This design comes from an exercise in tuning for small area on the open sky130 flow, not from production work. Where RTL was checked, it was by simulation tests only, not by an equivalence proof against the original. Not every run is shown, and edits may drop behaviour that the tests do not exercise. No functional check of the RTL was part of runs 4 and 7. Power and IR-drop figures of this design are not reliable: the tool's default activity estimate is inflated in some of its runs.

## flow/config.mk

```make
export PLATFORM = sky130hd
export DESIGN_NAME = ws_conv5
export DESIGN_NICKNAME = ws_conv5
export VERILOG_FILES = /design/flow/design.v
export SDC_FILE = /design/flow/constraint.sdc
export NUM_CORES = 4
export LEC_CHECK = 0
export CAP_MARGIN = 20
export CORE_MARGIN = 2
export CORE_UTILIZATION = 40
export PLACE_DENSITY = 0.6
export SLEW_MARGIN = 20
```

## flow/constraint.sdc

```tcl
create_clock -name core_clock -period 9.5 [get_ports {sys_clk}]
set_input_delay 1.9000 -clock core_clock [delete_from_list [all_inputs] [get_ports {sys_clk}]]
set_output_delay 1.9000 -clock core_clock [all_outputs]
set_load 0.01 [all_outputs]
```

## flow/design.v

```verilog
`timescale 1ns / 1ps
module DFF(
    input [10:0] D,  
    input clk,
    input en,
    output reg [10:0] Q
);
always @(posedge clk) 
    if (en) begin
        Q <= D; 
    end 
endmodule 
`timescale 1ns / 1ps
module complement(
    input sys_clk,
    input en,
    input [10:0] inp,
    output reg [10:0] outp
    );
always @ (posedge sys_clk) begin
    if (en) begin
        if (inp[10] == 1'b1) begin
            outp <= {1'b1, ~inp[9:0] + 10'd1};  
        end
        else outp <= inp;
    end
end
endmodule
`timescale 1ns / 1ps
module comp5(
    input sys_clk,
    input en,
    input [10:0] inp1,
    input [10:0] inp2,
    input [10:0] inp3,
    input [10:0] inp4,
    input [10:0] inp5,
    output [10:0] outp1,
    output [10:0] outp2,
    output [10:0] outp3,
    output [10:0] outp4,
    output [10:0] outp5
    );
complement comp1 (.sys_clk(sys_clk), .en(en), .inp(inp1), .outp(outp1));
complement comp2 (.sys_clk(sys_clk), .en(en), .inp(inp2), .outp(outp2));
complement comp3 (.sys_clk(sys_clk), .en(en), .inp(inp3), .outp(outp3));
complement comp4 (.sys_clk(sys_clk), .en(en), .inp(inp4), .outp(outp4));
complement comp5 (.sys_clk(sys_clk), .en(en), .inp(inp5), .outp(outp5));
endmodule
`timescale 1ns / 1ps
module accum5(
    input sys_clk,
    input clr,
    input [10:0] D1, D2, D3, D4, D5,
    output reg [10:0] Q
    );
localparam SF = 2.0**-7.0;   
always @(posedge sys_clk) begin 
  if (clr) 
    Q <= 11'b0000; 
  else begin
    Q <= D1+D2+D3+D4+D5;
  end 
end 
endmodule
`timescale 1ns / 1ps
module WS_PE(
    input [10:0] xin,
    input [10:0] win,
    input [10:0] psum,
    input load_w,
    input sys_clk,
    input enable,
    output reg [10:0] outp,
    output reg [10:0] f_inp
    );
reg [10:0] weights;
reg [20:0] pout;
localparam SF = 2.0**-7.0;   
always @ (posedge sys_clk) begin
if (load_w) begin
    weights <= win;
end
else if (enable) begin
    if (xin == 11'b0) begin
        outp <= psum;
    end
    else if (weights == 11'b0) begin
        outp <= psum;
    end
    else begin
        pout = weights[9:0] * xin[9:0];
        if (pout[16:7] == 10'b0)  
            outp <= psum;
        else begin
        if (weights[10] ^ xin[10])
            pout = ~pout + 1;  
        outp <= {pout[20], pout[16:7]} + psum;  
        end
    end
    f_inp <= xin;
end
end
endmodule
`timescale 1ns / 1ps
module pe25(
    input [10:0] x1,
    input [10:0] x2,
    input [10:0] x3,
    input [10:0] x4,
    input [10:0] x5,
    input [10:0] w11,
    input [10:0] w12,
    input [10:0] w13,
    input [10:0] w14,
    input [10:0] w15,
    input [10:0] w21,
    input [10:0] w22,
    input [10:0] w23,
    input [10:0] w24,
    input [10:0] w25,
    input [10:0] w31,
    input [10:0] w32,
    input [10:0] w33,
    input [10:0] w34,
    input [10:0] w35,
    input [10:0] w41,
    input [10:0] w42,
    input [10:0] w43,
    input [10:0] w44,
    input [10:0] w45,
    input [10:0] w51,
    input [10:0] w52,
    input [10:0] w53,
    input [10:0] w54,
    input [10:0] w55,
    input sys_clk,
    input load_w,
    input en,
    input [10:0] bias,
    input clr,
    output [10:0] acc_out
);
wire [10:0] zero_bias = 11'b0;
wire [10:0] o11, o12, o13, o14, o15, o21,o22,o23,o24,o25,o31,o32,o33,o34,o35,o41,o42,o43,o44, o45,o51,o52,o53,o54,o55;
wire [10:0] fx11, fx12, fx13, fx14, fx21,fx22,fx23, fx24,fx31,fx32, fx33, fx34, fx41,fx42,fx43,fx44,fx51,fx52, fx53,fx54;
WS_PE pe11(.psum(bias), .enable(en), .sys_clk(sys_clk), .load_w(load_w), .win(w11), .xin(x1), .outp(o11), .f_inp(fx11));
WS_PE pe12(.psum(zero_bias), .enable(en), .sys_clk(sys_clk), .load_w(load_w), .win(w12), .xin(fx11), .outp(o12), .f_inp(fx12));
WS_PE pe13(.psum(zero_bias), .enable(en), .sys_clk(sys_clk), .load_w(load_w), .win(w13), .xin(fx12), .outp(o13), .f_inp(fx13));
WS_PE pe14(.psum(zero_bias), .enable(en), .sys_clk(sys_clk), .load_w(load_w), .win(w14), .xin(fx13), .outp(o14), .f_inp(fx14));
WS_PE pe15(.psum(zero_bias), .enable(en), .sys_clk(sys_clk), .load_w(load_w), .win(w15), .xin(fx14), .outp(o15));
WS_PE pe21(.psum(o11), .enable(en), .sys_clk(sys_clk), .load_w(load_w), .win(w21), .xin(x2), .outp(o21), .f_inp(fx21));
WS_PE pe22(.psum(o12), .enable(en), .sys_clk(sys_clk), .load_w(load_w), .win(w22), .xin(fx21), .outp(o22), .f_inp(fx22));
WS_PE pe23(.psum(o13), .enable(en), .sys_clk(sys_clk), .load_w(load_w), .win(w23), .xin(fx22), .outp(o23), .f_inp(fx23));
WS_PE pe24(.psum(o14), .enable(en), .sys_clk(sys_clk), .load_w(load_w), .win(w24), .xin(fx23), .outp(o24), .f_inp(fx24));
WS_PE pe25(.psum(o15), .enable(en), .sys_clk(sys_clk), .load_w(load_w), .win(w25), .xin(fx24), .outp(o25));
WS_PE pe31(.psum(o21), .enable(en), .sys_clk(sys_clk), .load_w(load_w), .win(w31), .xin(x3), .outp(o31), .f_inp(fx31));
WS_PE pe32(.psum(o22), .enable(en), .sys_clk(sys_clk), .load_w(load_w), .win(w32), .xin(fx31), .outp(o32), .f_inp(fx32));
WS_PE pe33(.psum(o23), .enable(en), .sys_clk(sys_clk), .load_w(load_w), .win(w33), .xin(fx32), .outp(o33), .f_inp(fx33));
WS_PE pe34(.psum(o24), .enable(en), .sys_clk(sys_clk), .load_w(load_w), .win(w34), .xin(fx33), .outp(o34), .f_inp(fx34));
WS_PE pe35(.psum(o25), .enable(en), .sys_clk(sys_clk), .load_w(load_w), .win(w35), .xin(fx34), .outp(o35));
WS_PE pe41(.psum(o31), .enable(en), .sys_clk(sys_clk), .load_w(load_w), .win(w41), .xin(x4), .outp(o41), .f_inp(fx41));
WS_PE pe42(.psum(o32), .enable(en), .sys_clk(sys_clk), .load_w(load_w), .win(w42), .xin(fx41), .outp(o42), .f_inp(fx42));
WS_PE pe43(.psum(o33), .enable(en), .sys_clk(sys_clk), .load_w(load_w), .win(w43), .xin(fx42), .outp(o43), .f_inp(fx43));
WS_PE pe44(.psum(o34), .enable(en), .sys_clk(sys_clk), .load_w(load_w), .win(w44), .xin(fx43), .outp(o44), .f_inp(fx44));
WS_PE pe45(.psum(o35), .enable(en), .sys_clk(sys_clk), .load_w(load_w), .win(w45), .xin(fx44), .outp(o45));
 WS_PE pe51(.psum(o41), .enable(en), .sys_clk(sys_clk), .load_w(load_w), .win(w51), .xin(x5), .outp(o51), .f_inp(fx51));
 WS_PE pe52(.psum(o42), .enable(en), .sys_clk(sys_clk), .load_w(load_w), .win(w52), .xin(fx51), .outp(o52), .f_inp(fx52));
 WS_PE pe53(.psum(o43), .enable(en), .sys_clk(sys_clk), .load_w(load_w), .win(w53), .xin(fx52), .outp(o53), .f_inp(fx53));
 WS_PE pe54(.psum(o44), .enable(en), .sys_clk(sys_clk), .load_w(load_w), .win(w54), .xin(fx53), .outp(o54), .f_inp(fx54));
 WS_PE pe55(.psum(o45), .enable(en), .sys_clk(sys_clk), .load_w(load_w), .win(w55), .xin(fx54), .outp(o55));
accum5 acc5(.sys_clk(sys_clk), .clr(clr), .D1(o51), .D2(o52), .D3(o53), .D4(o54), .D5(o55), .Q(acc_out)); 
endmodule
`timescale 1ns / 1ps
module ws_conv5(
    input sys_clk,
    input en,
    input load_w,
    input clr,
    input [10:0] w11, w12, w13, w14, w15,
    input [10:0] w21, w22, w23, w24, w25,
    input [10:0] w31, w32, w33, w34, w35,
    input [10:0] w41, w42, w43, w44, w45,
    input [10:0] w51, w52, w53, w54, w55,
    input [10:0] bias,
    input [10:0] x1, x2, x3, x4, x5,
    output [10:0] acc_out
    );
    wire [10:0] w11a, w12a, w13a, w14a, w15a, w21a, w22a, w23a, w24a, w25a, w31a, w32a, w33a, w34a, w35a, w41a, w42a, w43a, w44a, w45a, w51a, w52a, w53a, w54a, w55a;
    wire [10:0] bias_reg;
    DFF bias_FF(.clk(sys_clk), .en(en), .D(bias), .Q(bias_reg));
    comp5 compblk2(.sys_clk(sys_clk), .en(en), .inp1(w11), .inp2(w12), .inp3(w13), .inp4(w14), .inp5(w15), .outp1(w11a), .outp2(w12a), .outp3(w13a), .outp4(w14a), .outp5(w15a));
    comp5 compblk3(.sys_clk(sys_clk), .en(en), .inp1(w21), .inp2(w22), .inp3(w23), .inp4(w24), .inp5(w25), .outp1(w21a), .outp2(w22a), .outp3(w23a), .outp4(w24a), .outp5(w25a));
    comp5 compblk4(.sys_clk(sys_clk), .en(en), .inp1(w31), .inp2(w32), .inp3(w33), .inp4(w34), .inp5(w35), .outp1(w31a), .outp2(w32a), .outp3(w33a), .outp4(w34a), .outp5(w35a));
    comp5 compblk5(.sys_clk(sys_clk), .en(en), .inp1(w41), .inp2(w42), .inp3(w43), .inp4(w44), .inp5(w45), .outp1(w41a), .outp2(w42a), .outp3(w43a), .outp4(w44a), .outp5(w45a));
    comp5 compblk6(.sys_clk(sys_clk), .en(en), .inp1(w51), .inp2(w52), .inp3(w53), .inp4(w54), .inp5(w55), .outp1(w51a), .outp2(w52a), .outp3(w53a), .outp4(w54a), .outp5(w55a));
    pe25 pe_arr(.bias(bias_reg), .clr(clr), .en(en), .acc_out(acc_out), .load_w(load_w), .sys_clk(sys_clk),
        .w11(w11a), .w12(w12a), .w13(w13a), .w14(w14a), .w15(w15a), .w21(w21a), .w22(w22a), .w23(w23a), .w24(w24a), .w25(w25a), .w31(w31a), .w32(w32a), .w33(w33a), .w34(w34a), .w35(w35a), .w41(w41a), .w42(w42a), .w43(w43a), .w44(w44a), .w45(w45a), .w51(w51a), .w52(w52a), .w53(w53a), .w54(w54a), .w55(w55a),
        .x1(x1), .x2(x2), .x3(x3), .x4(x4), .x5(x5));
endmodule
```

## flow/run.sh

```bash
#!/bin/bash
# synth_recipe.tcl (not shown) runs the flow's synth.tcl, then flattens the netlist and writes it again
# the make line also repeats each setting of config.mk as NAME=value (left out here)
make -C /OpenROAD-flow-scripts/flow DESIGN_CONFIG=/design/flow/config.mk WORK_HOME=/design/flow/orfs CLKGATE_MAP_FILE= SYNTH_SCRIPT=/design/flow/synth_recipe.tcl finish
```

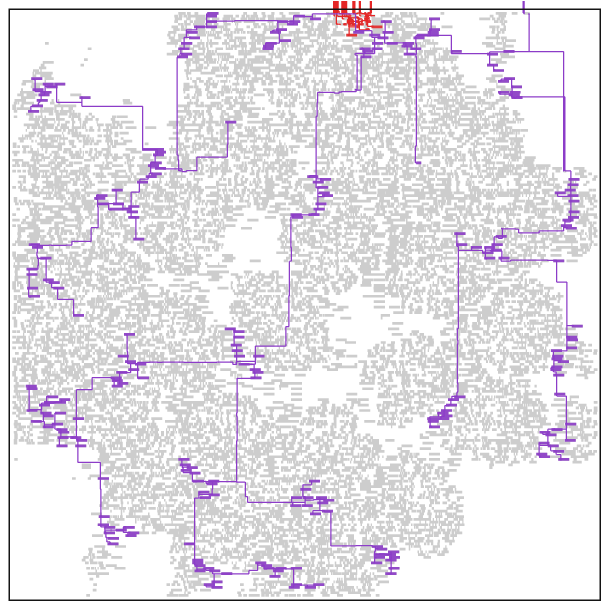
Fig. 1. Wires at chosen ports, followed through buffers (run 1).
(1 px per µm)
[purple] load_w | bits: 1 | direction: input | edge: top | end cells: 276 | wire: 5270 µm
[red] w52 | bits: 11 | direction: input | edge: top | end cells: 23 | wire: 345 µm

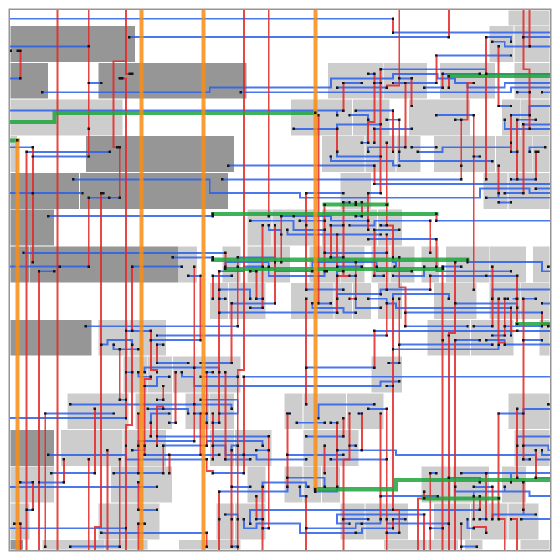
Fig. 2. Layout detail (run 1).
Window x 275 to 315, y 157 to 197 µm. Cells in gray, sequential cells in the stronger gray; small squares are vias.
[red] M2
[blue] M1
[orange] M4
[green] M3
sequential cells in the window: 6
most frequent: ha_1 (10), nor2_1 (9)
netlist names of flops here include: pe_arr.pe14.outp (5), pe_arr.pe23.outp (1)
cells with their middle in the window: 92

==> qor.txt, run 1 <==
Avg Vias per Cell: 5.19
Most frequent cells in the layout: inv_1 (1788), fa_1 (1591), nand2_1 (1565)
CP max FO: 6
Worst Setup End Kind: flop
Starting Density: 40.1%
Buf+Inv Stages, Crit Path: 6
Max Cap Viol: 0
DR iter-0 viols: 5093
GPL Wtd Cong: 0.868
Layout cells sized above 1: 3.94%
Ys async rst share: 0%
All-layer global routing usage: 19.4%
Crit path required time: 10.08 ns
H-tree Lvls: 4
Delay of the slowest cell on the worst path: 0.55 ns
Drt drc: 0
Critical path launch point type: input pin
Clock transition at path regs: 0.07 ns
Final wirelength: 331 mm
Final clock skew: 0.0359 ns
Area delta synth->final: 8.97%
CP top delay family: adder cells
Final setup fails: 0
Yosys top cell by area: fa_1
Endpoint arrival time on the critical path: 9.17 ns
Root Buffer: clkbuf_16
Commonest non-fill, non-tap cell in the layout: inv_1
Number of antenna violations at the first check in global routing: 26
Post-CTS sizing: 0
Synth top area share: 23.2%
Final WS setup: 0.902 ns
# clock sinks: 1067
Final core utilization: 43.7%
Core area: 342000 µm²
Grt ovf: 0
Global-route met1 utilization: 26.3%
Synthesized area per cell: 9.86 µm²
Post-Synthesis Cell Area: 137000 µm²
NumNets Final: 17400
Fin. max-slew vios: 0
Die Wd: 590 µm
CTS Hold Buffers Added: 0
GR Layer Usage met3: 2.42%
Vias in the first global route: 100000
Least-Margin Pin Slew: 1.01 ns
Highest clock rate: 116 MHz
Met2 Resource Use GR: 32.3%
Skew-Pair Late Insertion Delay: 0.86 ns
Non-filler cells in the finished layout: 18600
Placed cell count: 18300
Pre-CTS WS: 0.118 ns
Final Hold Fails: 0
Worst slew margin: 32.4%
Max Root-Sink Buffers: 4
Site row count: 215
Largest net degree at the start of global routing: 146
Final period util: 90.5%
Port bufs: 355
EDFF count, synth: 1056
# IOs: 356
TritonCTS buffer count: 142
RSZ-0062 raised after global routing: no
Synth top area cells: fa_1 (23%), edfxtp_1 (23%), ha_1 (14%), and2_1 (6.4%), inv_1 (4.9%)
Most Used Layer, Global Route: met2
Outcome: timing/DRC/antenna clean
Setup Buffers After CTS: 0
First-pass GRT wire length: 545 mm
Mapped Cells: 13900
Type of the worst setup path: in2reg
Antenna Nets Post-Route: 0
DPL Wire Length: 259 mm
DIE HEIGHT: 590 µm
Count of cell types in the netlist: 97
Final Critical Period: 8.60 ns
Register bit total from synthesis: 1067
Final setup TNS: 0 ns
Post-synth top flop: edfxtp_1
Drt first pass iters: 5
Die ar.: 348000 µm²
Via count: 96300
Post-synthesis sequential area ratio: 23.3%
Yosys warning count: 4
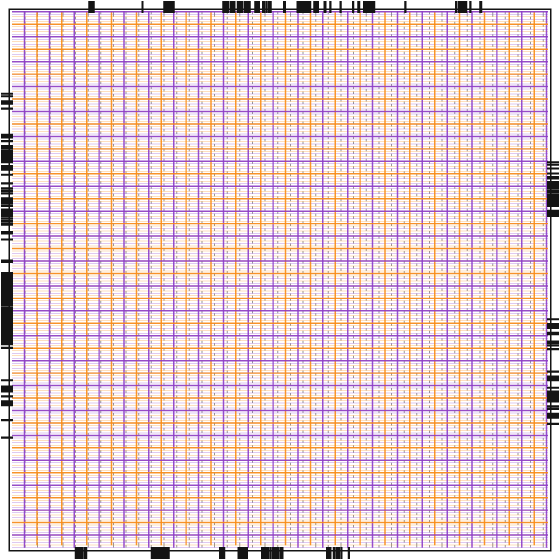
Fig. 3. PDN straps and rails (run 1).
Pins as bars on the die edge. Tap cells in gray.
[orange] VDD
[purple] VSS
met5 straps: 43
tap cells: 4557
met1 rails: 216
rows: 215
met4 straps: 43

==> run 1: cells by family (layout without fill, tap and decap cells) <==
kind of cell    count (synthesis)  after routing  synth area share, %
mux                           182            182                 1.48
xor+xnor                      982            982                 6.28
other cells                     0             11                    0
buf+inv                      2388           2471                 6.55
simple gates                 4224           4224                 15.6
fa+ha+maj                    3152           3152                 37.5
compound gates               1914           1914                 9.33
flops                        1067           1067                 23.3
==> run 1: metrics by stage <==
step | hold WS [ns] | area, µm²
6_report | 0.400 | 149000
5_1_grt | 0.404 | 149000
4_1_cts | 0.394 | 149000
3_5_place_dp | 0.405 | 145000
3_3_place_gp | 0.400 | 145000
2_1_floorplan | 0.400 | 137000
==> run 1: synthesized netlist by cell type, types with 39 or more instances <==
cell type and n:
o31ai_1 106, o21a_1 69, and3_1 50, mux2_2 165
xnor2_1 688, nor3_1 170, nor2b_1 39, nand3_1 135
o21ai_0 389, and2_1 1411, a21o_1 181, a31oi_1 61
nand2b_1 68, o21bai_1 160, or3_1 57, clkbuf_1 578
o41ai_1 62, nor4_1 155, ha_1 1561, a21oi_1 459
fa_1 1591, nor2_1 381, a2111oi_0 39, o211ai_1 46
inv_1 1788, edfxtp_1 1056, a211oi_1 63, nand4_1 45
xor2_1 293, nand2_1 1565
==> run 1: layout make-up <==
| cell class | instances | area (µm²) |
|---|---|---|
| clock buffer | 158 | 3710 |
| multi-input combinational | 10500 | 96300 |
| timing repair buffer | 427 | 4140 |
| clock inverter | 98 | 963 |
| fill | 32900 | 193000 |
| sequential | 1067 | 31900 |
| inverter | 1788 | 6710 |
| antenna | 11 | 27.5 |
| tap | 4557 | 5700 |
==> run 1: worst paths after layout <==
| kind | startpoint | to | slack (ns) | cells after the start |
|---|---|---|---|---|
| setup / recovery | x2[1] | pe_arr.pe21.outp[10] | 0.90 | 29 |
| hold / removal | compblk6.comp1.outp[0] | pe_arr.pe51.weights[0] | 0.40 | 0 |
| setup reg to reg | pe_arr.pe31.f_inp[1] | pe_arr.pe32.outp[10] | 1.40 | 29 |
| hold reg to reg | compblk6.comp1.outp[0] | pe_arr.pe51.weights[0] | 0.40 | 0 |
==> run 1: per-layer routing <==
layer	vias to the layer above	routed length [µm]
met2	1760	155000
met4	18	9700
met5	-	106
li1	46200	-
met1	47900	151000
met3	428	14800
Fig. 4: run 1, static IR drop
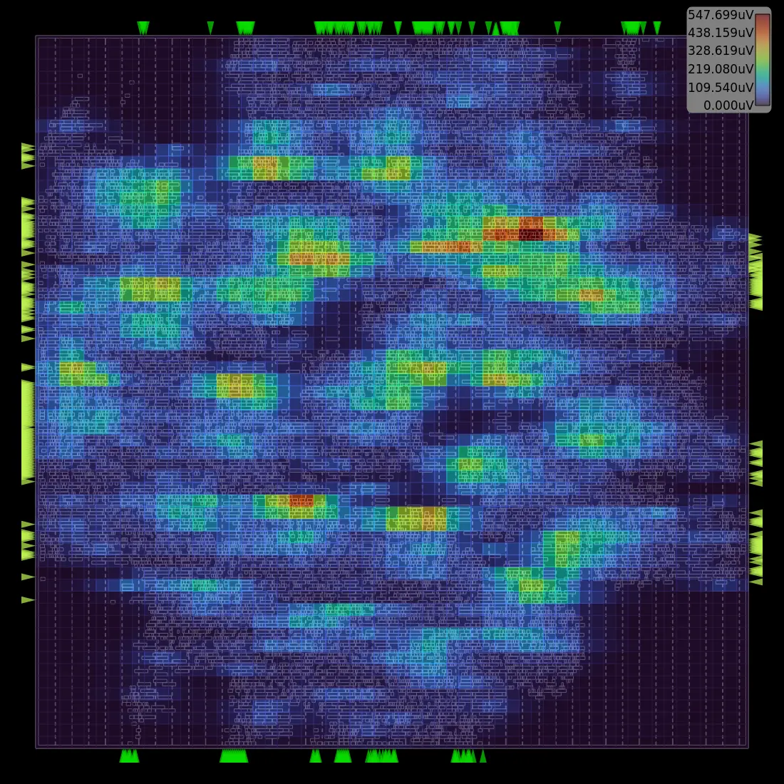

--- run 2 (diff from run 1) ---
==> flow/design.v (replaced) <==
module ws_conv5(
    input sys_clk,
    input en,
    input load_w,
    input clr,
    input [10:0] w11, w12, w13, w14, w15,
    input [10:0] w21, w22, w23, w24, w25,
    input [10:0] w31, w32, w33, w34, w35,
    input [10:0] w41, w42, w43, w44, w45,
    input [10:0] w51, w52, w53, w54, w55,
    input [10:0] bias,
    input [10:0] x1, x2, x3, x4, x5,
    output reg [10:0] acc_out
    );
    wire [10:0] win [0:24];
    assign win[0] = w11; assign win[1] = w12; assign win[2] = w13; assign win[3] = w14; assign win[4] = w15;
    assign win[5] = w21; assign win[6] = w22; assign win[7] = w23; assign win[8] = w24; assign win[9] = w25;
    assign win[10] = w31; assign win[11] = w32; assign win[12] = w33; assign win[13] = w34; assign win[14] = w35;
    assign win[15] = w41; assign win[16] = w42; assign win[17] = w43; assign win[18] = w44; assign win[19] = w45;
    assign win[20] = w51; assign win[21] = w52; assign win[22] = w53; assign win[23] = w54; assign win[24] = w55;
    wire [10:0] xin [0:4];
    assign xin[0] = x1; assign xin[1] = x2; assign xin[2] = x3; assign xin[3] = x4; assign xin[4] = x5;
    wire step = en & ~load_w;
    reg [10:0] wc [0:24];    
    reg [10:0] wt [0:24];    
    reg [10:0] b;
    reg [10:0] f [0:4][0:3];  
    reg [10:0] s [0:4];       
    function [10:0] contrib(input [10:0] wv, input [10:0] xv);
        reg [16:0] p;
        reg sg, cin;
        begin
            p = wv[9:0] * xv[9:0];
            sg = wv[10] ^ xv[10];
            cin = sg & ((p[6:0] == 7'd0) | (p[16:7] == 10'd0));
            contrib = {sg, p[16:7] ^ {10{sg}}} + {10'd0, cin};
        end
    endfunction
    integer i, r, c;
    always @(posedge sys_clk) begin
        if (en) begin
            b <= bias;
            for (i = 0; i < 25; i = i + 1)
                wc[i] <= win[i][10] ? {1'b1, ~win[i][9:0] + 10'd1} : win[i];
        end
        if (load_w)
            for (i = 0; i < 25; i = i + 1)
                wt[i] <= wc[i];
    end
    reg [10:0] rowsum [0:4];
    reg [10:0] xv;
    always @(*) begin
        for (r = 0; r < 5; r = r + 1) begin
            rowsum[r] = (r == 0) ? b : s[r-1];
            for (c = 0; c < 5; c = c + 1) begin
                xv = (c == 0) ? xin[r] : f[r][c-1];
                rowsum[r] = rowsum[r] + contrib(wt[r*5+c], xv);
            end
        end
    end
    always @(posedge sys_clk) begin
        if (step) begin
            for (r = 0; r < 5; r = r + 1) begin
                s[r] <= rowsum[r];
                f[r][0] <= xin[r];
                for (c = 1; c < 4; c = c + 1)
                    f[r][c] <= f[r][c-1];
            end
        end
        acc_out <= clr ? 11'd0 : s[4];
    end
endmodule
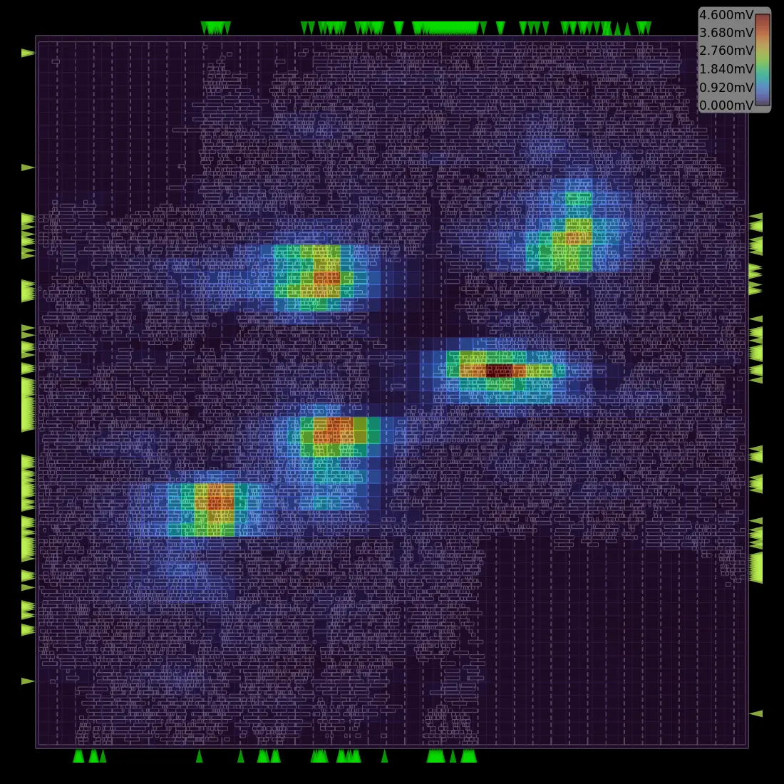
Fig. 5. Static IR drop (run 2).

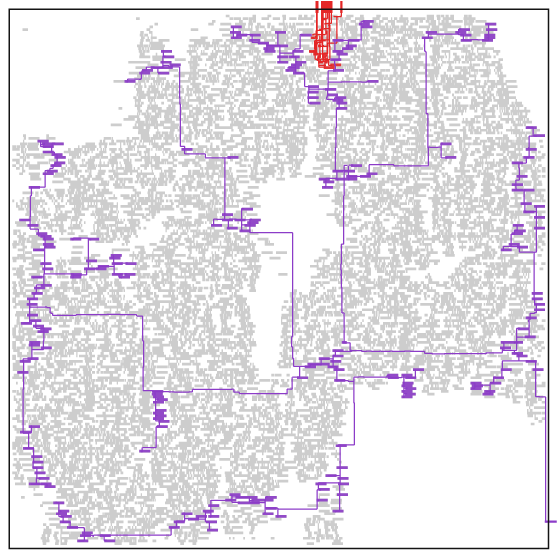
Fig. 6. Wires at chosen ports, followed through buffers (run 2).
(1 px per µm)
[purple] load_w | bits: 1 | direction: input | edge: right | end cells: 276 | wire: 4860 µm
[red] w52 | bits: 11 | direction: input | edge: top | end cells: 23 | wire: 706 µm

==> run 2 against run 1 <==
Compared with the run above:
- the layout now fails its checks (negative setup slack)
- clock skew increased by 0.054 ns
- sequential cell count decreased by 220
- critical endpoint is now s[3][8]
- utilization increased by 2.5 points
- critical path type unchanged
- routed wire length decreased by 13%
- die area decreased by 17%
==> qor.txt, run 2 <==
Antenna Nets Post-Route: 0 (unchanged)
Synth top area share: 30.0% (+6.8 points)
CP max FO: 4 (-2)
Type of the worst setup path: in2reg
Drt first pass iters: 5 (unchanged)
Outcome: failed layout checks
Final core utilization: 46.2% (+2.5 points)
Area delta synth->final: 14.6%
Site row count: 195 (-9.3%)
Via count: 79900 (-17%)
Mapped Cells: 11300 (-18%)
Post-Synthesis Cell Area: 114000 µm² (-17%)
Synthesized area per cell: 10.1 µm² (+1.9%)
TritonCTS buffer count: 112 (-21%)
Number of antenna violations at the first check in global routing: 24 (-7.7%)
CP top delay family: adder cells
Skew-Pair Late Insertion Delay: 0.86 ns (about the same)
Endpoint arrival time on the critical path: 10.17 ns (+1.00 ns)
Layout cells sized above 1: 9.04% (+5.1 points)
Commonest non-fill, non-tap cell in the layout: inv_1
Most frequent cell after synthesis: inv_1
Final setup fails: 4 (+4)
Final Critical Period: 9.55 ns (+0.955 ns)
Post-synthesis sequential area ratio: 22.2% (-1.1 points)
Buf+Inv Stages, Crit Path: 10 (+4)
Most common cell on crit path: fa_1
Die ar.: 289000 µm² (-17%)
CTS Hold Buffers Added: 0 (unchanged)
All-layer global routing usage: 20.3% (+0.99 points)
Layout check faults: negative setup slack
CP max-delay cell: fa_1
Worst Setup End Kind: flop
GPL Wtd Cong: 0.896 (+3.3%)
First-pass GRT wire length: 470 mm (-14%)
Synth top area cells: fa_1 (30%), edfxtp_1 (22%), ha_1 (12%), inv_1 (6.6%), and2_1 (6.6%)
Largest net degree at the start of global routing: 133 (-8.9%)
Final WS setup: -0.0523 ns (-0.955 ns)
Class of the worst hold path: reg2reg
Crit path required time: 10.12 ns (+0.04 ns)
Register bit total from synthesis: 847 (-21%)
Filler Cells Inserted: 26300 (-20%)
Max Cap Viol: 0 (unchanged)
Final period util: 101% (+10 points)
Design Area, Final: 131000 µm² (-13%)
Vias in the first global route: 87100 (-13%)
Placed cell count: 15600 (-15%)
Critical path launch point type: input pin
Final Hold Fails: 0 (unchanged)
H-tree Lvls: 3 (-1)
Non-filler cells in the finished layout: 15900 (-14%)
Final clock skew: 0.0900 ns (+0.0541 ns)
Dpl cell area: 125000 µm² (-13%)
Delay of the slowest cell on the worst path: 0.54 ns (about the same)
NumNets Final: 15200 (-13%)
CTS tree: built
WL/cell: 18.1 µm
Most frequent cells in the layout: inv_1 (1977), fa_1 (1689), nand2_1 (1461)
EDFF count, synth: 836 (-21%)
Highest clock rate: 105 MHz (-10%)
Post-synth top flop: edfxtp_1
Biggest regs: wc x275, wt x275, f x220
DR iter-0 viols: 4057 (-20%)
Least-Margin Pin Slew: 1.06 ns (+0.0474 ns)
Worst slew margin: 28.9% (-3.5 points)
Fin. max-slew vios: 0 (unchanged)
Yosys top cell by area: fa_1
Clock transition at path regs: 0.07 ns (about the same)
Core area: 283000 µm² (-17%)
Max Root-Sink Buffers: 4 (unchanged)
Count of cell types in the netlist: 82 (-15%)
DIE HEIGHT: 538 µm (-8.8%)
Grt ovf: 0 (unchanged)
Avg Vias per Cell: 5.03 (-3.1%)
Drt drc: 0 (unchanged)
Yosys warning count: 6 (+2)
Ys async rst share: 0% (unchanged)
DPL Wire Length: 233 mm (-10%)
Most instantiated cells after synthesis: inv_1 (2011), fa_1 (1710), nand2_1 (1497), and2_1 (1202), ha_1 (1095)
Final wirelength: 287 mm (-13%)
# IOs: 356 (unchanged)
Starting Density: 40.3% (+0.22 points)
# clock sinks: 847 (-21%)
Die Wd: 538 µm (-8.8%)
Port bufs: 355 (unchanged)
Root Buffer: clkbuf_16
RSZ-0062 raised after global routing: yes
Final setup TNS: -0.102 ns (-0.102 ns)
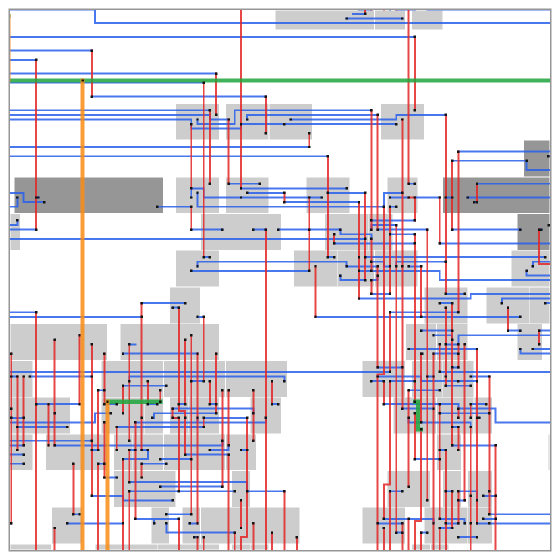
Fig. 7. Layout detail (run 2).
Window x 249 to 289, y 141 to 181 µm. Cells in gray, sequential cells in the stronger gray; small squares are vias.
[orange] M4
[red] M2
[blue] M1
[green] M3
cells with their middle in the window: 64
sequential cells in the window: 2
netlist names of flops here include: f (1), wc (1)
most frequent: xnor2_1 (15), and2_1 (9), ha_1 (7)

run 2: cell types whose count changed in the layout (fill, tap and decap cells not counted), sizes merged, moves of 162 or more:
cell,change
edfxtp,-220
nor2,-183
buf,+540
and2,-208
inv,+213
a21oi,-246
mux2,-162
ha,-466
run 2: area by class of cell:
cell class / instances / area [µm²] / share of cell area (%)
Antenna cell: 8 / 20.0 / 0.0153
Clock buffer: 121 / 2840 / 2.17
Timing Repair Buffer: 951 / 8260 / 6.33
Sequential cell: 847 / 25300 / 19.4
Tap cell: 3743 / 4680 / 3.59
Multi-Input combinational cell: 8131 / 81100 / 62.1
Inverter: 2011 / 7550 / 5.78
Clock inverter: 80 / 847 / 0.649
run 2: what timing repair did:
item                                   CTS  global route
endpoints found under the hold margin    0             0
setup endpoints to repair               29            33
gates resized for setup                173           212
cloned                                   1             0
pin swaps                              109           150
setup buffers                           50            60
run 2: cell families (layout without fill, tap and decap cells):
| kind of cell | Yosys count | after routing | synth area share [%] |
|---|---|---|---|
| AO/OA/AOI/OAI | 1019 | 1019 | 5.91 |
| AND/OR/NAND/NOR | 3304 | 3304 | 14.3 |
| multiplexers | 5 | 5 | 0.0472 |
| XOR/XNOR | 998 | 998 | 7.68 |
| flip-flops | 847 | 847 | 22.2 |
| adder cells (fa/ha/maj) | 2805 | 2805 | 42.1 |
| buffers and inverters | 2359 | 3163 | 7.77 |
| other | 0 | 8 | 0 |
run 2: stage by stage:
stage	hold slack, ns	setup WS, ns
floorplan	0.400	-0.496
global placement	0.400	-1.41
detailed placement	0.405	-1.49
CTS	0.359	-0.197
global route	0.369	-0.306
finish	0.354	-0.0523
run 2: path summary, 6_finish.rpt:
check / slack, ns / cells past startpoint / startpoint / to
worst min register to register: 0.35 / 0 / wc[0][1] / wt[0][1]
worst max register to register: -0.03 / 34 / wt[24][3] / s[4][10]
worst min-delay path: 0.35 / 0 / wc[0][1] / wt[0][1]
worst max-delay path: -0.05 / 36 / x4[3] / s[3][8]
run 2: per-layer routing:
layer	track usage (%)	vias to the layer above	wire (µm)	part of all wire, %
li1	-	37200	-	-
met1	26.4	40700	123000	43
met2	35.5	1648	144000	50
met3	2.58	380	12900	4.5
met4	5.71	26	7890	2.7
met5	0	-	163	0.057
Fig. 8: run 2, PDN straps and rails
(1 px per µm) Pins as bars on the die edge. Tap cells in gray.
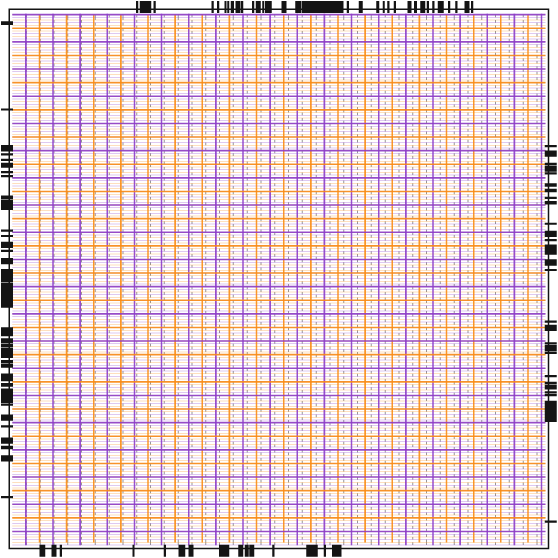

==> run 3: too many edits to list; what changed since run 2 <==
flow/design.v: 72 -> 900 lines; modules unchanged: 0
  ws_conv5: edited, 72 -> 891 lines
  fa: new, 4 lines
  ha: new, 4 lines
==> module fa as of run 3 <==
module fa(input a, input b, input c, output s, output co);
    assign s = a ^ b ^ c;
    assign co = (a & b) | (a & c) | (b & c);
endmodule
==> module ha as of run 3 <==
module ha(input a, input b, output s, output co);
    assign s = a ^ b;
    assign co = a & b;
endmodule
--- a/flow/config.mk
+++ b/flow/config.mk
@@ -11,2 +11,3 @@
 export PLACE_DENSITY = 0.6
 export SLEW_MARGIN = 20
+export SYNTH_HIERARCHICAL = 1
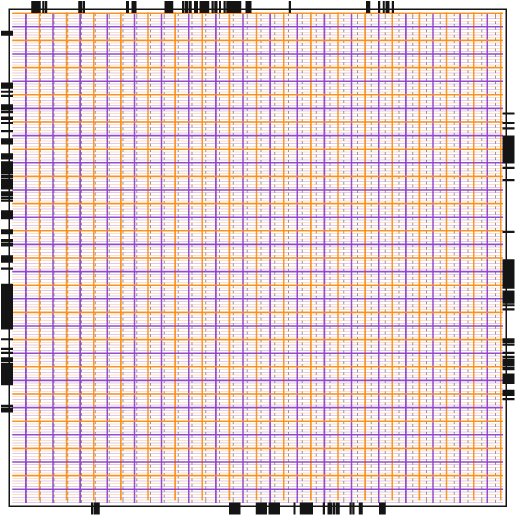
Fig. 9. PDN straps and rails (run 3).
(1 px per µm) Pins as bars on the die edge. Tap cells in gray.
[purple] VSS
[orange] VDD
met1 rails: 181
tap cells: 3185
met5 straps: 36
rows: 180
signal pins: 356

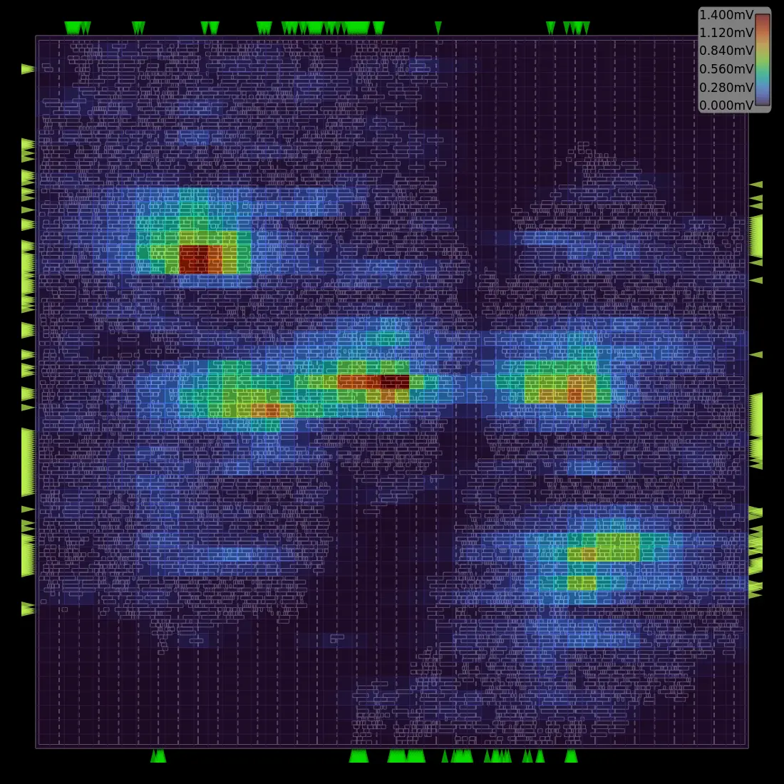
Fig. 10. Static IR drop (run 3).

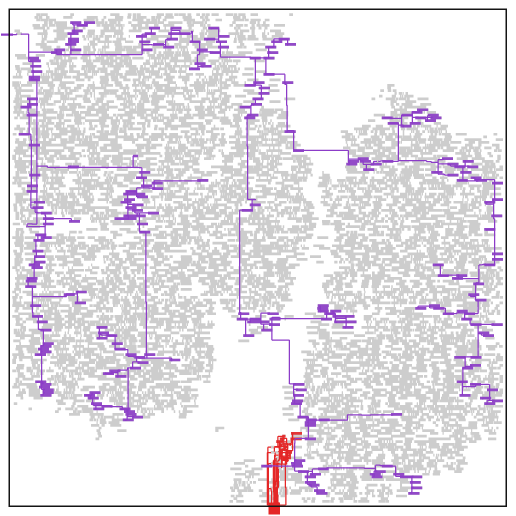
Fig. 11. Wires at chosen ports, followed through buffers (run 3).
(1 px per µm)
[red] w52 | bits: 11 | direction: input | edge: bottom | end cells: 25 | wire: 847 µm
[purple] load_w | bits: 1 | direction: input | edge: left | end cells: 276 | wire: 4300 µm

==> run 3 against run 2 <==
Compared with the run above:
- now clean on timing, DRC and antenna
- worst setup slack improved by 0.29 ns
- global-route usage down 0.26 points
- critical path depth shrank 14
- synthesized cell count fell by 33%
- count of clock-buffer cells in the layout up 12
- critical path type is now reg2reg
- critical endpoint is now sb[0][9]
==> qor.txt, run 3 <==
Type of the worst setup path: reg2reg
Die Wd: 496 µm (-7.9%)
Critical path cell sequence: nand2_2, fa_2, fa_1, fa_1, fa_2, fa_1, fa_1, fa_1, fa_1, fa_2, fa_2, fa_1, fa_1, fa_1, fa_1, fa_1, fa_2, xnor2_2, fa_1, fa_1, fa_1, ha_1
Endpoint arrival time on the critical path: 9.80 ns (-0.37 ns)
Grt ovf: 0 (unchanged)
WL/cell: 20.8 µm (+15%)
Crit path required time: 10.03 ns (-0.09 ns)
Simple-gate area share of the yosys netlist: 11.6% (-2.7 points)
Number of antenna violations at the first check in global routing: 16 (-33%)
GPL Wtd Cong: 0.902 (+0.67%)
Filler Cells Inserted: 21400 (-19%)
Drt drc: 0 (unchanged)
Final Hold Fails: 0 (unchanged)
Biggest regs: wc x275, wt x275, f x220
WHS Endpoint: wt[16][9]
TritonCTS buffer count: 111 (-0.89%)
Outcome: timing/DRC/antenna clean
Antenna Nets Post-Route: 0 (unchanged)
Delay of the slowest cell on the worst path: 0.61 ns (+0.07 ns)
Worst Setup End Kind: flop
Final wirelength: 239 mm (-17%)
Synth top area share: 51.0% (+21 points)
Area delta synth->final: 14.3%
Post-Synthesis Cell Area: 96600 µm² (-15%)
Most instantiated cells after synthesis: nand2_1 (2573), fa_1 (2464), edfxtp_1 (891), clkbuf_1 (442), xnor2_1 (412)
All-layer global routing usage: 20.1% (-0.26 points)
Dpl cell area: 106000 µm² (-15%)
Critical path launch point type: flop
Core area: 240000 µm² (-15%)
Skew-Pair Late Insertion Delay: 0.79 ns (-0.07 ns)
Starting Density: 40.2% (-0.085 points)
CTS Hold Buffers Added: 0 (unchanged)
Port bufs: 355 (unchanged)
Final Critical Period: 9.27 ns (-0.287 ns)
Final clock skew: 0.0582 ns (-0.0319 ns)
DR iter-0 viols: 4122 (+1.6%)
Post-synth top flop: edfxtp_1
Commonest non-fill, non-tap cell in the layout: nand2_1
DPL Wire Length: 195 mm (-16%)
CTS tree: built
Site row count: 180 (-7.7%)
Register bit total from synthesis: 902 (+6.5%)
Drt first pass iters: 6 (+1)
Most common cell on crit path: fa_1
Synthesized area per cell: 12.8 µm² (+27%)
Synth Area in XOR/XNOR: 4.40% (-3.3 points)
Mapped Cells: 7555 (-33%)
Fin. max-slew vios: 0 (unchanged)
Root Buffer: clkbuf_16
Ys async rst share: 0% (unchanged)
EDFF count, synth: 891 (+6.6%)
Highest clock rate: 108 MHz (+3.1%)
Cells on worst reg2reg path: 22 (-35%)
Layout cells sized above 1: 9.73% (+0.69 points)
Avg Vias per Cell: 5.11 (+1.6%)
Synth top area cells: fa_1 (51%), edfxtp_1 (28%), nand2_1 (10%), xnor2_1 (3.7%), clkbuf_1 (1.7%)
Mux contribution to synthesized area: 0.207% (+0.16 points)
Hold path start: wc[16][9]
Max Root-Sink Buffers: 3 (-1)
Die ar.: 246000 µm² (-15%)
Largest net degree at the start of global routing: 135 (+1.5%)
R2R setup slack: 0.23 ns (+0.26 ns)
Vias in the first global route: 66800 (-23%)
Most frequent cells in the layout: nand2_1 (2567), fa_1 (2355), edfxtp_1 (891)
Worst slew margin: 30.0% (+1.1 points)
Max Cap Viol: 0 (unchanged)
Post-synthesis sequential area ratio: 27.9% (+5.7 points)
Buf+Inv Stages, Crit Path: 0 (-10)
Design Area, Final: 110000 µm² (-15%)
WHS Path Cells: 0 (unchanged)
Reg2reg start: f[0][1]
# IOs: 356 (unchanged)
Final period util: 97.5% (-3.0 points)
Count of cell types in the netlist: 34 (-59%)
# clock sinks: 902 (+6.5%)
DIE HEIGHT: 496 µm (-7.9%)
CP top delay family: adder cells
First-pass GRT wire length: 380 mm (-19%)
Clock transition at path regs: 0.06 ns (about the same)
Compound-cell area share of the yosys netlist: 1.80% (-4.1 points)
R2R Path End: sb[0][9]
NumNets Final: 11000 (-28%)
Yosys warning count: 17 (+11)
Largest family of logic cells by synthesized area: adder cells
Yosys top cell by area: fa_1
Least-Margin Pin Slew: 1.05 ns (-0.0123 ns)
Final core utilization: 46.0% (-0.23 points)
Adder-cell share of the synthesized area: 51.5% (+9.5 points)
Via count: 58500 (-27%)
Class of the worst hold path: reg2reg
CP max FO: 5 (+1)
H-tree Lvls: 3 (unchanged)
Final setup fails: 0 (-4)
Most frequent cell after synthesis: nand2_1
CP max-delay cell: fa_2
[run 3: cell types whose count changed after synthesis, sizes merged, moves of 234 or more]
cell,previous run,this run
inv,2011,55
and2,1203,0
nand2,1497,2573
ha,1095,37
fa,1710,2464
xnor2,691,412
xor2,307,73
[run 3: how the worst max path moves through the flow]
stage,from,endpoint,cells past startpoint
after floorplan,f[0][3],sb[0][9],23
after global placement,x3[2],sb[2][10],20
after detailed placement,x3[2],sb[2][6],20
after CTS,wt[16][0],sb[3][9],22
after global routing,f[4][2],sb[1][9],22
final,f[0][1],sb[0][9],22
[run 3: through the flow]
| step | setup TNS, ns | setup slack [ns] | hold WS [ns] | cells |
|---|---|---|---|---|
| finish | 0 | 0.235 | 0.403 | 11500 |
| global route | -0.00722 | -0.00722 | 0.394 | 11500 |
| CTS | 0 | 0.000571 | 0.404 | 11400 |
| detailed placement | -12.46 | -0.339 | 0.405 | 11200 |
| global placement | -7.36 | -0.370 | 0.400 | 11200 |
| floorplan | 0 | 0.0899 | 0.400 | 7813 |
[run 3: timing repair]
action / CTS / global route
setup endpoints to repair: 14 / 19
gates resized for setup: 17 / 112
pin swaps: 6 / 26
buffers inserted: 12 / 28
[run 3: worst register-to-register path, delay by kind of cell, from the launching register on]
| family | cells | cell delay [ns] |
|---|---|---|
| adders and majority gates | 20 | 8.18 |
| DFF | 1 | 0.55 |
| and+or+nand+nor | 1 | 0.13 |
| xor gates and xnor gates | 1 | 0.13 |
[run 3: per-layer routing]
layer / wire length, µm / GRT usage (%) / part of all wire (%)
met1: 93900 / 26.1 / 39
met2: 122000 / 34.4 / 51
met3: 13800 / 2.77 / 5.8
met4: 9140 / 7.36 / 3.8
met5: 105 / 0 / 0.044
[run 3: per-module statistics from Yosys, one instance, submodules excluded]
| module | area, µm² | cells inside | times used | flip-flops and latches |
|---|---|---|---|---|
| ha | 12.5 | 1 | 12 | 0 |
| ws_conv5 | 47200 | 5079 | 1 | 902 |
| fa | 20.0 | 1 | 2464 | 0 |
[run 3: cell type report]
cell class | count | area (µm²) | share of cell area, %
Tap cell | 3185 | 3990 | 3.61
Antenna cell | 7 | 17.5 | 0.0159
Timing Repair Buffer | 797 | 6930 | 6.27
Clock buffer | 133 | 2970 | 2.69
Clock inverter | 72 | 791 | 0.716
Sequential cell | 902 | 27000 | 24.4
Multi-Input combinational cell | 6305 | 68600 | 62.1
Inverter | 55 | 206 | 0.187
[run 3: kinds of logic after synthesis]
family                   count (synthesis)
multiplexers                            20
other                                    2
adder cells (fa/ha/maj)               2501
flip-flops                             902
AND/OR/NAND/NOR                       2824
XOR/XNOR                               485
AO/OA/AOI/OAI                          215
buffers and inverters                  606
--- run 4: outline of the changes from run 3 ---
flow/design.v: 900 -> 900 lines; modules unchanged: 2
  ws_conv5: edited, 891 -> 891 lines
--- a/flow/config.mk
+++ b/flow/config.mk
@@ -8,6 +8,9 @@
 export CAP_MARGIN = 20
 export CORE_MARGIN = 2
-export CORE_UTILIZATION = 40
-export PLACE_DENSITY = 0.6
+export CORE_UTILIZATION = 60
+export CTS_BUF_LIST = sky130_fd_sc_hd__clkbuf_16
+export CTS_CLUSTER_DIAMETER = 100
+export CTS_CLUSTER_SIZE = 20
+export PLACE_DENSITY = 0.72
 export SLEW_MARGIN = 20
 export SYNTH_HIERARCHICAL = 1
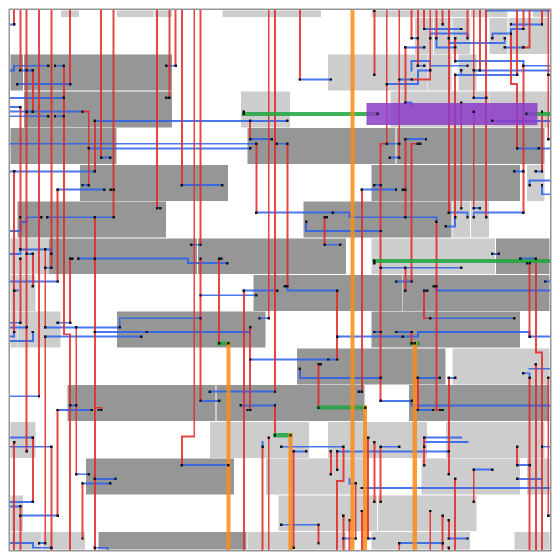
Fig. 12. Layout detail (run 4).
Window x 183 to 223, y 102 to 142 µm. Cells in gray, sequential cells in the stronger gray; small squares are vias.
[red] M2
[blue] M1
[green] M3
[purple] M5
[orange] M4
cells with their middle in the window: 51
netlist names of flops here include: wc (13), wt (6), f (2)
most frequent: edfxtp_1 (21), fa_1 (13), nand2_1 (8)
sequential cells in the window: 21

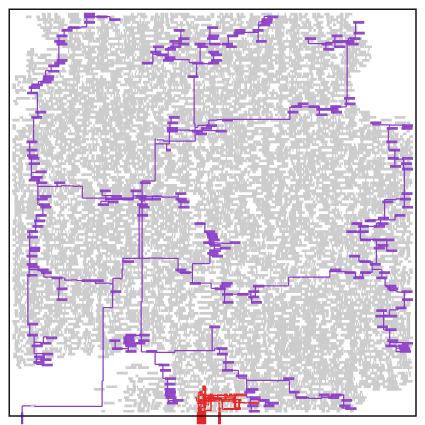
Fig. 13. Wires at chosen ports, followed through buffers (run 4).
(1 px per µm)
[purple] load_w | bits: 1 | direction: input | edge: bottom | end cells: 276 | wire: 4090 µm
[red] w52 | bits: 11 | direction: input | edge: bottom | end cells: 25 | wire: 567 µm

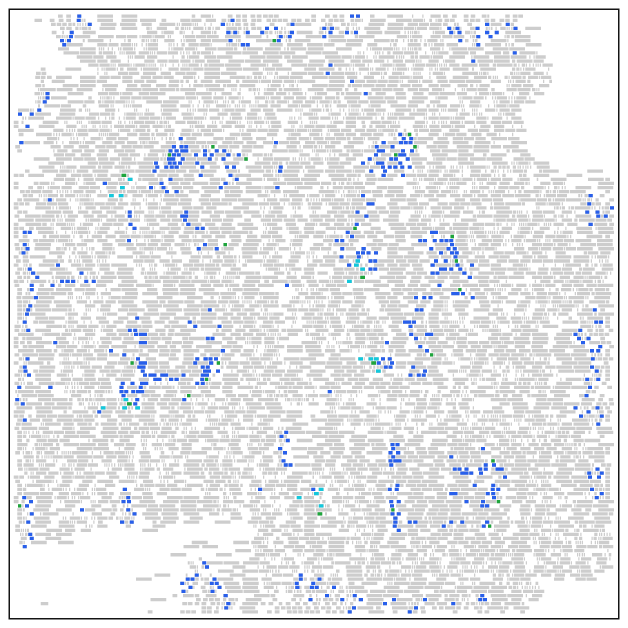
Fig. 14. Logic cells by family (run 4).
(1.5 px per µm)
[blue] xor and xnor cells | cells: 485 | where: spread over the die
[cyan] mux cells | cells: 20
[green] non-inverting ao/oa cells | cells: 27

==> run 4 against run 3 <==
Compared with the run above:
- still clean
- cell count fell by 10%
- synthesized cell count unchanged
==> qor.txt, run 4 <==
Crit path required time: 10.01 ns (-0.02 ns)
Skew-Pair Late Insertion Delay: 0.75 ns (-0.04 ns)
Final Hold Fails: 0 (unchanged)
Endpoint arrival time on the critical path: 9.77 ns (-0.03 ns)
H-tree Lvls: 2 (-1)
Mapped Cells: 7555 (unchanged)
Synth top area share: 51.0% (unchanged)
Final setup fails: 0 (unchanged)
Largest net degree at the start of global routing: 149 (+10%)
Final period util: 97.5% (about the same)
Ys async rst share: 0% (unchanged)
Most frequent cells in the layout: nand2_1 (2568), fa_1 (2375), edfxtp_1 (891)
Final wirelength: 234 mm (-2.0%)
Starting Density: 60.3% (+20 points)
Biggest regs: wc x275, wt x275, f x220
Worst setup path endpoint: sb[0][10]
Via count: 59300 (+1.3%)
Root Buffer: clkbuf_16
Core area: 160000 µm² (-33%)
Global-route met1 utilization: 39.7% (+14 points)
CTS tree: built
Max Root-Sink Buffers: 3 (unchanged)
Fin. max-slew vios: 0 (unchanged)
Least-Margin Pin Slew: 0.903 ns (-0.146 ns)
# clock sinks: 902 (unchanged)
Met2 Resource Use GR: 48.7% (+14 points)
Number of antenna violations at the first check in global routing: 26 (+10)
R2R setup slack: 0.23 ns (about the same)
CP max FO: 4 (-1)
Antenna Nets Post-Route: 0 (unchanged)
DPL Wire Length: 190 mm (-2.7%)
Port bufs: 355 (unchanged)
Synth top area cells: fa_1 (51%), edfxtp_1 (28%), nand2_1 (10%), xnor2_1 (3.7%), clkbuf_1 (1.7%)
Class of the worst hold path: reg2reg
Worst Setup End Kind: flop
Die ar.: 164000 µm² (-33%)
NumNets Final: 10900 (-0.87%)
Hold_ws: 0.395 ns (-0.00841 ns)
R2R Path End: sb[0][10]
Commonest non-fill, non-tap cell in the layout: nand2_1
Count of cell types in the netlist: 34 (unchanged)
Hold path start: wc[19][1]
Most Used Layer, Global Route: met2
WHS Path Cells: 0 (unchanged)
Post-synth top flop: edfxtp_1
Die Wd: 405 µm (-18%)
GR Layer Usage met3: 5.56% (+2.8 points)
Avg Vias per Cell: 5.77 (+13%)
Layout cells sized above 1: 8.05% (-1.7 points)
TritonCTS buffer count: 57 (-49%)
Yosys warning count: 17 (unchanged)
Site row count: 147 (-18%)
Area delta synth->final: 10.6%
Final Critical Period: 9.27 ns (+0.00133 ns)
Drt drc: 0 (unchanged)
Critical path launch point type: flop
DR iter-0 viols: 5700 (+38%)
Vias in the first global route: 66600 (-0.40%)
Max Cap Viol: 0 (unchanged)
Synthesized area per cell: 12.8 µm² (unchanged)
DIE HEIGHT: 405 µm (-18%)
# IOs: 356 (unchanged)
Grt ovf: 0 (unchanged)
Register bit total from synthesis: 902 (unchanged)
Final clock skew: 0.0506 ns (-0.00762 ns)
Cells on worst reg2reg path: 22 (unchanged)
Type of the worst setup path: reg2reg
Reg2reg start: wt[3][0]
Filler Cells Inserted: 11500 (-46%)
Post-synthesis sequential area ratio: 27.9% (unchanged)
Worst slew margin: 39.8% (+9.8 points)
Outcome: timing/DRC/antenna clean
Most frequent cell after synthesis: nand2_1
CTS Hold Buffers Added: 0 (unchanged)
EDFF count, synth: 891 (unchanged)
Most instantiated cells after synthesis: nand2_1 (2573), fa_1 (2464), edfxtp_1 (891), clkbuf_1 (442), xnor2_1 (412)
First-pass GRT wire length: 372 mm (-2.1%)
Yosys top cell by area: fa_1
GPL Wtd Cong: 0.959 (+6.4%)
Drt first pass iters: 10 (+4)
Final setup TNS: 0 ns (unchanged)
-- run 4: area by class of cell --
cell class / instances / area [µm²] / share of cell area [%]
Timing Repair Buffer: 755 / 6600 / 6.18
Clock inverter: 32 / 295 / 0.276
Inverter: 55 / 206 / 0.193
Tap cell: 2160 / 2700 / 2.53
Sequential cell: 902 / 27000 / 25.2
Antenna cell: 14 / 35.0 / 0.0328
Clock buffer: 59 / 1480 / 1.38
Multi-Input combinational cell: 6305 / 68600 / 64.2
-- run 4: logic make-up after synthesis --
| group | count (synthesis) | share of synthesized area (%) |
|---|---|---|
| AO/OA/AOI/OAI | 215 | 1.80 |
| other | 2 | 0.00777 |
| flip-flops | 902 | 27.9 |
| buffers and inverters | 606 | 2.56 |
| adder cells (fa/ha/maj) | 2501 | 51.5 |
| multiplexers | 20 | 0.207 |
| AND/OR/NAND/NOR | 2824 | 11.6 |
| XOR/XNOR | 485 | 4.40 |
-- run 4: how the worst min path moves through the flow --
stage | end | slack [ns]
6_report | wt[19][1] | 0.40
5_1_grt | wt[10][6] | 0.41
4_1_cts | wt[21][6] | 0.40
3_5_place_dp | wt[13][6] | 0.40
3_3_place_gp | wt[11][7] | 0.40
2_1_floorplan | wt[0][0] | 0.40
-- run 4: critical path: stages (launching register included) --
cell and delay (ns):
edfxtp_1 0.40, nand2_1 0.09, fa_1 0.45, fa_1 0.48, fa_1 0.43, fa_1 0.49, fa_2 0.39, fa_2 0.38
fa_1 0.43, fa_2 0.38, fa_2 0.63, xnor2_2 0.11, fa_1 0.51, fa_2 0.36, fa_1 0.42, fa_1 0.44
fa_1 0.43, fa_1 0.43, fa_1 0.43, fa_1 0.39, fa_1 0.46, ha_1 0.23, ha_1 0.28
-- run 4: Yosys stat by module, one instance, submodules excluded --
module / cells / copies in the design / flip-flops and latches / cell area, µm²
ws_conv5: 5079 / 1 / 902 / 47200
ha: 1 / 12 / 0 / 12.5
fa: 1 / 2464 / 0 / 20.0
-- run 4: layer usage --
layer  share of wire (%)  up-vias
met5               0.064        -
met4                 5.0       22
met3                 8.4      598
met2                  49     2925
met1                  37    31300
li1                    -    24400
-- run 4: repair_timing --
item / 4_1_cts / 5_1_grt
setup endpoints to repair: 5 / 16
setup buffers: 4 / 27
gates cloned: 0 / 0
pin swaps: 4 / 30
resized for setup: 11 / 110
-- run 4: metrics by stage --
stage	instance area, µm²	cells	util [%]	setup WS [ns]
after global routing	107000	10300	66.7	-0.0183
after detailed placement	104000	10100	65.2	-0.133
after global placement	104000	10100	65.2	0.00147
after CTS	106000	10200	66.3	-0.00782
after floorplan	97600	7813	-	0.144
final	107000	10300	66.7	0.234
Fig. 15: run 4, static IR drop
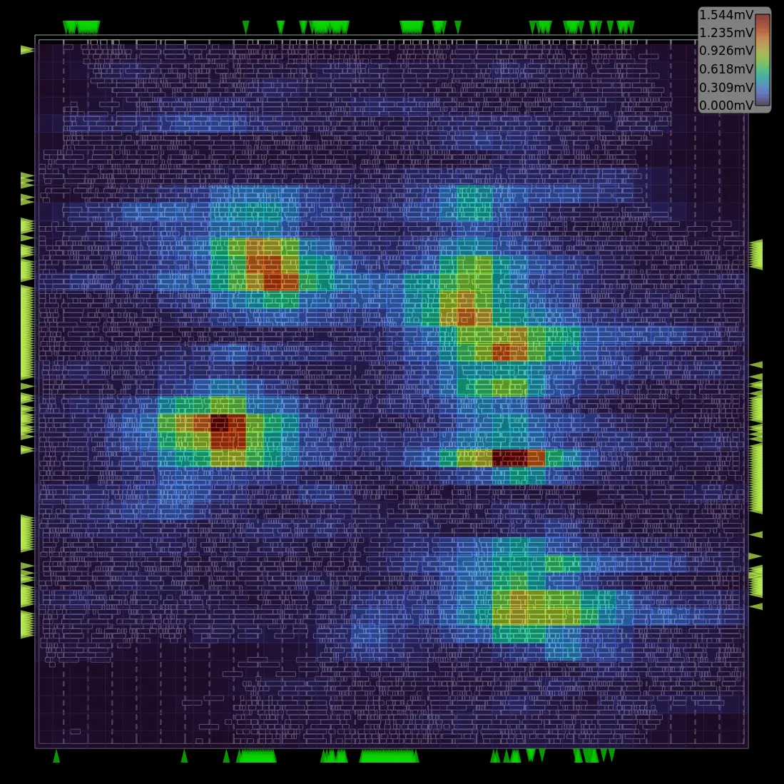

--- run 5 (diff from run 4) ---
--- a/flow/design.v
+++ b/flow/design.v
@@ -153,17 +153,20 @@
                 wire t96 = ~(wv[9] & xv[6]);
                 wire t97 = ~(wv[9] & xv[7]);
                 wire t98, t99;
-                fa ut98(.a(1'b1), .b(t3), .c(t12), .s(t98), .co(t99));
+                xnor2m ut98(.a(t3), .b(t12), .y(t98));
+                or2m ut99(.a(t3), .b(t12), .y(t99));
                 wire t100, t101;
                 fa ut100(.a(t4), .b(t13), .c(t22), .s(t100), .co(t101));
                 wire t102, t103;
-                fa ut102(.a(1'b1), .b(t31), .c(t99), .s(t102), .co(t103));
+                xnor2m ut102(.a(t31), .b(t99), .y(t102));
+                or2m ut103(.a(t31), .b(t99), .y(t103));
                 wire t104, t105;
                 fa ut104(.a(t5), .b(t14), .c(t23), .s(t104), .co(t105));
                 wire t106, t107;
                 fa ut106(.a(t32), .b(t41), .c(t101), .s(t106), .co(t107));
                 wire t108, t109;
-                fa ut108(.a(1'b1), .b(t104), .c(t103), .s(t108), .co(t109));
+                xnor2m ut108(.a(t103), .b(t104), .y(t108));
+                or2m ut109(.a(t103), .b(t104), .y(t109));
                 wire t110, t111;
                 fa ut110(.a(t6), .b(t15), .c(t24), .s(t110), .co(t111));
                 wire t112, t113;
@@ -171,7 +174,8 @@
                 wire t114, t115;
                 fa ut114(.a(t105), .b(t110), .c(t112), .s(t114), .co(t115));
                 wire t116, t117;
-                fa ut116(.a(1'b1), .b(t107), .c(t114), .s(t116), .co(t117));
+                xnor2m ut116(.a(t109), .b(t107), .y(t116));
+                or2m ut117(.a(t109), .b(t107), .y(t117));
                 wire t118, t119;
                 fa ut118(.a(t7), .b(t16), .c(t25), .s(t118), .co(t119));
                 wire t120, t121;
@@ -181,7 +185,8 @@
                 wire t124, t125;
                 fa ut124(.a(t118), .b(t120), .c(t115), .s(t124), .co(t125));
                 wire t126, t127;
-                fa ut126(.a(1'b1), .b(t122), .c(t117), .s(t126), .co(t127));
+                xnor2m ut126(.a(t122), .b(t117), .y(t126));
+                or2m ut127(.a(t122), .b(t117), .y(t127));
                 wire t128, t129;
                 fa ut128(.a(t8), .b(t17), .c(t26), .s(t128), .co(t129));
                 wire t130, t131;
@@ -193,7 +198,8 @@
                 wire t136, t137;
                 fa ut136(.a(t123), .b(t132), .c(t134), .s(t136), .co(t137));
                 wire t138, t139;
-                fa ut138(.a(1'b1), .b(t125), .c(t136), .s(t138), .co(t139));
+                xnor2m ut138(.a(t127), .b(t125), .y(t138));
+                or2m ut139(.a(t127), .b(t125), .y(t139));
                 wire t140, t141;
                 fa ut140(.a(t9), .b(t18), .c(t27), .s(t140), .co(t141));
                 wire t142, t143;
@@ -207,7 +213,8 @@
                 wire t150, t151;
                 fa ut150(.a(t135), .b(t146), .c(t148), .s(t150), .co(t151));
                 wire t152, t153;
-                fa ut152(.a(1'b1), .b(t137), .c(t150), .s(t152), .co(t153));
+                xnor2m ut152(.a(t137), .b(t139), .y(t152));
+                or2m ut153(.a(t137), .b(t139), .y(t153));
                 wire t154, t155;
                 fa ut154(.a(t10), .b(t19), .c(t28), .s(t154), .co(t155));
                 wire t156, t157;
@@ -223,7 +230,8 @@
                 wire t166, t167;
                 fa ut166(.a(t162), .b(t149), .c(t164), .s(t166), .co(t167));
                 wire t168, t169;
-                fa ut168(.a(1'b1), .b(t151), .c(t166), .s(t168), .co(t169));
+                xnor2m ut168(.a(t151), .b(t153), .y(t168));
+                or2m ut169(.a(t151), .b(t153), .y(t169));
                 wire t170, t171;
                 fa ut170(.a(t20), .b(t29), .c(t38), .s(t170), .co(t171));
                 wire t172, t173;
@@ -239,7 +247,8 @@
                 wire t182, t183;
                 fa ut182(.a(t178), .b(t165), .c(t180), .s(t182), .co(t183));
                 wire t184, t185;
-                fa ut184(.a(1'b1), .b(t167), .c(t182), .s(t184), .co(t185));
+                xnor2m ut184(.a(t167), .b(t182), .y(t184));
+                or2m ut185(.a(t167), .b(t182), .y(t185));
                 wire t186, t187;
                 fa ut186(.a(t30), .b(t39), .c(t48), .s(t186), .co(t187));
                 wire t188, t189;
@@ -295,29 +304,31 @@
                 wire t238, t239;
                 fa ut238(.a(t231), .b(t236), .c(t233), .s(t238), .co(t239));
                 wire t240, t241;
-                fa ut240(.a(1'b1), .b(t2), .c(t11), .s(t240), .co(t241));
+                xnor2m ut240(.a(t2), .b(t11), .y(t240));
+                or2m ut241(.a(t2), .b(t11), .y(t241));
                 wire t242, t243;
                 fa ut242(.a(t21), .b(t241), .c(t98), .s(t242), .co(t243));
                 wire t244, t245;
                 fa ut244(.a(t100), .b(t102), .c(t243), .s(t244), .co(t245));
                 wire t246, t247;
-                fa ut246(.a(t106), .b(t108), .c(t245), .s(t246), .co(t247));
+                fa ut246(.a(t108), .b(t106), .c(t245), .s(t246), .co(t247));
                 wire t248, t249;
-                fa ut248(.a(t109), .b(t116), .c(t247), .s(t248), .co(t249));
+                fa ut248(.a(t114), .b(t116), .c(t247), .s(t248), .co(t249));
                 wire t250, t251;
-                fa ut250(.a(t124), .b(t126), .c(t249), .s(t250), .co(t251));
+                fa ut250(.a(t126), .b(t124), .c(t249), .s(t250), .co(t251));
                 wire t252, t253;
-                fa ut252(.a(t127), .b(t138), .c(t251), .s(t252), .co(t253));
+                fa ut252(.a(t136), .b(t138), .c(t251), .s(t252), .co(t253));
                 wire t254, t255;
-                fa ut254(.a(t139), .b(t152), .c(t253), .s(t254), .co(t255));
+                fa ut254(.a(t150), .b(t152), .c(t253), .s(t254), .co(t255));
                 wire t256, t257;
-                fa ut256(.a(t153), .b(t168), .c(t255), .s(t256), .co(t257));
+                fa ut256(.a(t166), .b(t168), .c(t255), .s(t256), .co(t257));
                 wire t258, t259;
                 fa ut258(.a(t169), .b(t184), .c(t257), .s(t258), .co(t259));
                 wire t260, t261;
                 fa ut260(.a(t185), .b(t198), .c(t259), .s(t260), .co(t261));
                 wire t262, t263;
-                fa ut262(.a(1'b1), .b(t199), .c(t210), .s(t262), .co(t263));
+                xnor2m ut262(.a(t199), .b(t210), .y(t262));
+                or2m ut263(.a(t199), .b(t210), .y(t263));
                 wire t264, t265;
                 fa ut264(.a(t211), .b(t220), .c(t263), .s(t264), .co(t265));
                 wire t266, t267;
@@ -326,7 +337,7 @@
                 fa ut268(.a(t229), .b(t234), .c(t267), .s(t268), .co(t269));
                 wire t270 = t235 ^ t238 ^ t269;
                 wire t271, t272;
-                fa ut271(.a(1'b0), .b(t199), .c(t210), .s(t271), .co(t272));
+                ha ut271(.a(t199), .b(t210), .s(t271), .co(t272));
                 wire t273, t274;
                 fa ut273(.a(t211), .b(t220), .c(t272), .s(t273), .co(t274));
                 wire t275, t276;
@@ -444,17 +455,20 @@
                 wire t96 = ~(wv[9] & xv[6]);
                 wire t97 = ~(wv[9] & xv[7]);
                 wire t98, t99;
-                fa ut98(.a(1'b1), .b(t2), .c(t11), .s(t98), .co(t99));
+                xnor2m ut98(.a(t2), .b(t11), .y(t98));
+                or2m ut99(.a(t2), .b(t11), .y(t99));
                 wire t100, t101;
                 fa ut100(.a(t3), .b(t12), .c(t21), .s(t100), .co(t101));
                 wire t102, t103;
-                fa ut102(.a(1'b1), .b(t99), .c(t100), .s(t102), .co(t103));
+                xnor2m ut102(.a(t99), .b(t100), .y(t102));
+                or2m ut103(.a(t99), .b(t100), .y(t103));
                 wire t104, t105;
                 fa ut104(.a(t4), .b(t13), .c(t22), .s(t104), .co(t105));
                 wire t106, t107;
                 fa ut106(.a(t31), .b(t101), .c(t104), .s(t106), .co(t107));
                 wire t108, t109;
-                fa ut108(.a(1'b1), .b(t103), .c(t106), .s(t108), .co(t109));
+                xnor2m ut108(.a(t103), .b(t106), .y(t108));
+                or2m ut109(.a(t103), .b(t106), .y(t109));
                 wire t110, t111;
                 fa ut110(.a(t5), .b(t14), .c(t23), .s(t110), .co(t111));
                 wire t112, t113;
@@ -462,7 +476,8 @@
                 wire t114, t115;
                 fa ut114(.a(t110), .b(t112), .c(t107), .s(t114), .co(t115));
                 wire t116, t117;
-                fa ut116(.a(1'b1), .b(t109), .c(t114), .s(t116), .co(t117));
+                xnor2m ut116(.a(t109), .b(t114), .y(t116));
+                or2m ut117(.a(t109), .b(t114), .y(t117));
                 wire t118, t119;
                 fa ut118(.a(t6), .b(t15), .c(t24), .s(t118), .co(t119));
                 wire t120, t121;
@@ -472,7 +487,8 @@
                 wire t124, t125;
                 fa ut124(.a(t113), .b(t122), .c(t115), .s(t124), .co(t125));
                 wire t126, t127;
-                fa ut126(.a(1'b1), .b(t117), .c(t124), .s(t126), .co(t127));
+                xnor2m ut126(.a(t117), .b(t124), .y(t126));
+                or2m ut127(.a(t117), .b(t124), .y(t127));
                 wire t128, t129;
                 fa ut128(.a(t7), .b(t16), .c(t25), .s(t128), .co(t129));
                 wire t130, t131;
@@ -484,7 +500,8 @@
                 wire t136, t137;
                 fa ut136(.a(t123), .b(t134), .c(t125), .s(t136), .co(t137));
                 wire t138, t139;
-                fa ut138(.a(1'b1), .b(t127), .c(t136), .s(t138), .co(t139));
+                xnor2m ut138(.a(t127), .b(t136), .y(t138));
+                or2m ut139(.a(t127), .b(t136), .y(t139));
                 wire t140, t141;
                 fa ut140(.a(t8), .b(t17), .c(t26), .s(t140), .co(t141));
                 wire t142, t143;
@@ -498,7 +515,8 @@
                 wire t150, t151;
                 fa ut150(.a(t135), .b(t148), .c(t137), .s(t150), .co(t151));
                 wire t152, t153;
-                fa ut152(.a(1'b1), .b(t139), .c(t150), .s(t152), .co(t153));
+                xnor2m ut152(.a(t139), .b(t150), .y(t152));
+                or2m ut153(.a(t139), .b(t150), .y(t153));
                 wire t154, t155;
                 fa ut154(.a(t9), .b(t18), .c(t27), .s(t154), .co(t155));
                 wire t156, t157;
@@ -514,7 +532,8 @@
                 wire t166, t167;
                 fa ut166(.a(t149), .b(t164), .c(t151), .s(t166), .co(t167));
                 wire t168, t169;
-                fa ut168(.a(1'b1), .b(t153), .c(t166), .s(t168), .co(t169));
+                xnor2m ut168(.a(t153), .b(t166), .y(t168));
+                or2m ut169(.a(t153), .b(t166), .y(t169));
                 wire t170, t171;
                 fa ut170(.a(t10), .b(t19), .c(t28), .s(t170), .co(t171));
                 wire t172, t173;
@@ -532,7 +551,8 @@
                 wire t184, t185;
                 fa ut184(.a(t165), .b(t182), .c(t167), .s(t184), .co(t185));
                 wire t186, t187;
-                fa ut186(.a(1'b1), .b(t169), .c(t184), .s(t186), .co(t187));
+                xnor2m ut186(.a(t169), .b(t184), .y(t186));
+                or2m ut187(.a(t169), .b(t184), .y(t187));
                 wire t188, t189;
                 fa ut188(.a(t20), .b(t29), .c(t38), .s(t188), .co(t189));
                 wire t190, t191;
@@ -550,7 +570,8 @@
                 wire t202, t203;
                 fa ut202(.a(t183), .b(t200), .c(t185), .s(t202), .co(t203));
                 wire t204, t205;
-                fa ut204(.a(1'b1), .b(t187), .c(t202), .s(t204), .co(t205));
+                xnor2m ut204(.a(t187), .b(t202), .y(t204));
+                or2m ut205(.a(t187), .b(t202), .y(t205));
                 wire t206, t207;
                 fa ut206(.a(t30), .b(t39), .c(t48), .s(t206), .co(t207));
                 wire t208, t209;
@@ -692,7 +713,7 @@
             wire t65, t66;
             fa ut65(.a(t54), .b(t56), .c(t61), .s(t65), .co(t66));
             wire t67, t68;
-            fa ut67(.a(t63), .b(t65), .c(pc[0][6]), .s(t67), .co(t68));
+            fa ut67(.a(t63), .b(pc[0][6]), .c(t65), .s(t67), .co(t68));
             wire t69, t70;
             ha ut69(.a(t58), .b(t60), .s(t69), .co(t70));
             wire t71, t72;
@@ -702,9 +723,9 @@
             wire t75, t76;
             fa ut75(.a(t64), .b(t66), .c(t71), .s(t75), .co(t76));
             wire t77, t78;
-            fa ut77(.a(t73), .b(pc[0][7]), .c(t75), .s(t77), .co(t78));
+            fa ut77(.a(t73), .b(pc[0][7]), .c(t68), .s(t77), .co(t78));
             wire t79, t80;
-            ha ut79(.a(t68), .b(t70), .s(t79), .co(t80));
+            ha ut79(.a(t75), .b(t70), .s(t79), .co(t80));
             wire t81, t82;
             fa ut81(.a(b[8]), .b(pc[1][8]), .c(pc[2][8]), .s(t81), .co(t82));
             wire t83, t84;
@@ -724,7 +745,7 @@
             wire t97, t98;
             fa ut97(.a(t91), .b(t93), .c(t90), .s(t97), .co(t98));
             wire t99, t100;
-            ha ut99(.a(t95), .b(t88), .s(t99), .co(t100));
+            ha ut99(.a(t88), .b(t95), .s(t99), .co(t100));
             wire t101, t102;
             fa ut101(.a(b[10]), .b(pc[0][10]), .c(pc[1][10]), .s(t101), .co(t102));
             wire t103, t104;
@@ -734,7 +755,7 @@
             wire t107, t108;
             fa ut107(.a(t94), .b(t96), .c(t105), .s(t107), .co(t108));
             wire t109, t110;
-            ha ut109(.a(t98), .b(t100), .s(t109), .co(t110));
+            ha ut109(.a(t100), .b(t98), .s(t109), .co(t110));
             assign rsa[gr] = {t107, t97, t87, t77, t67, t57, t47, t30, t20, t17, t7};
             assign rsb[gr] = {t109, t99, t89, t79, t69, t59, t49, t39, t29, t19, t9};
             end else begin : rn
@@ -805,9 +826,9 @@
             wire t65, t66;
             fa ut65(.a(t52), .b(t54), .c(t56), .s(t65), .co(t66));
             wire t67, t68;
-            fa ut67(.a(t61), .b(t63), .c(t58), .s(t67), .co(t68));
+            fa ut67(.a(t61), .b(t63), .c(pc[0][6]), .s(t67), .co(t68));
             wire t69, t70;
-            fa ut69(.a(t65), .b(pc[0][6]), .c(t60), .s(t69), .co(t70));
+            fa ut69(.a(t58), .b(t65), .c(t60), .s(t69), .co(t70));
             wire t71, t72;
             fa ut71(.a(sa[gr-1][7]), .b(sb[gr-1][7]), .c(pc[1][7]), .s(t71), .co(t72));
             wire t73, t74;
@@ -837,7 +858,7 @@
             wire t97, t98;
             fa ut97(.a(t86), .b(t91), .c(t88), .s(t97), .co(t98));
             wire t99, t100;
-            fa ut99(.a(t93), .b(t95), .c(t97), .s(t99), .co(t100));
+            fa ut99(.a(t93), .b(t95), .c(t90), .s(t99), .co(t100));
             wire t101, t102;
             fa ut101(.a(sa[gr-1][10]), .b(sb[gr-1][10]), .c(pc[0][10]), .s(t101), .co(t102));
             wire t103, t104;
@@ -848,7 +869,7 @@
             fa ut107(.a(t105), .b(t92), .c(t94), .s(t107), .co(t108));
             wire t109, t110;
             fa ut109(.a(t96), .b(t98), .c(t107), .s(t109), .co(t110));
-            assign rsa[gr] = {t100, t90, t80, t70, t67, t50, t40, t30, t20, t10, t7};
+            assign rsa[gr] = {t100, t97, t80, t70, t67, t50, t40, t30, t20, t10, t7};
             assign rsb[gr] = {t109, t99, t89, t79, t69, t59, t49, t39, t29, t19, t9};
             end
         end
@@ -894,6 +915,12 @@
     assign s = a ^ b ^ c;
     assign co = (a & b) | (a & c) | (b & c);
 endmodule
+module xnor2m(input a, input b, output y);
+    assign y = ~(a ^ b);
+endmodule
+module or2m(input a, input b, output y);
+    assign y = a | b;
+endmodule
 module ha(input a, input b, output s, output co);
     assign s = a ^ b;
     assign co = a & b;
==> flow/flow/run.sh (new file) <==
#!/bin/bash
# Layout: the standard flow (standard.sh), except that the buffer put on
# every input and output port is the smallest buffer cell, and the buffers
# synthesis inserted are removed at floorplan (placement is not timing-driven;
# timing is repaired after clock tree synthesis and global routing).
# The whole output of the flow goes to standard.log; ORFS keeps each step's
# log under orfs/logs/.
set -euo pipefail
cd "$(dirname "$0")/.."
export BUFFER_PORTS_ARGS="-buffer_cell sky130_fd_sc_hd__buf_1"
export REMOVE_ABC_BUFFERS=1
bash standard.sh > standard.log 2>&1
==> flow/standard.sh (new file) <==
#!/bin/bash
# synth_recipe.tcl (not shown) runs the flow's synth.tcl, then flattens the netlist and writes it again
# the make line also repeats each setting of config.mk as NAME=value (left out here)
make -C /OpenROAD-flow-scripts/flow DESIGN_CONFIG=/design/flow/config.mk WORK_HOME=/design/flow/orfs CLKGATE_MAP_FILE= SYNTH_SCRIPT=/design/flow/synth_recipe.tcl "${@:-finish}"
--- a/flow/config.mk
+++ b/flow/config.mk
@@ -5,12 +5,13 @@
 export SDC_FILE = /design/flow/constraint.sdc
 export NUM_CORES = 4
 export LEC_CHECK = 0
-export CAP_MARGIN = 20
+export CAP_MARGIN = 0
 export CORE_MARGIN = 2
 export CORE_UTILIZATION = 60
 export CTS_BUF_LIST = sky130_fd_sc_hd__clkbuf_16
 export CTS_CLUSTER_DIAMETER = 100
 export CTS_CLUSTER_SIZE = 20
+export GPL_TIMING_DRIVEN = 0
 export PLACE_DENSITY = 0.72
-export SLEW_MARGIN = 20
+export SLEW_MARGIN = 0
 export SYNTH_HIERARCHICAL = 1
removed: flow/run.sh
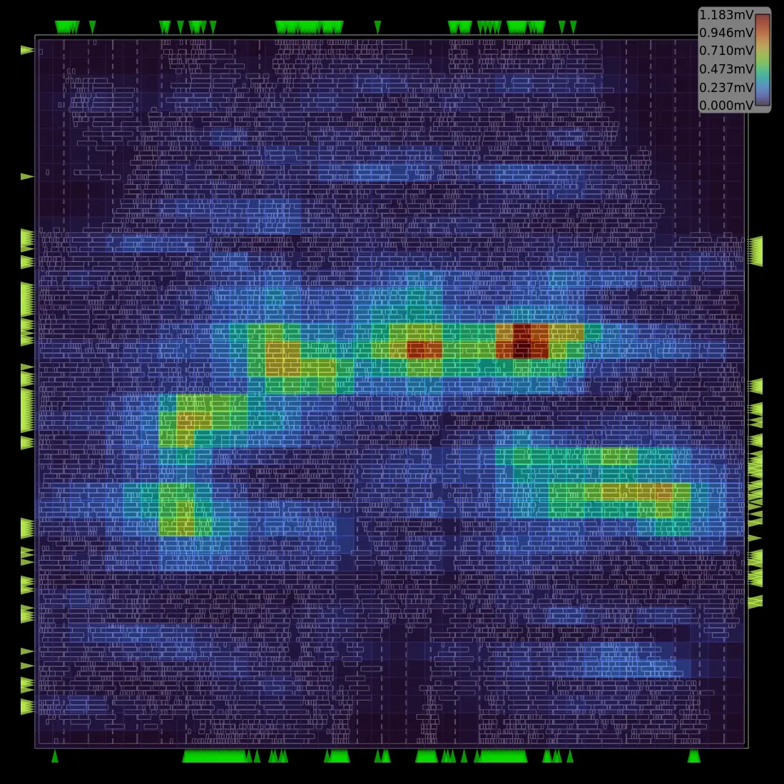
Fig. 16. Static IR drop (run 5).

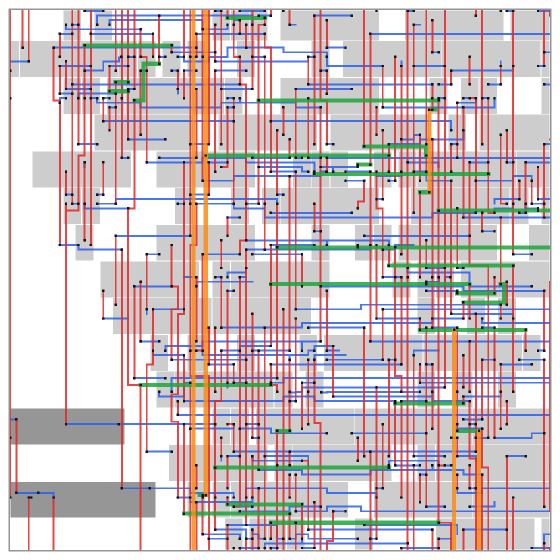
Fig. 17. Layout detail (run 5).
Window x 181 to 221, y 101 to 141 µm. Cells in gray, sequential cells in the stronger gray; small squares are vias.
[red] M2
[green] M3
[blue] M1
[orange] M4
sequential cells in the window: 2
most frequent: nand2_1 (66), fa_1 (36), edfxtp_1 (2)
netlist names of flops here include: wt (2)
cells with their middle in the window: 105

==> run 5 against run 4 <==
Compared with the run above:
- still clean
- critical path depth fell by 1
- via count fell by 2.2%
- register-to-register slack got worse by 0.02 ns
- cell count fell by 3.4%
- largest cell class unchanged
==> qor.txt, run 5 <==
Outcome: timing/DRC/antenna clean
Compound-cell area share of the yosys netlist: 1.83% (+0.025 points)
H-tree Lvls: 2 (unchanged)
Post-synth top flop: edfxtp_1
Hold path start: wc[2][4]
Crit path required time: 9.94 ns (-0.07 ns)
Register bit total from synthesis: 902 (unchanged)
Adder-cell share of the synthesized area: 46.8% (-4.7 points)
Yosys top cell by area: fa_1
GPL Wtd Cong: 0.907 (-5.4%)
DR iter-0 viols: 4604 (-19%)
Sequential Area: 27000 µm² (unchanged)
Synth Area in XOR/XNOR: 6.80% (+2.4 points)
Starting Density: 60.3% (about the same)
Via count: 58000 (-2.2%)
EDFF count, synth: 891 (unchanged)
Non-filler cells in the finished layout: 9937 (-3.4%)
Final period util: 97.8% (+0.24 points)
Number of antenna violations at the first check in global routing: 21 (-19%)
Worst slew margin: 8.26% (-32 points)
Hold_ws: 0.413 ns (+0.0184 ns)
Placed cell count: 9710 (-4.3%)
R2R Path End: sb[3][9]
Die ar.: 162000 µm² (-1.4%)
Synth top area cells: fa_1 (46%), edfxtp_1 (28%), nand2_1 (10%), xnor2_1 (6.1%), clkbuf_1 (1.7%)
Biggest regs: wc x275, wt x275, f x220
Cells on worst reg2reg path: 21 (-4.5%)
Final Hold Fails: 0 (unchanged)
Final setup TNS: 0 ns (unchanged)
WHS Endpoint: wt[2][4]
CTS Hold Buffers Added: 0 (unchanged)
Type of the worst setup path: reg2reg
Final wirelength: 215 mm (-8.1%)
Avg Vias per Cell: 5.84 (+1.2%)
Least-Margin Pin Slew: 1.37 ns (+0.469 ns)
Die Wd: 403 µm (-0.68%)
Final setup fails: 0 (unchanged)
# IOs: 356 (unchanged)
Final clock skew: 0.0456 ns (-0.00493 ns)
NumNets Final: 10400 (-4.6%)
DPL Wire Length: 171 mm (-9.7%)
Synthesized area per cell: 12.2 µm² (-4.6%)
Endpoint arrival time on the critical path: 9.73 ns (-0.04 ns)
Max Root-Sink Buffers: 3 (unchanged)
Class of the worst hold path: reg2reg
R2R setup slack: 0.21 ns (-0.02 ns)
Synth top area share: 46.3% (-4.8 points)
Area delta synth->final: 5.27%
Antenna Nets Post-Route: 0 (unchanged)
Critical path launch point type: flop
Count of cell types in the netlist: 34 (unchanged)
Layout cells sized above 1: 3.81% (-4.2 points)
Yosys warning count: 17 (unchanged)
Site row count: 146 (-0.68%)
Final core utilization: 63.5% (-3.2 points)
Simple-gate area share of the yosys netlist: 13.4% (+1.8 points)
Reg2reg start: f[13][3]
First-pass GRT wire length: 344 mm (-7.4%)
Grt ovf: 0 (unchanged)
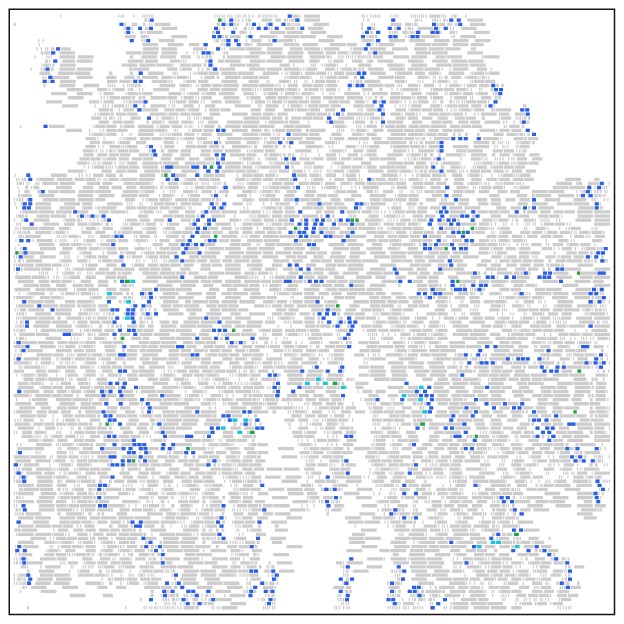
Fig. 18. Logic cells by family (run 5).
(1.5 px per µm)
[blue] xor and xnor cells | cells: 740 | where: spread over the die
[green] non-inverting ao/oa cells | cells: 27
[cyan] mux cells | cells: 20

-- run 5: cells by family after synthesis --
| group | Yosys count |
|---|---|
| simple gates | 3079 |
| fa+ha+maj | 2246 |
| flops | 902 |
| xor+xnor | 740 |
| buf+inv | 606 |
| compound gates | 215 |
| mux | 20 |
-- run 5: layout make-up --
| cell class | instances | area share, % |
|---|---|---|
| multi-input combinational | 6300 | 65.8 |
| clock buffer | 58 | 1.45 |
| tap | 2072 | 2.58 |
| clock inverter | 27 | 0.226 |
| sequential | 902 | 26.9 |
| inverter | 55 | 0.206 |
| timing repair buffer | 509 | 2.86 |
| antenna | 14 | 0.0349 |
-- run 5: how the worst max path moves through the flow --
stage	slack (ns)	to	startpoint	cells after the start
after floorplan	-8.05	f[0][0]	load_w	1
after global placement	-85.54	f[2][8]	load_w	2
after detailed placement	-0.06	sb[1][10]	x2[0]	19
after CTS	0.06	sb[0][10]	f[2][3]	22
after global routing	-0.01	sb[3][9]	f[13][3]	21
final	0.21	sb[3][9]	f[13][3]	21
-- run 5: routing by layer --
layer / part of all wire, % / track usage (%) / routed length [µm]
met1: 35 / 33.8 / 75700
met2: 53 / 48.3 / 114000
met3: 6.7 / 3.33 / 14500
met4: 5.1 / 12.7 / 10900
met5: 0.040 / 0 / 87
-- run 5: critical path, cell delays in order, from the launching register on --
cell      delay, ns
edfxtp_1       0.56
nand2_1        0.14
fa_1           0.46
fa_1           0.47
fa_1           0.42
fa_1           0.41
fa_1           0.40
fa_1           0.39
fa_1           0.39
fa_1           0.39
fa_1           0.47
or2_1          0.25
fa_1           0.40
fa_1           0.39
fa_1           0.39
fa_1           0.39
fa_1           0.51
xnor2_1        0.18
fa_1           0.64
fa_1           0.44
fa_1           0.42
fa_1           0.51
-- run 5: what timing repair did --
| action | CTS | global route |
|---|---|---|
| setup endpoints to repair | 0 | 12 |
| setup buffers | 0 | 125 |
| resized for setup | 0 | 3 |
-- run 5: through the flow --
stage          setup slack (ns)  instance area, µm²
6_report                  0.211              100000
3_3_place_gp             -85.54               97000
4_1_cts                  0.0556               99200
5_1_grt                -0.00970              100000
3_5_place_dp            -0.0600               97500
2_1_floorplan             -8.05               93000
-- run 5: Yosys stat by module, one instance, submodules excluded --
| module | cell area, µm² | flops+latches |
|---|---|---|
| fa | 20.0 | 0 |
| ha | 12.5 | 0 |
| or2m | 6.26 | 0 |
| ws_conv5 | 47200 | 902 |
| xnor2m | 8.76 | 0 |
Fig. 19: run 5, wires at chosen ports, followed through buffers
(1 px per µm)
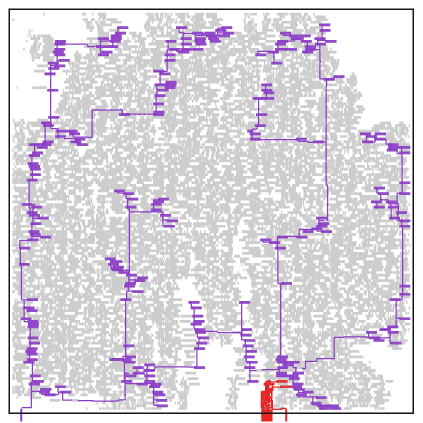

--- run 6 (diff from run 5) ---
==> flow/flow/run.sh (replaced) <==
#!/bin/bash
# Layout: the standard flow (standard.sh), except that the buffer put on
# every input and output port is the smallest buffer cell. The whole output of
# the flow goes to standard.log; ORFS keeps each step's log under orfs/logs/.
set -euo pipefail
cd "$(dirname "$0")/.."
export BUFFER_PORTS_ARGS="-buffer_cell sky130_fd_sc_hd__buf_1"
bash standard.sh > standard.log 2>&1
--- a/flow/config.mk
+++ b/flow/config.mk
@@ -11,7 +11,6 @@
 export CTS_BUF_LIST = sky130_fd_sc_hd__clkbuf_16
 export CTS_CLUSTER_DIAMETER = 100
 export CTS_CLUSTER_SIZE = 20
-export GPL_TIMING_DRIVEN = 0
 export PLACE_DENSITY = 0.72
 export SLEW_MARGIN = 0
 export SYNTH_HIERARCHICAL = 1
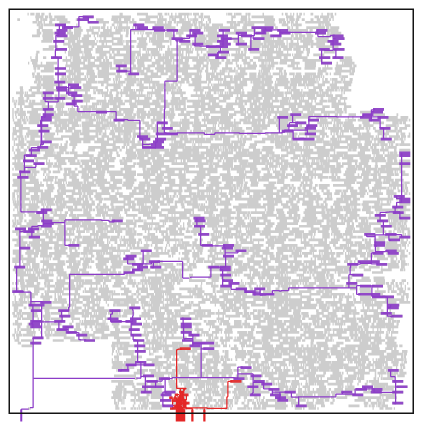
Fig. 20. Wires at chosen ports, followed through buffers (run 6).
(1 px per µm)
[purple] load_w | bits: 1 | direction: input | edge: bottom | end cells: 276 | wire: 3890 µm
[red] w52 | bits: 11 | direction: input | edge: bottom | end cells: 25 | wire: 428 µm

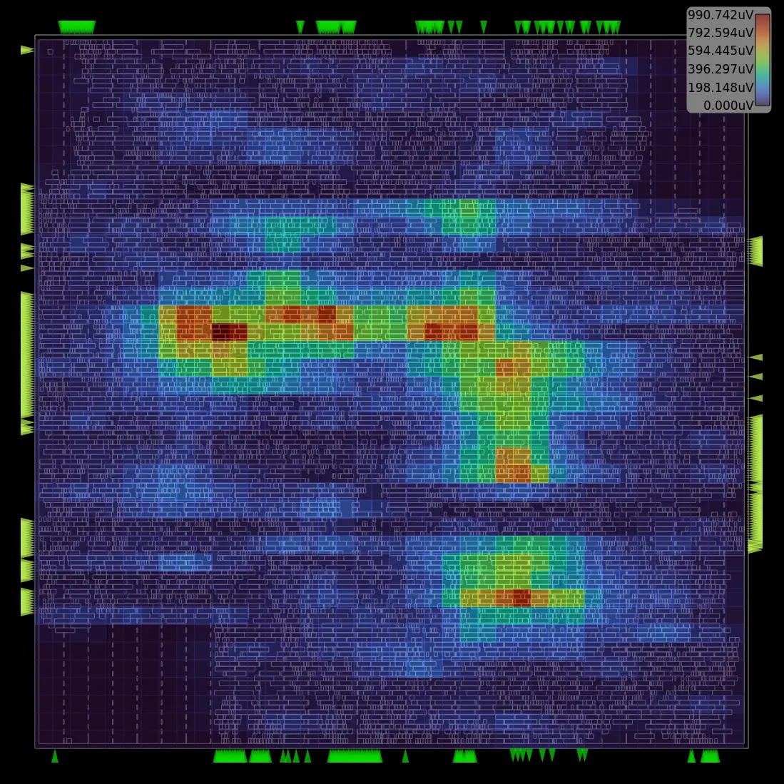
Fig. 21. Static IR drop (run 6).

==> run 6 against run 5 <==
Compared with the run above:
- non-clock buffer count is 92 higher
- first-iteration DRC count is 13% higher
- area after synthesis stayed put
- global-route usage is 2.3 points higher
- worst setup slack better by 0.029 ns
- critical path type unchanged
- largest cell class unchanged
==> qor.txt, run 6 <==
Final core utilization: 63.8% (+0.25 points)
Most instantiated cells after synthesis: nand2_1 (2573), fa_1 (2204), edfxtp_1 (891), xnor2_1 (667), clkbuf_1 (442)
Grt ovf: 0 (unchanged)
Area delta synth->final: 5.69%
Final period util: 97.5% (-0.30 points)
Crit path required time: 9.98 ns (+0.04 ns)
Final setup TNS: 0 ns (unchanged)
Outcome: timing/DRC/antenna clean
Starting Density: 60.3% (unchanged)
EDFF count, synth: 891 (unchanged)
GPL Wtd Cong: 0.959 (+5.7%)
Yosys warning count: 17 (unchanged)
Worst slew margin: 27.3% (+19 points)
# IOs: 356 (unchanged)
Site row count: 146 (unchanged)
Synth top area share: 46.3% (unchanged)
DR iter-0 viols: 5181 (+13%)
Endpoint arrival time on the critical path: 9.74 ns (about the same)
DPL Wire Length: 187 mm (+9.1%)
Layout cells sized above 1: 4.78% (+0.97 points)
Synthesized area per cell: 12.2 µm² (unchanged)
Count of cell types in the netlist: 34 (unchanged)
Critical path launch point type: flop
Register bit total from synthesis: 902 (unchanged)
First-pass GRT wire length: 366 mm (+6.4%)
Final wirelength: 231 mm (+7.4%)
Dpl cell area: 98900 µm² (+1.4%)
H-tree Lvls: 2 (unchanged)
Final clock skew: 0.0598 ns (+0.0141 ns)
Via count: 58900 (+1.6%)
Max Root-Sink Buffers: 3 (unchanged)
Least-Margin Pin Slew: 1.09 ns (-0.281 ns)
Number of antenna violations at the first check in global routing: 34 (+62%)
Class of the worst hold path: reg2reg
Antenna Nets Post-Route: 0 (unchanged)
Avg Vias per Cell: 5.87 (+0.63%)
Die ar.: 162000 µm² (unchanged)
Post-synth top flop: edfxtp_1
Hold_ws: 0.391 ns (-0.0223 ns)
Final setup fails: 0 (unchanged)
Die Wd: 403 µm (unchanged)
Sequential Area: 27000 µm² (unchanged)
Type of the worst setup path: reg2reg
Design Area, Final: 101000 µm² (+0.40%)
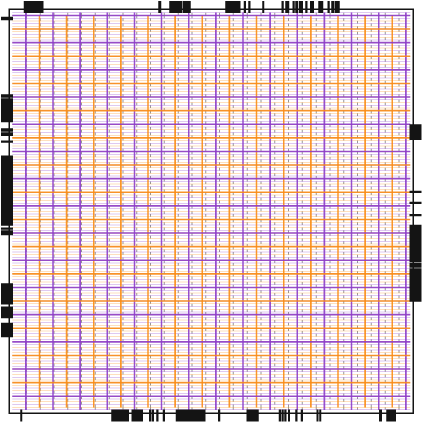
Fig. 22. PDN straps and rails (run 6).
(1 px per µm) Pins as bars on the die edge. Tap cells in gray.
[orange] VDD
[purple] VSS
rows: 146
met5 straps: 29

## run 6: cell count changes in the layout (fill, tap and decap cells not counted), moves of 4 or more
cell,delta
xor2_1,+11
buf_4,+124
buf_12,-26
xor2_2,-11
buf_2,-4
clkinv_8,+5
## run 6: path summary, 6_finish.rpt
| kind | start | to | slack (ns) | depth (start not counted) |
|---|---|---|---|---|
| worst max register to register | wt[1][0] | sb[0][10] | 0.24 | 22 |
| worst min-delay path | wc[15][7] | wt[15][7] | 0.39 | 0 |
| worst max-delay path | wt[1][0] | sb[0][10] | 0.24 | 22 |
| worst min register to register | wc[15][7] | wt[15][7] | 0.39 | 0 |
## run 6: routing by layer
| layer | share of wire, % | global-route usage [%] |
|---|---|---|
| met5 | 0.096 | 0 |
| met1 | 37 | 39.1 |
| met3 | 8.9 | 6.66 |
| met2 | 49 | 48.2 |
| met4 | 4.7 | 11.7 |
## run 6: layout make-up
class                   instances  share of cell area, %
diodes                         14                 0.0348
clock inverters                33                  0.348
inverters                      55                  0.205
multi-input cells            6300                   65.4
clock buffers                  59                   1.47
flip-flops and latches        902                   26.8
well taps                    2072                   2.57
repair buffers                601                   3.20
## run 6: critical path: stages (launching register included)
cell and delay (ns):
edfxtp_1 0.56, nand2_1 0.15, fa_1 0.46, fa_1 0.47, fa_1 0.44, fa_1 0.40, fa_1 0.40, fa_1 0.41
fa_1 0.41, fa_1 0.40, fa_1 0.47, or2_1 0.26, fa_1 0.50, xnor2_2 0.20, fa_1 0.47, fa_1 0.40
fa_1 0.42, fa_1 0.42, fa_1 0.42, fa_1 0.46, ha_1 0.21, fa_1 0.39, ha_1 0.28
## run 6: cells by family after synthesis
group                    after synthesis  share of synthesized area [%]
multiplexers                          20                          0.210
XOR/XNOR                             740                           6.80
adder cells (fa/ha/maj)             2246                           46.8
flip-flops                           902                           28.3
AO/OA/AOI/OAI                        215                           1.83
AND/OR/NAND/NOR                     3079                           13.4
buffers and inverters                606                           2.60
## run 6: stage by stage
step,setup slack [ns],cells
after floorplan,0.601,7808
after global placement,0.257,9928
after detailed placement,0.199,9928
after CTS,0.196,10000
after global routing,-0.0497,10000
final,0.240,10000
## run 6: repair_timing
item,in CTS,in global routing
buffers inserted,0,2
endpoints found under the setup margin,0,4
hold buffers,0,0
resized for setup,0,1
## run 6: per-module statistics from Yosys (local to each module, per instance)
module | copies in the design | cell area, µm² | cells inside | flip-flops and latches
or2m | 255 | 6.26 | 1 | 0
ha | 17 | 12.5 | 1 | 0
fa | 2204 | 20.0 | 1 | 0
xnor2m | 255 | 8.76 | 1 | 0
ws_conv5 | 1 | 47200 | 5077 | 902
Fig. 23: run 6, layout detail
Window x 181 to 221, y 101 to 141 µm. Cells in gray, sequential cells in the stronger gray; small squares are vias.
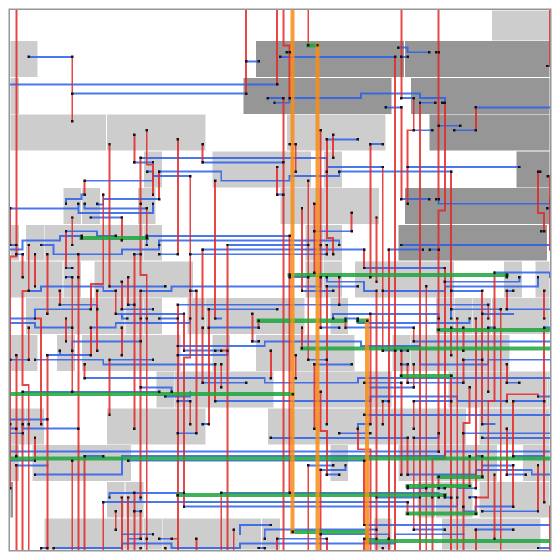

--- run 7 (diff from run 6) ---
--- a/flow/design.v
+++ b/flow/design.v
@@ -327,30 +327,21 @@
                 wire t260, t261;
                 fa ut260(.a(t185), .b(t198), .c(t259), .s(t260), .co(t261));
                 wire t262, t263;
-                xnor2m ut262(.a(t199), .b(t210), .y(t262));
-                or2m ut263(.a(t199), .b(t210), .y(t263));
+                fa ut262(.a(t199), .b(t210), .c(t261), .s(t262), .co(t263));
                 wire t264, t265;
                 fa ut264(.a(t211), .b(t220), .c(t263), .s(t264), .co(t265));
                 wire t266, t267;
                 fa ut266(.a(t228), .b(t221), .c(t265), .s(t266), .co(t267));
                 wire t268, t269;
-                fa ut268(.a(t229), .b(t234), .c(t267), .s(t268), .co(t269));
+                xnor2m ut268(.a(t229), .b(t234), .y(t268));
+                or2m ut269(.a(t229), .b(t234), .y(t269));
                 wire t270 = t235 ^ t238 ^ t269;
                 wire t271, t272;
-                ha ut271(.a(t199), .b(t210), .s(t271), .co(t272));
-                wire t273, t274;
-                fa ut273(.a(t211), .b(t220), .c(t272), .s(t273), .co(t274));
-                wire t275, t276;
-                fa ut275(.a(t228), .b(t221), .c(t274), .s(t275), .co(t276));
-                wire t277, t278;
-                fa ut277(.a(t229), .b(t234), .c(t276), .s(t277), .co(t278));
-                wire t279 = t235 ^ t238 ^ t278;
-                wire t280 = t261 ? t262 : t271;
-                wire t281 = t261 ? t264 : t273;
-                wire t282 = t261 ? t266 : t275;
-                wire t283 = t261 ? t268 : t277;
-                wire t284 = t261 ? t270 : t279;
-                wire [9:0] t = {~t284, ~t283, ~t282, ~t281, ~t280, ~t260, ~t258, ~t256, ~t254, ~t252};
+                ha ut271(.a(t229), .b(t234), .s(t271), .co(t272));
+                wire t273 = t235 ^ t238 ^ t272;
+                wire t274 = t267 ? t268 : t271;
+                wire t275 = t267 ? t270 : t273;
+                wire [9:0] t = {~t275, ~t274, ~t266, ~t264, ~t262, ~t260, ~t258, ~t256, ~t254, ~t252};
                 wire sg = wv[10] ^ xv[10];
                 wire lowz = t1 & t240 & t242 & t244 & t246 & t248 & t250;
                 assign cin = sg & (lowz | ~|t);
@@ -651,11 +642,11 @@
             wire t3, t4;
             fa ut3(.a(pc[3][0]), .b(pc[4][0]), .c(t1), .s(t3), .co(t4));
             wire t5, t6;
-            fa ut5(.a(t3), .b(pc[0][0]), .c(pci[0]), .s(t5), .co(t6));
+            fa ut5(.a(t3), .b(pc[0][0]), .c(pci[1]), .s(t5), .co(t6));
             wire t7, t8;
-            fa ut7(.a(pci[1]), .b(pci[2]), .c(pci[3]), .s(t7), .co(t8));
+            fa ut7(.a(pci[2]), .b(pci[3]), .c(pci[4]), .s(t7), .co(t8));
             wire t9, t10;
-            ha ut9(.a(pci[4]), .b(t5), .s(t9), .co(t10));
+            ha ut9(.a(t5), .b(t7), .s(t9), .co(t10));
             wire t11, t12;
             fa ut11(.a(b[1]), .b(pc[1][1]), .c(pc[2][1]), .s(t11), .co(t12));
             wire t13, t14;
@@ -665,7 +656,7 @@
             wire t17, t18;
             fa ut17(.a(t15), .b(pc[0][1]), .c(t6), .s(t17), .co(t18));
             wire t19, t20;
-            ha ut19(.a(t10), .b(t8), .s(t19), .co(t20));
+            ha ut19(.a(t8), .b(t10), .s(t19), .co(t20));
             wire t21, t22;
             fa ut21(.a(b[2]), .b(pc[1][2]), .c(pc[2][2]), .s(t21), .co(t22));
             wire t23, t24;
@@ -713,9 +704,9 @@
             wire t65, t66;
             fa ut65(.a(t54), .b(t56), .c(t61), .s(t65), .co(t66));
             wire t67, t68;
-            fa ut67(.a(t63), .b(pc[0][6]), .c(t65), .s(t67), .co(t68));
+            fa ut67(.a(t63), .b(t65), .c(t60), .s(t67), .co(t68));
             wire t69, t70;
-            ha ut69(.a(t58), .b(t60), .s(t69), .co(t70));
+            ha ut69(.a(pc[0][6]), .b(t58), .s(t69), .co(t70));
             wire t71, t72;
             fa ut71(.a(b[7]), .b(pc[1][7]), .c(pc[2][7]), .s(t71), .co(t72));
             wire t73, t74;
@@ -723,29 +714,29 @@
             wire t75, t76;
             fa ut75(.a(t64), .b(t66), .c(t71), .s(t75), .co(t76));
             wire t77, t78;
-            fa ut77(.a(t73), .b(pc[0][7]), .c(t68), .s(t77), .co(t78));
+            fa ut77(.a(t73), .b(t75), .c(t70), .s(t77), .co(t78));
             wire t79, t80;
-            ha ut79(.a(t75), .b(t70), .s(t79), .co(t80));
+            ha ut79(.a(t68), .b(pc[0][7]), .s(t79), .co(t80));
             wire t81, t82;
             fa ut81(.a(b[8]), .b(pc[1][8]), .c(pc[2][8]), .s(t81), .co(t82));
             wire t83, t84;
             fa ut83(.a(pc[3][8]), .b(pc[4][8]), .c(t72), .s(t83), .co(t84));
             wire t85, t86;
-            fa ut85(.a(t74), .b(pc[0][8]), .c(t76), .s(t85), .co(t86));
+            fa ut85(.a(t74), .b(t76), .c(t81), .s(t85), .co(t86));
             wire t87, t88;
-            fa ut87(.a(t81), .b(t83), .c(t78), .s(t87), .co(t88));
+            fa ut87(.a(t83), .b(t85), .c(t78), .s(t87), .co(t88));
             wire t89, t90;
-            ha ut89(.a(t80), .b(t85), .s(t89), .co(t90));
+            ha ut89(.a(t80), .b(pc[0][8]), .s(t89), .co(t90));
             wire t91, t92;
-            fa ut91(.a(b[9]), .b(pc[0][9]), .c(pc[1][9]), .s(t91), .co(t92));
+            fa ut91(.a(b[9]), .b(pc[1][9]), .c(pc[2][9]), .s(t91), .co(t92));
             wire t93, t94;
-            fa ut93(.a(pc[2][9]), .b(pc[3][9]), .c(pc[4][9]), .s(t93), .co(t94));
+            fa ut93(.a(pc[3][9]), .b(pc[4][9]), .c(t82), .s(t93), .co(t94));
             wire t95, t96;
-            fa ut95(.a(t82), .b(t84), .c(t86), .s(t95), .co(t96));
+            fa ut95(.a(t84), .b(t86), .c(t91), .s(t95), .co(t96));
             wire t97, t98;
-            fa ut97(.a(t91), .b(t93), .c(t90), .s(t97), .co(t98));
+            fa ut97(.a(t93), .b(t95), .c(pc[0][9]), .s(t97), .co(t98));
             wire t99, t100;
-            ha ut99(.a(t88), .b(t95), .s(t99), .co(t100));
+            ha ut99(.a(t90), .b(t88), .s(t99), .co(t100));
             wire t101, t102;
             fa ut101(.a(b[10]), .b(pc[0][10]), .c(pc[1][10]), .s(t101), .co(t102));
             wire t103, t104;
@@ -755,8 +746,8 @@
             wire t107, t108;
             fa ut107(.a(t94), .b(t96), .c(t105), .s(t107), .co(t108));
             wire t109, t110;
-            ha ut109(.a(t100), .b(t98), .s(t109), .co(t110));
-            assign rsa[gr] = {t107, t97, t87, t77, t67, t57, t47, t30, t20, t17, t7};
+            ha ut109(.a(t107), .b(t98), .s(t109), .co(t110));
+            assign rsa[gr] = {t100, t97, t87, t77, t67, t57, t47, t30, t20, t17, pci[0]};
             assign rsb[gr] = {t109, t99, t89, t79, t69, t59, t49, t39, t29, t19, t9};
             end else begin : rn
             wire t1, t2;
@@ -766,9 +757,9 @@
             wire t5, t6;
             fa ut5(.a(t1), .b(t3), .c(pc[0][0]), .s(t5), .co(t6));
             wire t7, t8;
-            fa ut7(.a(t5), .b(pci[0]), .c(pci[1]), .s(t7), .co(t8));
+            fa ut7(.a(t5), .b(pci[1]), .c(pci[2]), .s(t7), .co(t8));
             wire t9, t10;
-            fa ut9(.a(pci[2]), .b(pci[3]), .c(pci[4]), .s(t9), .co(t10));
+            fa ut9(.a(pci[3]), .b(pci[4]), .c(t7), .s(t9), .co(t10));
             wire t11, t12;
             fa ut11(.a(sa[gr-1][1]), .b(sb[gr-1][1]), .c(pc[1][1]), .s(t11), .co(t12));
             wire t13, t14;
@@ -818,7 +809,7 @@
             wire t57, t58;
             fa ut57(.a(t51), .b(t53), .c(t48), .s(t57), .co(t58));
             wire t59, t60;
-            fa ut59(.a(t55), .b(pc[0][5]), .c(t57), .s(t59), .co(t60));
+            fa ut59(.a(t55), .b(t57), .c(pc[0][5]), .s(t59), .co(t60));
             wire t61, t62;
             fa ut61(.a(sa[gr-1][6]), .b(sb[gr-1][6]), .c(pc[1][6]), .s(t61), .co(t62));
             wire t63, t64;
@@ -826,9 +817,9 @@
             wire t65, t66;
             fa ut65(.a(t52), .b(t54), .c(t56), .s(t65), .co(t66));
             wire t67, t68;
-            fa ut67(.a(t61), .b(t63), .c(pc[0][6]), .s(t67), .co(t68));
+            fa ut67(.a(t61), .b(t63), .c(t58), .s(t67), .co(t68));
             wire t69, t70;
-            fa ut69(.a(t58), .b(t65), .c(t60), .s(t69), .co(t70));
+            fa ut69(.a(t65), .b(t67), .c(pc[0][6]), .s(t69), .co(t70));
             wire t71, t72;
             fa ut71(.a(sa[gr-1][7]), .b(sb[gr-1][7]), .c(pc[1][7]), .s(t71), .co(t72));
             wire t73, t74;
@@ -836,29 +827,29 @@
             wire t75, t76;
             fa ut75(.a(t62), .b(t64), .c(t66), .s(t75), .co(t76));
             wire t77, t78;
-            fa ut77(.a(t71), .b(t73), .c(pc[0][7]), .s(t77), .co(t78));
+            fa ut77(.a(t71), .b(t73), .c(t68), .s(t77), .co(t78));
             wire t79, t80;
-            fa ut79(.a(t68), .b(t75), .c(t77), .s(t79), .co(t80));
+            fa ut79(.a(t75), .b(t77), .c(t70), .s(t79), .co(t80));
             wire t81, t82;
             fa ut81(.a(sa[gr-1][8]), .b(sb[gr-1][8]), .c(pc[1][8]), .s(t81), .co(t82));
             wire t83, t84;
             fa ut83(.a(pc[2][8]), .b(pc[3][8]), .c(pc[4][8]), .s(t83), .co(t84));
             wire t85, t86;
-            fa ut85(.a(t72), .b(t74), .c(pc[0][8]), .s(t85), .co(t86));
+            fa ut85(.a(t72), .b(t74), .c(t76), .s(t85), .co(t86));
             wire t87, t88;
-            fa ut87(.a(t76), .b(t81), .c(t83), .s(t87), .co(t88));
+            fa ut87(.a(t81), .b(t83), .c(t78), .s(t87), .co(t88));
             wire t89, t90;
-            fa ut89(.a(t78), .b(t85), .c(t87), .s(t89), .co(t90));
+            fa ut89(.a(t85), .b(pc[0][8]), .c(t87), .s(t89), .co(t90));
             wire t91, t92;
-            fa ut91(.a(sa[gr-1][9]), .b(sb[gr-1][9]), .c(pc[0][9]), .s(t91), .co(t92));
+            fa ut91(.a(sa[gr-1][9]), .b(sb[gr-1][9]), .c(pc[1][9]), .s(t91), .co(t92));
             wire t93, t94;
-            fa ut93(.a(pc[1][9]), .b(pc[2][9]), .c(pc[3][9]), .s(t93), .co(t94));
+            fa ut93(.a(pc[2][9]), .b(pc[3][9]), .c(pc[4][9]), .s(t93), .co(t94));
             wire t95, t96;
-            fa ut95(.a(pc[4][9]), .b(t82), .c(t84), .s(t95), .co(t96));
+            fa ut95(.a(t82), .b(t84), .c(t86), .s(t95), .co(t96));
             wire t97, t98;
-            fa ut97(.a(t86), .b(t91), .c(t88), .s(t97), .co(t98));
+            fa ut97(.a(t91), .b(t93), .c(t88), .s(t97), .co(t98));
             wire t99, t100;
-            fa ut99(.a(t93), .b(t95), .c(t90), .s(t99), .co(t100));
+            fa ut99(.a(t95), .b(pc[0][9]), .c(t97), .s(t99), .co(t100));
             wire t101, t102;
             fa ut101(.a(sa[gr-1][10]), .b(sb[gr-1][10]), .c(pc[0][10]), .s(t101), .co(t102));
             wire t103, t104;
@@ -868,8 +859,8 @@
             wire t107, t108;
             fa ut107(.a(t105), .b(t92), .c(t94), .s(t107), .co(t108));
             wire t109, t110;
-            fa ut109(.a(t96), .b(t98), .c(t107), .s(t109), .co(t110));
-            assign rsa[gr] = {t100, t97, t80, t70, t67, t50, t40, t30, t20, t10, t7};
+            fa ut109(.a(t96), .b(t107), .c(t98), .s(t109), .co(t110));
+            assign rsa[gr] = {t100, t90, t80, pc[0][7], t60, t50, t40, t30, t20, t10, pci[0]};
             assign rsb[gr] = {t109, t99, t89, t79, t69, t59, t49, t39, t29, t19, t9};
             end
         end
--- a/flow/config.mk
+++ b/flow/config.mk
@@ -9,8 +9,8 @@
 export CORE_MARGIN = 2
 export CORE_UTILIZATION = 60
 export CTS_BUF_LIST = sky130_fd_sc_hd__clkbuf_16
-export CTS_CLUSTER_DIAMETER = 100
-export CTS_CLUSTER_SIZE = 20
+export CTS_CLUSTER_DIAMETER = 120
+export CTS_CLUSTER_SIZE = 25
 export PLACE_DENSITY = 0.72
 export SLEW_MARGIN = 0
 export SYNTH_HIERARCHICAL = 1
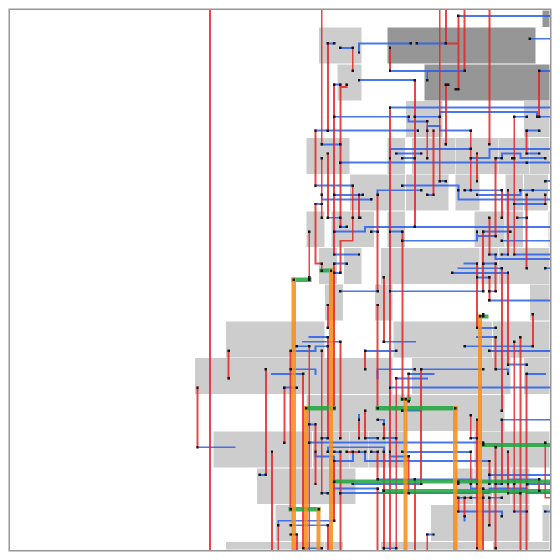
Fig. 24. Layout detail (run 7).
Window x 180 to 220, y 100 to 140 µm. Cells in gray, sequential cells in the stronger gray; small squares are vias.
[blue] M1
[orange] M4
[green] M3
[red] M2
sequential cells in the window: 2
netlist names of flops here include: wc (2)
cells with their middle in the window: 50
most frequent: fa_1 (13), nand2_1 (12), buf_1 (7)

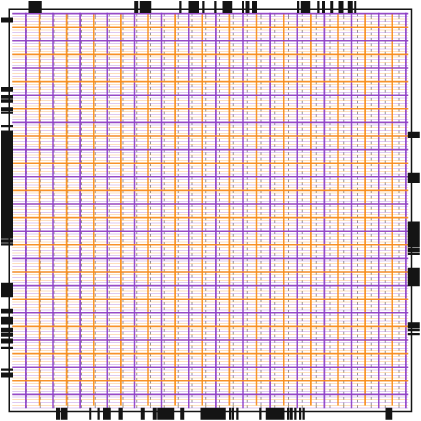
Fig. 25. PDN straps and rails (run 7).
(1 px per µm) Pins as bars on the die edge. Tap cells in gray.
[orange] VDD
[purple] VSS
met1 rails: 146
met4 straps: 29

==> run 7 against run 6 <==
Compared with the run above:
- critical path depth stayed put
- die area is 0.92% lower
- critical endpoint is now sb[1][9]
- worst setup slack worse by 0.025 ns
- highest routed layer unchanged
==> qor.txt, run 7 <==
Class of the worst hold path: reg2reg
Post-synth top flop: edfxtp_1
Delay of the slowest cell on the worst path: 0.52 ns (-0.04 ns)
First-pass GRT wire length: 358 mm (-2.4%)
Highest metal used: met5
EDFF count, synth: 891 (unchanged)
Count of cell types in the netlist: 31 (-8.8%)
Critical path launch point type: flop
Simple-gate area share of the yosys netlist: 13.1% (-0.28 points)
Buf+Inv Stages, Crit Path: 0 (unchanged)
CP max-delay cell: fa_1
R2R setup slack: 0.21 ns (-0.03 ns)
Synth Area in XOR/XNOR: 6.86% (+0.064 points)
Register bit total from synthesis: 902 (unchanged)
Synthesized area per cell: 12.3 µm² (+0.77%)
Final setup TNS: 0 ns (unchanged)
Final period util: 97.7% (+0.26 points)
Grt ovf: 0 (unchanged)
Placed cell count: 9836 (-0.93%)
Most instantiated cells after synthesis: nand2_1 (2496), fa_1 (2189), edfxtp_1 (891), xnor2_1 (702), clkbuf_1 (469)
Final wirelength: 222 mm (-4.0%)
Compound-cell area share of the yosys netlist: 1.92% (+0.094 points)
Area delta synth->final: 6.51%
Most common cell on crit path: fa_1
Yosys warning count: 17 (unchanged)
Max Root-Sink Buffers: 3 (unchanged)
Layout cells sized above 1: 6.40% (+1.6 points)
Final setup fails: 0 (unchanged)
Mux contribution to synthesized area: 0.106% (-0.10 points)
DR WL met3: 17.8 mm (-13%)
Number of antenna violations at the first check in global routing: 34 (unchanged)
DPL Wire Length: 179 mm (-4.3%)
Via count: 58300 (-1.1%)
Antenna Nets Post-Route: 0 (unchanged)
Starting Density: 60.5% (+0.13 points)
WL met1: 85.6 mm (-0.88%)
Adder-cell share of the synthesized area: 47.0% (+0.12 points)
Die Wd: 401 µm (-0.46%)
Endpoint arrival time on the critical path: 9.71 ns (-0.03 ns)
# IOs: 356 (unchanged)
Least-Margin Pin Slew: 1.05 ns (-0.0357 ns)
Final clock skew: 0.0269 ns (-0.0329 ns)
Outcome: timing/DRC/antenna clean
Type of the worst setup path: reg2reg
Critical path cell sequence: nand2_1, fa_1, fa_1, fa_1, fa_1, fa_1, fa_1, fa_1, xnor2_2, xnor2_2, fa_1, fa_1, fa_1, fa_1, fa_1, fa_1, fa_1, fa_2, fa_1, fa_1, fa_1, fa_1
DR WL met2: 110 mm (-2.9%)
Non-filler cells in the finished layout: 9973 (-0.63%)
CP top delay family: adder cells
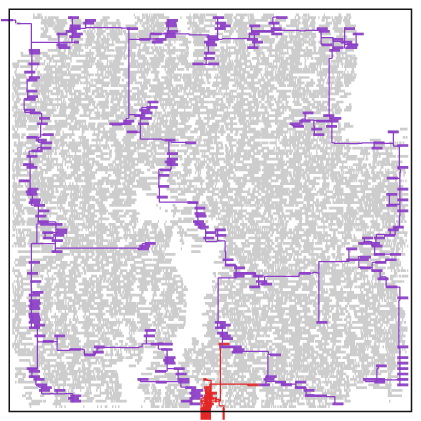
Fig. 26. Wires at chosen ports, followed through buffers (run 7).
(1 px per µm)
[purple] load_w | bits: 1 | direction: input | edge: left | end cells: 276 | wire: 3630 µm
[red] w52 | bits: 11 | direction: input | edge: bottom | end cells: 25 | wire: 446 µm

==> run 7: per-module statistics from Yosys (local to each module, per instance) <==
module	area, µm²	copies in the design	cells inside
fa	20.0	2189	1
ha	12.5	17	1
or2m	6.26	255	1
ws_conv5	46600	1	4960
xnor2m	8.76	255	1
==> run 7: cell families (layout without fill, tap and decap cells) <==
logic type,Yosys count,in the layout
flops,902,902
buf+inv,605,830
xor+xnor,740,740
fa+ha+maj,2231,2231
mux,10,10
simple gates,2960,2960
other cells,0,14
compound gates,228,228
==> run 7: through the flow <==
step | cell area [µm²] | utilization [%] | hold slack (ns) | setup slack, ns
3_3_place_gp | 98500 | 63.1 | 0.400 | 0.0434
3_5_place_dp | 98500 | 63.1 | 0.405 | 0.00882
4_1_cts | 100000 | 64.0 | 0.406 | 0.0130
5_1_grt | 101000 | 64.4 | 0.407 | -0.0160
6_report | 101000 | 64.4 | 0.402 | 0.215
2_1_floorplan | 94400 | - | 0.400 | 0.278
==> run 7: final timing paths <==
kind,endpoint,startpoint,depth (start not counted)
worst max-delay path,sb[1][9],wt[6][0],22
worst max register to register,sb[1][9],wt[6][0],22
worst min-delay path,wt[16][0],wc[16][0],0
worst min register to register,wt[16][0],wc[16][0],0
==> run 7: area by class of cell <==
type / count / area [µm²]
Timing Repair Buffer: 703 / 4010
Clock buffer: 49 / 1230
Multi-Input combinational cell: 6169 / 65300
Tap cell: 2058 / 2570
Fill cell: 11700 / 55600
Inverter: 54 / 203
Sequential cell: 902 / 27000
Antenna cell: 14 / 35.0
Clock inverter: 24 / 213
==> run 7: routing by layer <==
metal / up-vias / GRT usage, %
li1: 24500 / -
met1: 30600 / 38.9
met2: 2669 / 47.3
met3: 494 / 5.56
met4: 28 / 9.17
met5: - / 0
==> run 7: repair_timing <==
item | CTS | global route
gates cloned | 0 | 0
setup endpoints to repair | 1 | 14
setup buffers | 2 | 48
pin swaps | 0 | 5
gates resized for setup | 0 | 28

==> port drivers added, routing unchanged <==
The results above use ideal ports. As a check the final layouts listed here were re-extracted and re-timed, cells and wires unchanged.
Step 1 (the two cells are an assumption about what drives the block):
set clk [get_ports {sys_clk}]
set_driving_cell -lib_cell sky130_fd_sc_hd__clkbuf_16 $clk
set_driving_cell -lib_cell sky130_fd_sc_hd__buf_2 [delete_from_list [all_inputs] $clk]
Step 2 adds t to the input delays and takes it off the output delays; t is the mean of the earliest and latest rising clock arrival at the registers after step 1. Input paths then give back, and output paths get back, about the clock's delay inside the block.
Three values: ideal, step 1, step 2; two values: the first two.
run | t, ns | slack for setup (ns) | slew at the worst register clock pin (ns)
run 1 | 0.941 | 0.902 / 0.913 / -0.028 | 0.07 / 0.07
run 2 | 0.913 | -0.052 / -0.059 / -0.972 | 0.07 / 0.07
run 3 | 0.857 | 0.235 / 0.235 / -0.330 | 0.07 / 0.07
run 4 | 0.810 | 0.234 / 0.234 / -0.161 | 0.10 / 0.10
run 5 | 0.774 | 0.211 / 0.211 / -0.046 | 0.10 / 0.10
run 6 | 0.802 | 0.240 / 0.240 / 0.240 | 0.09 / 0.09
run 7 | 0.756 | 0.215 / 0.215 / 0.187 | 0.11 / 0.11
With both steps, setup timing fails in run 1, run 3, run 4 and run 5, where it was met with ideal ports. For run 1, which loses most, drivers alone change the setup slack by +0.011 ns; drivers and shift together by -0.930 ns.
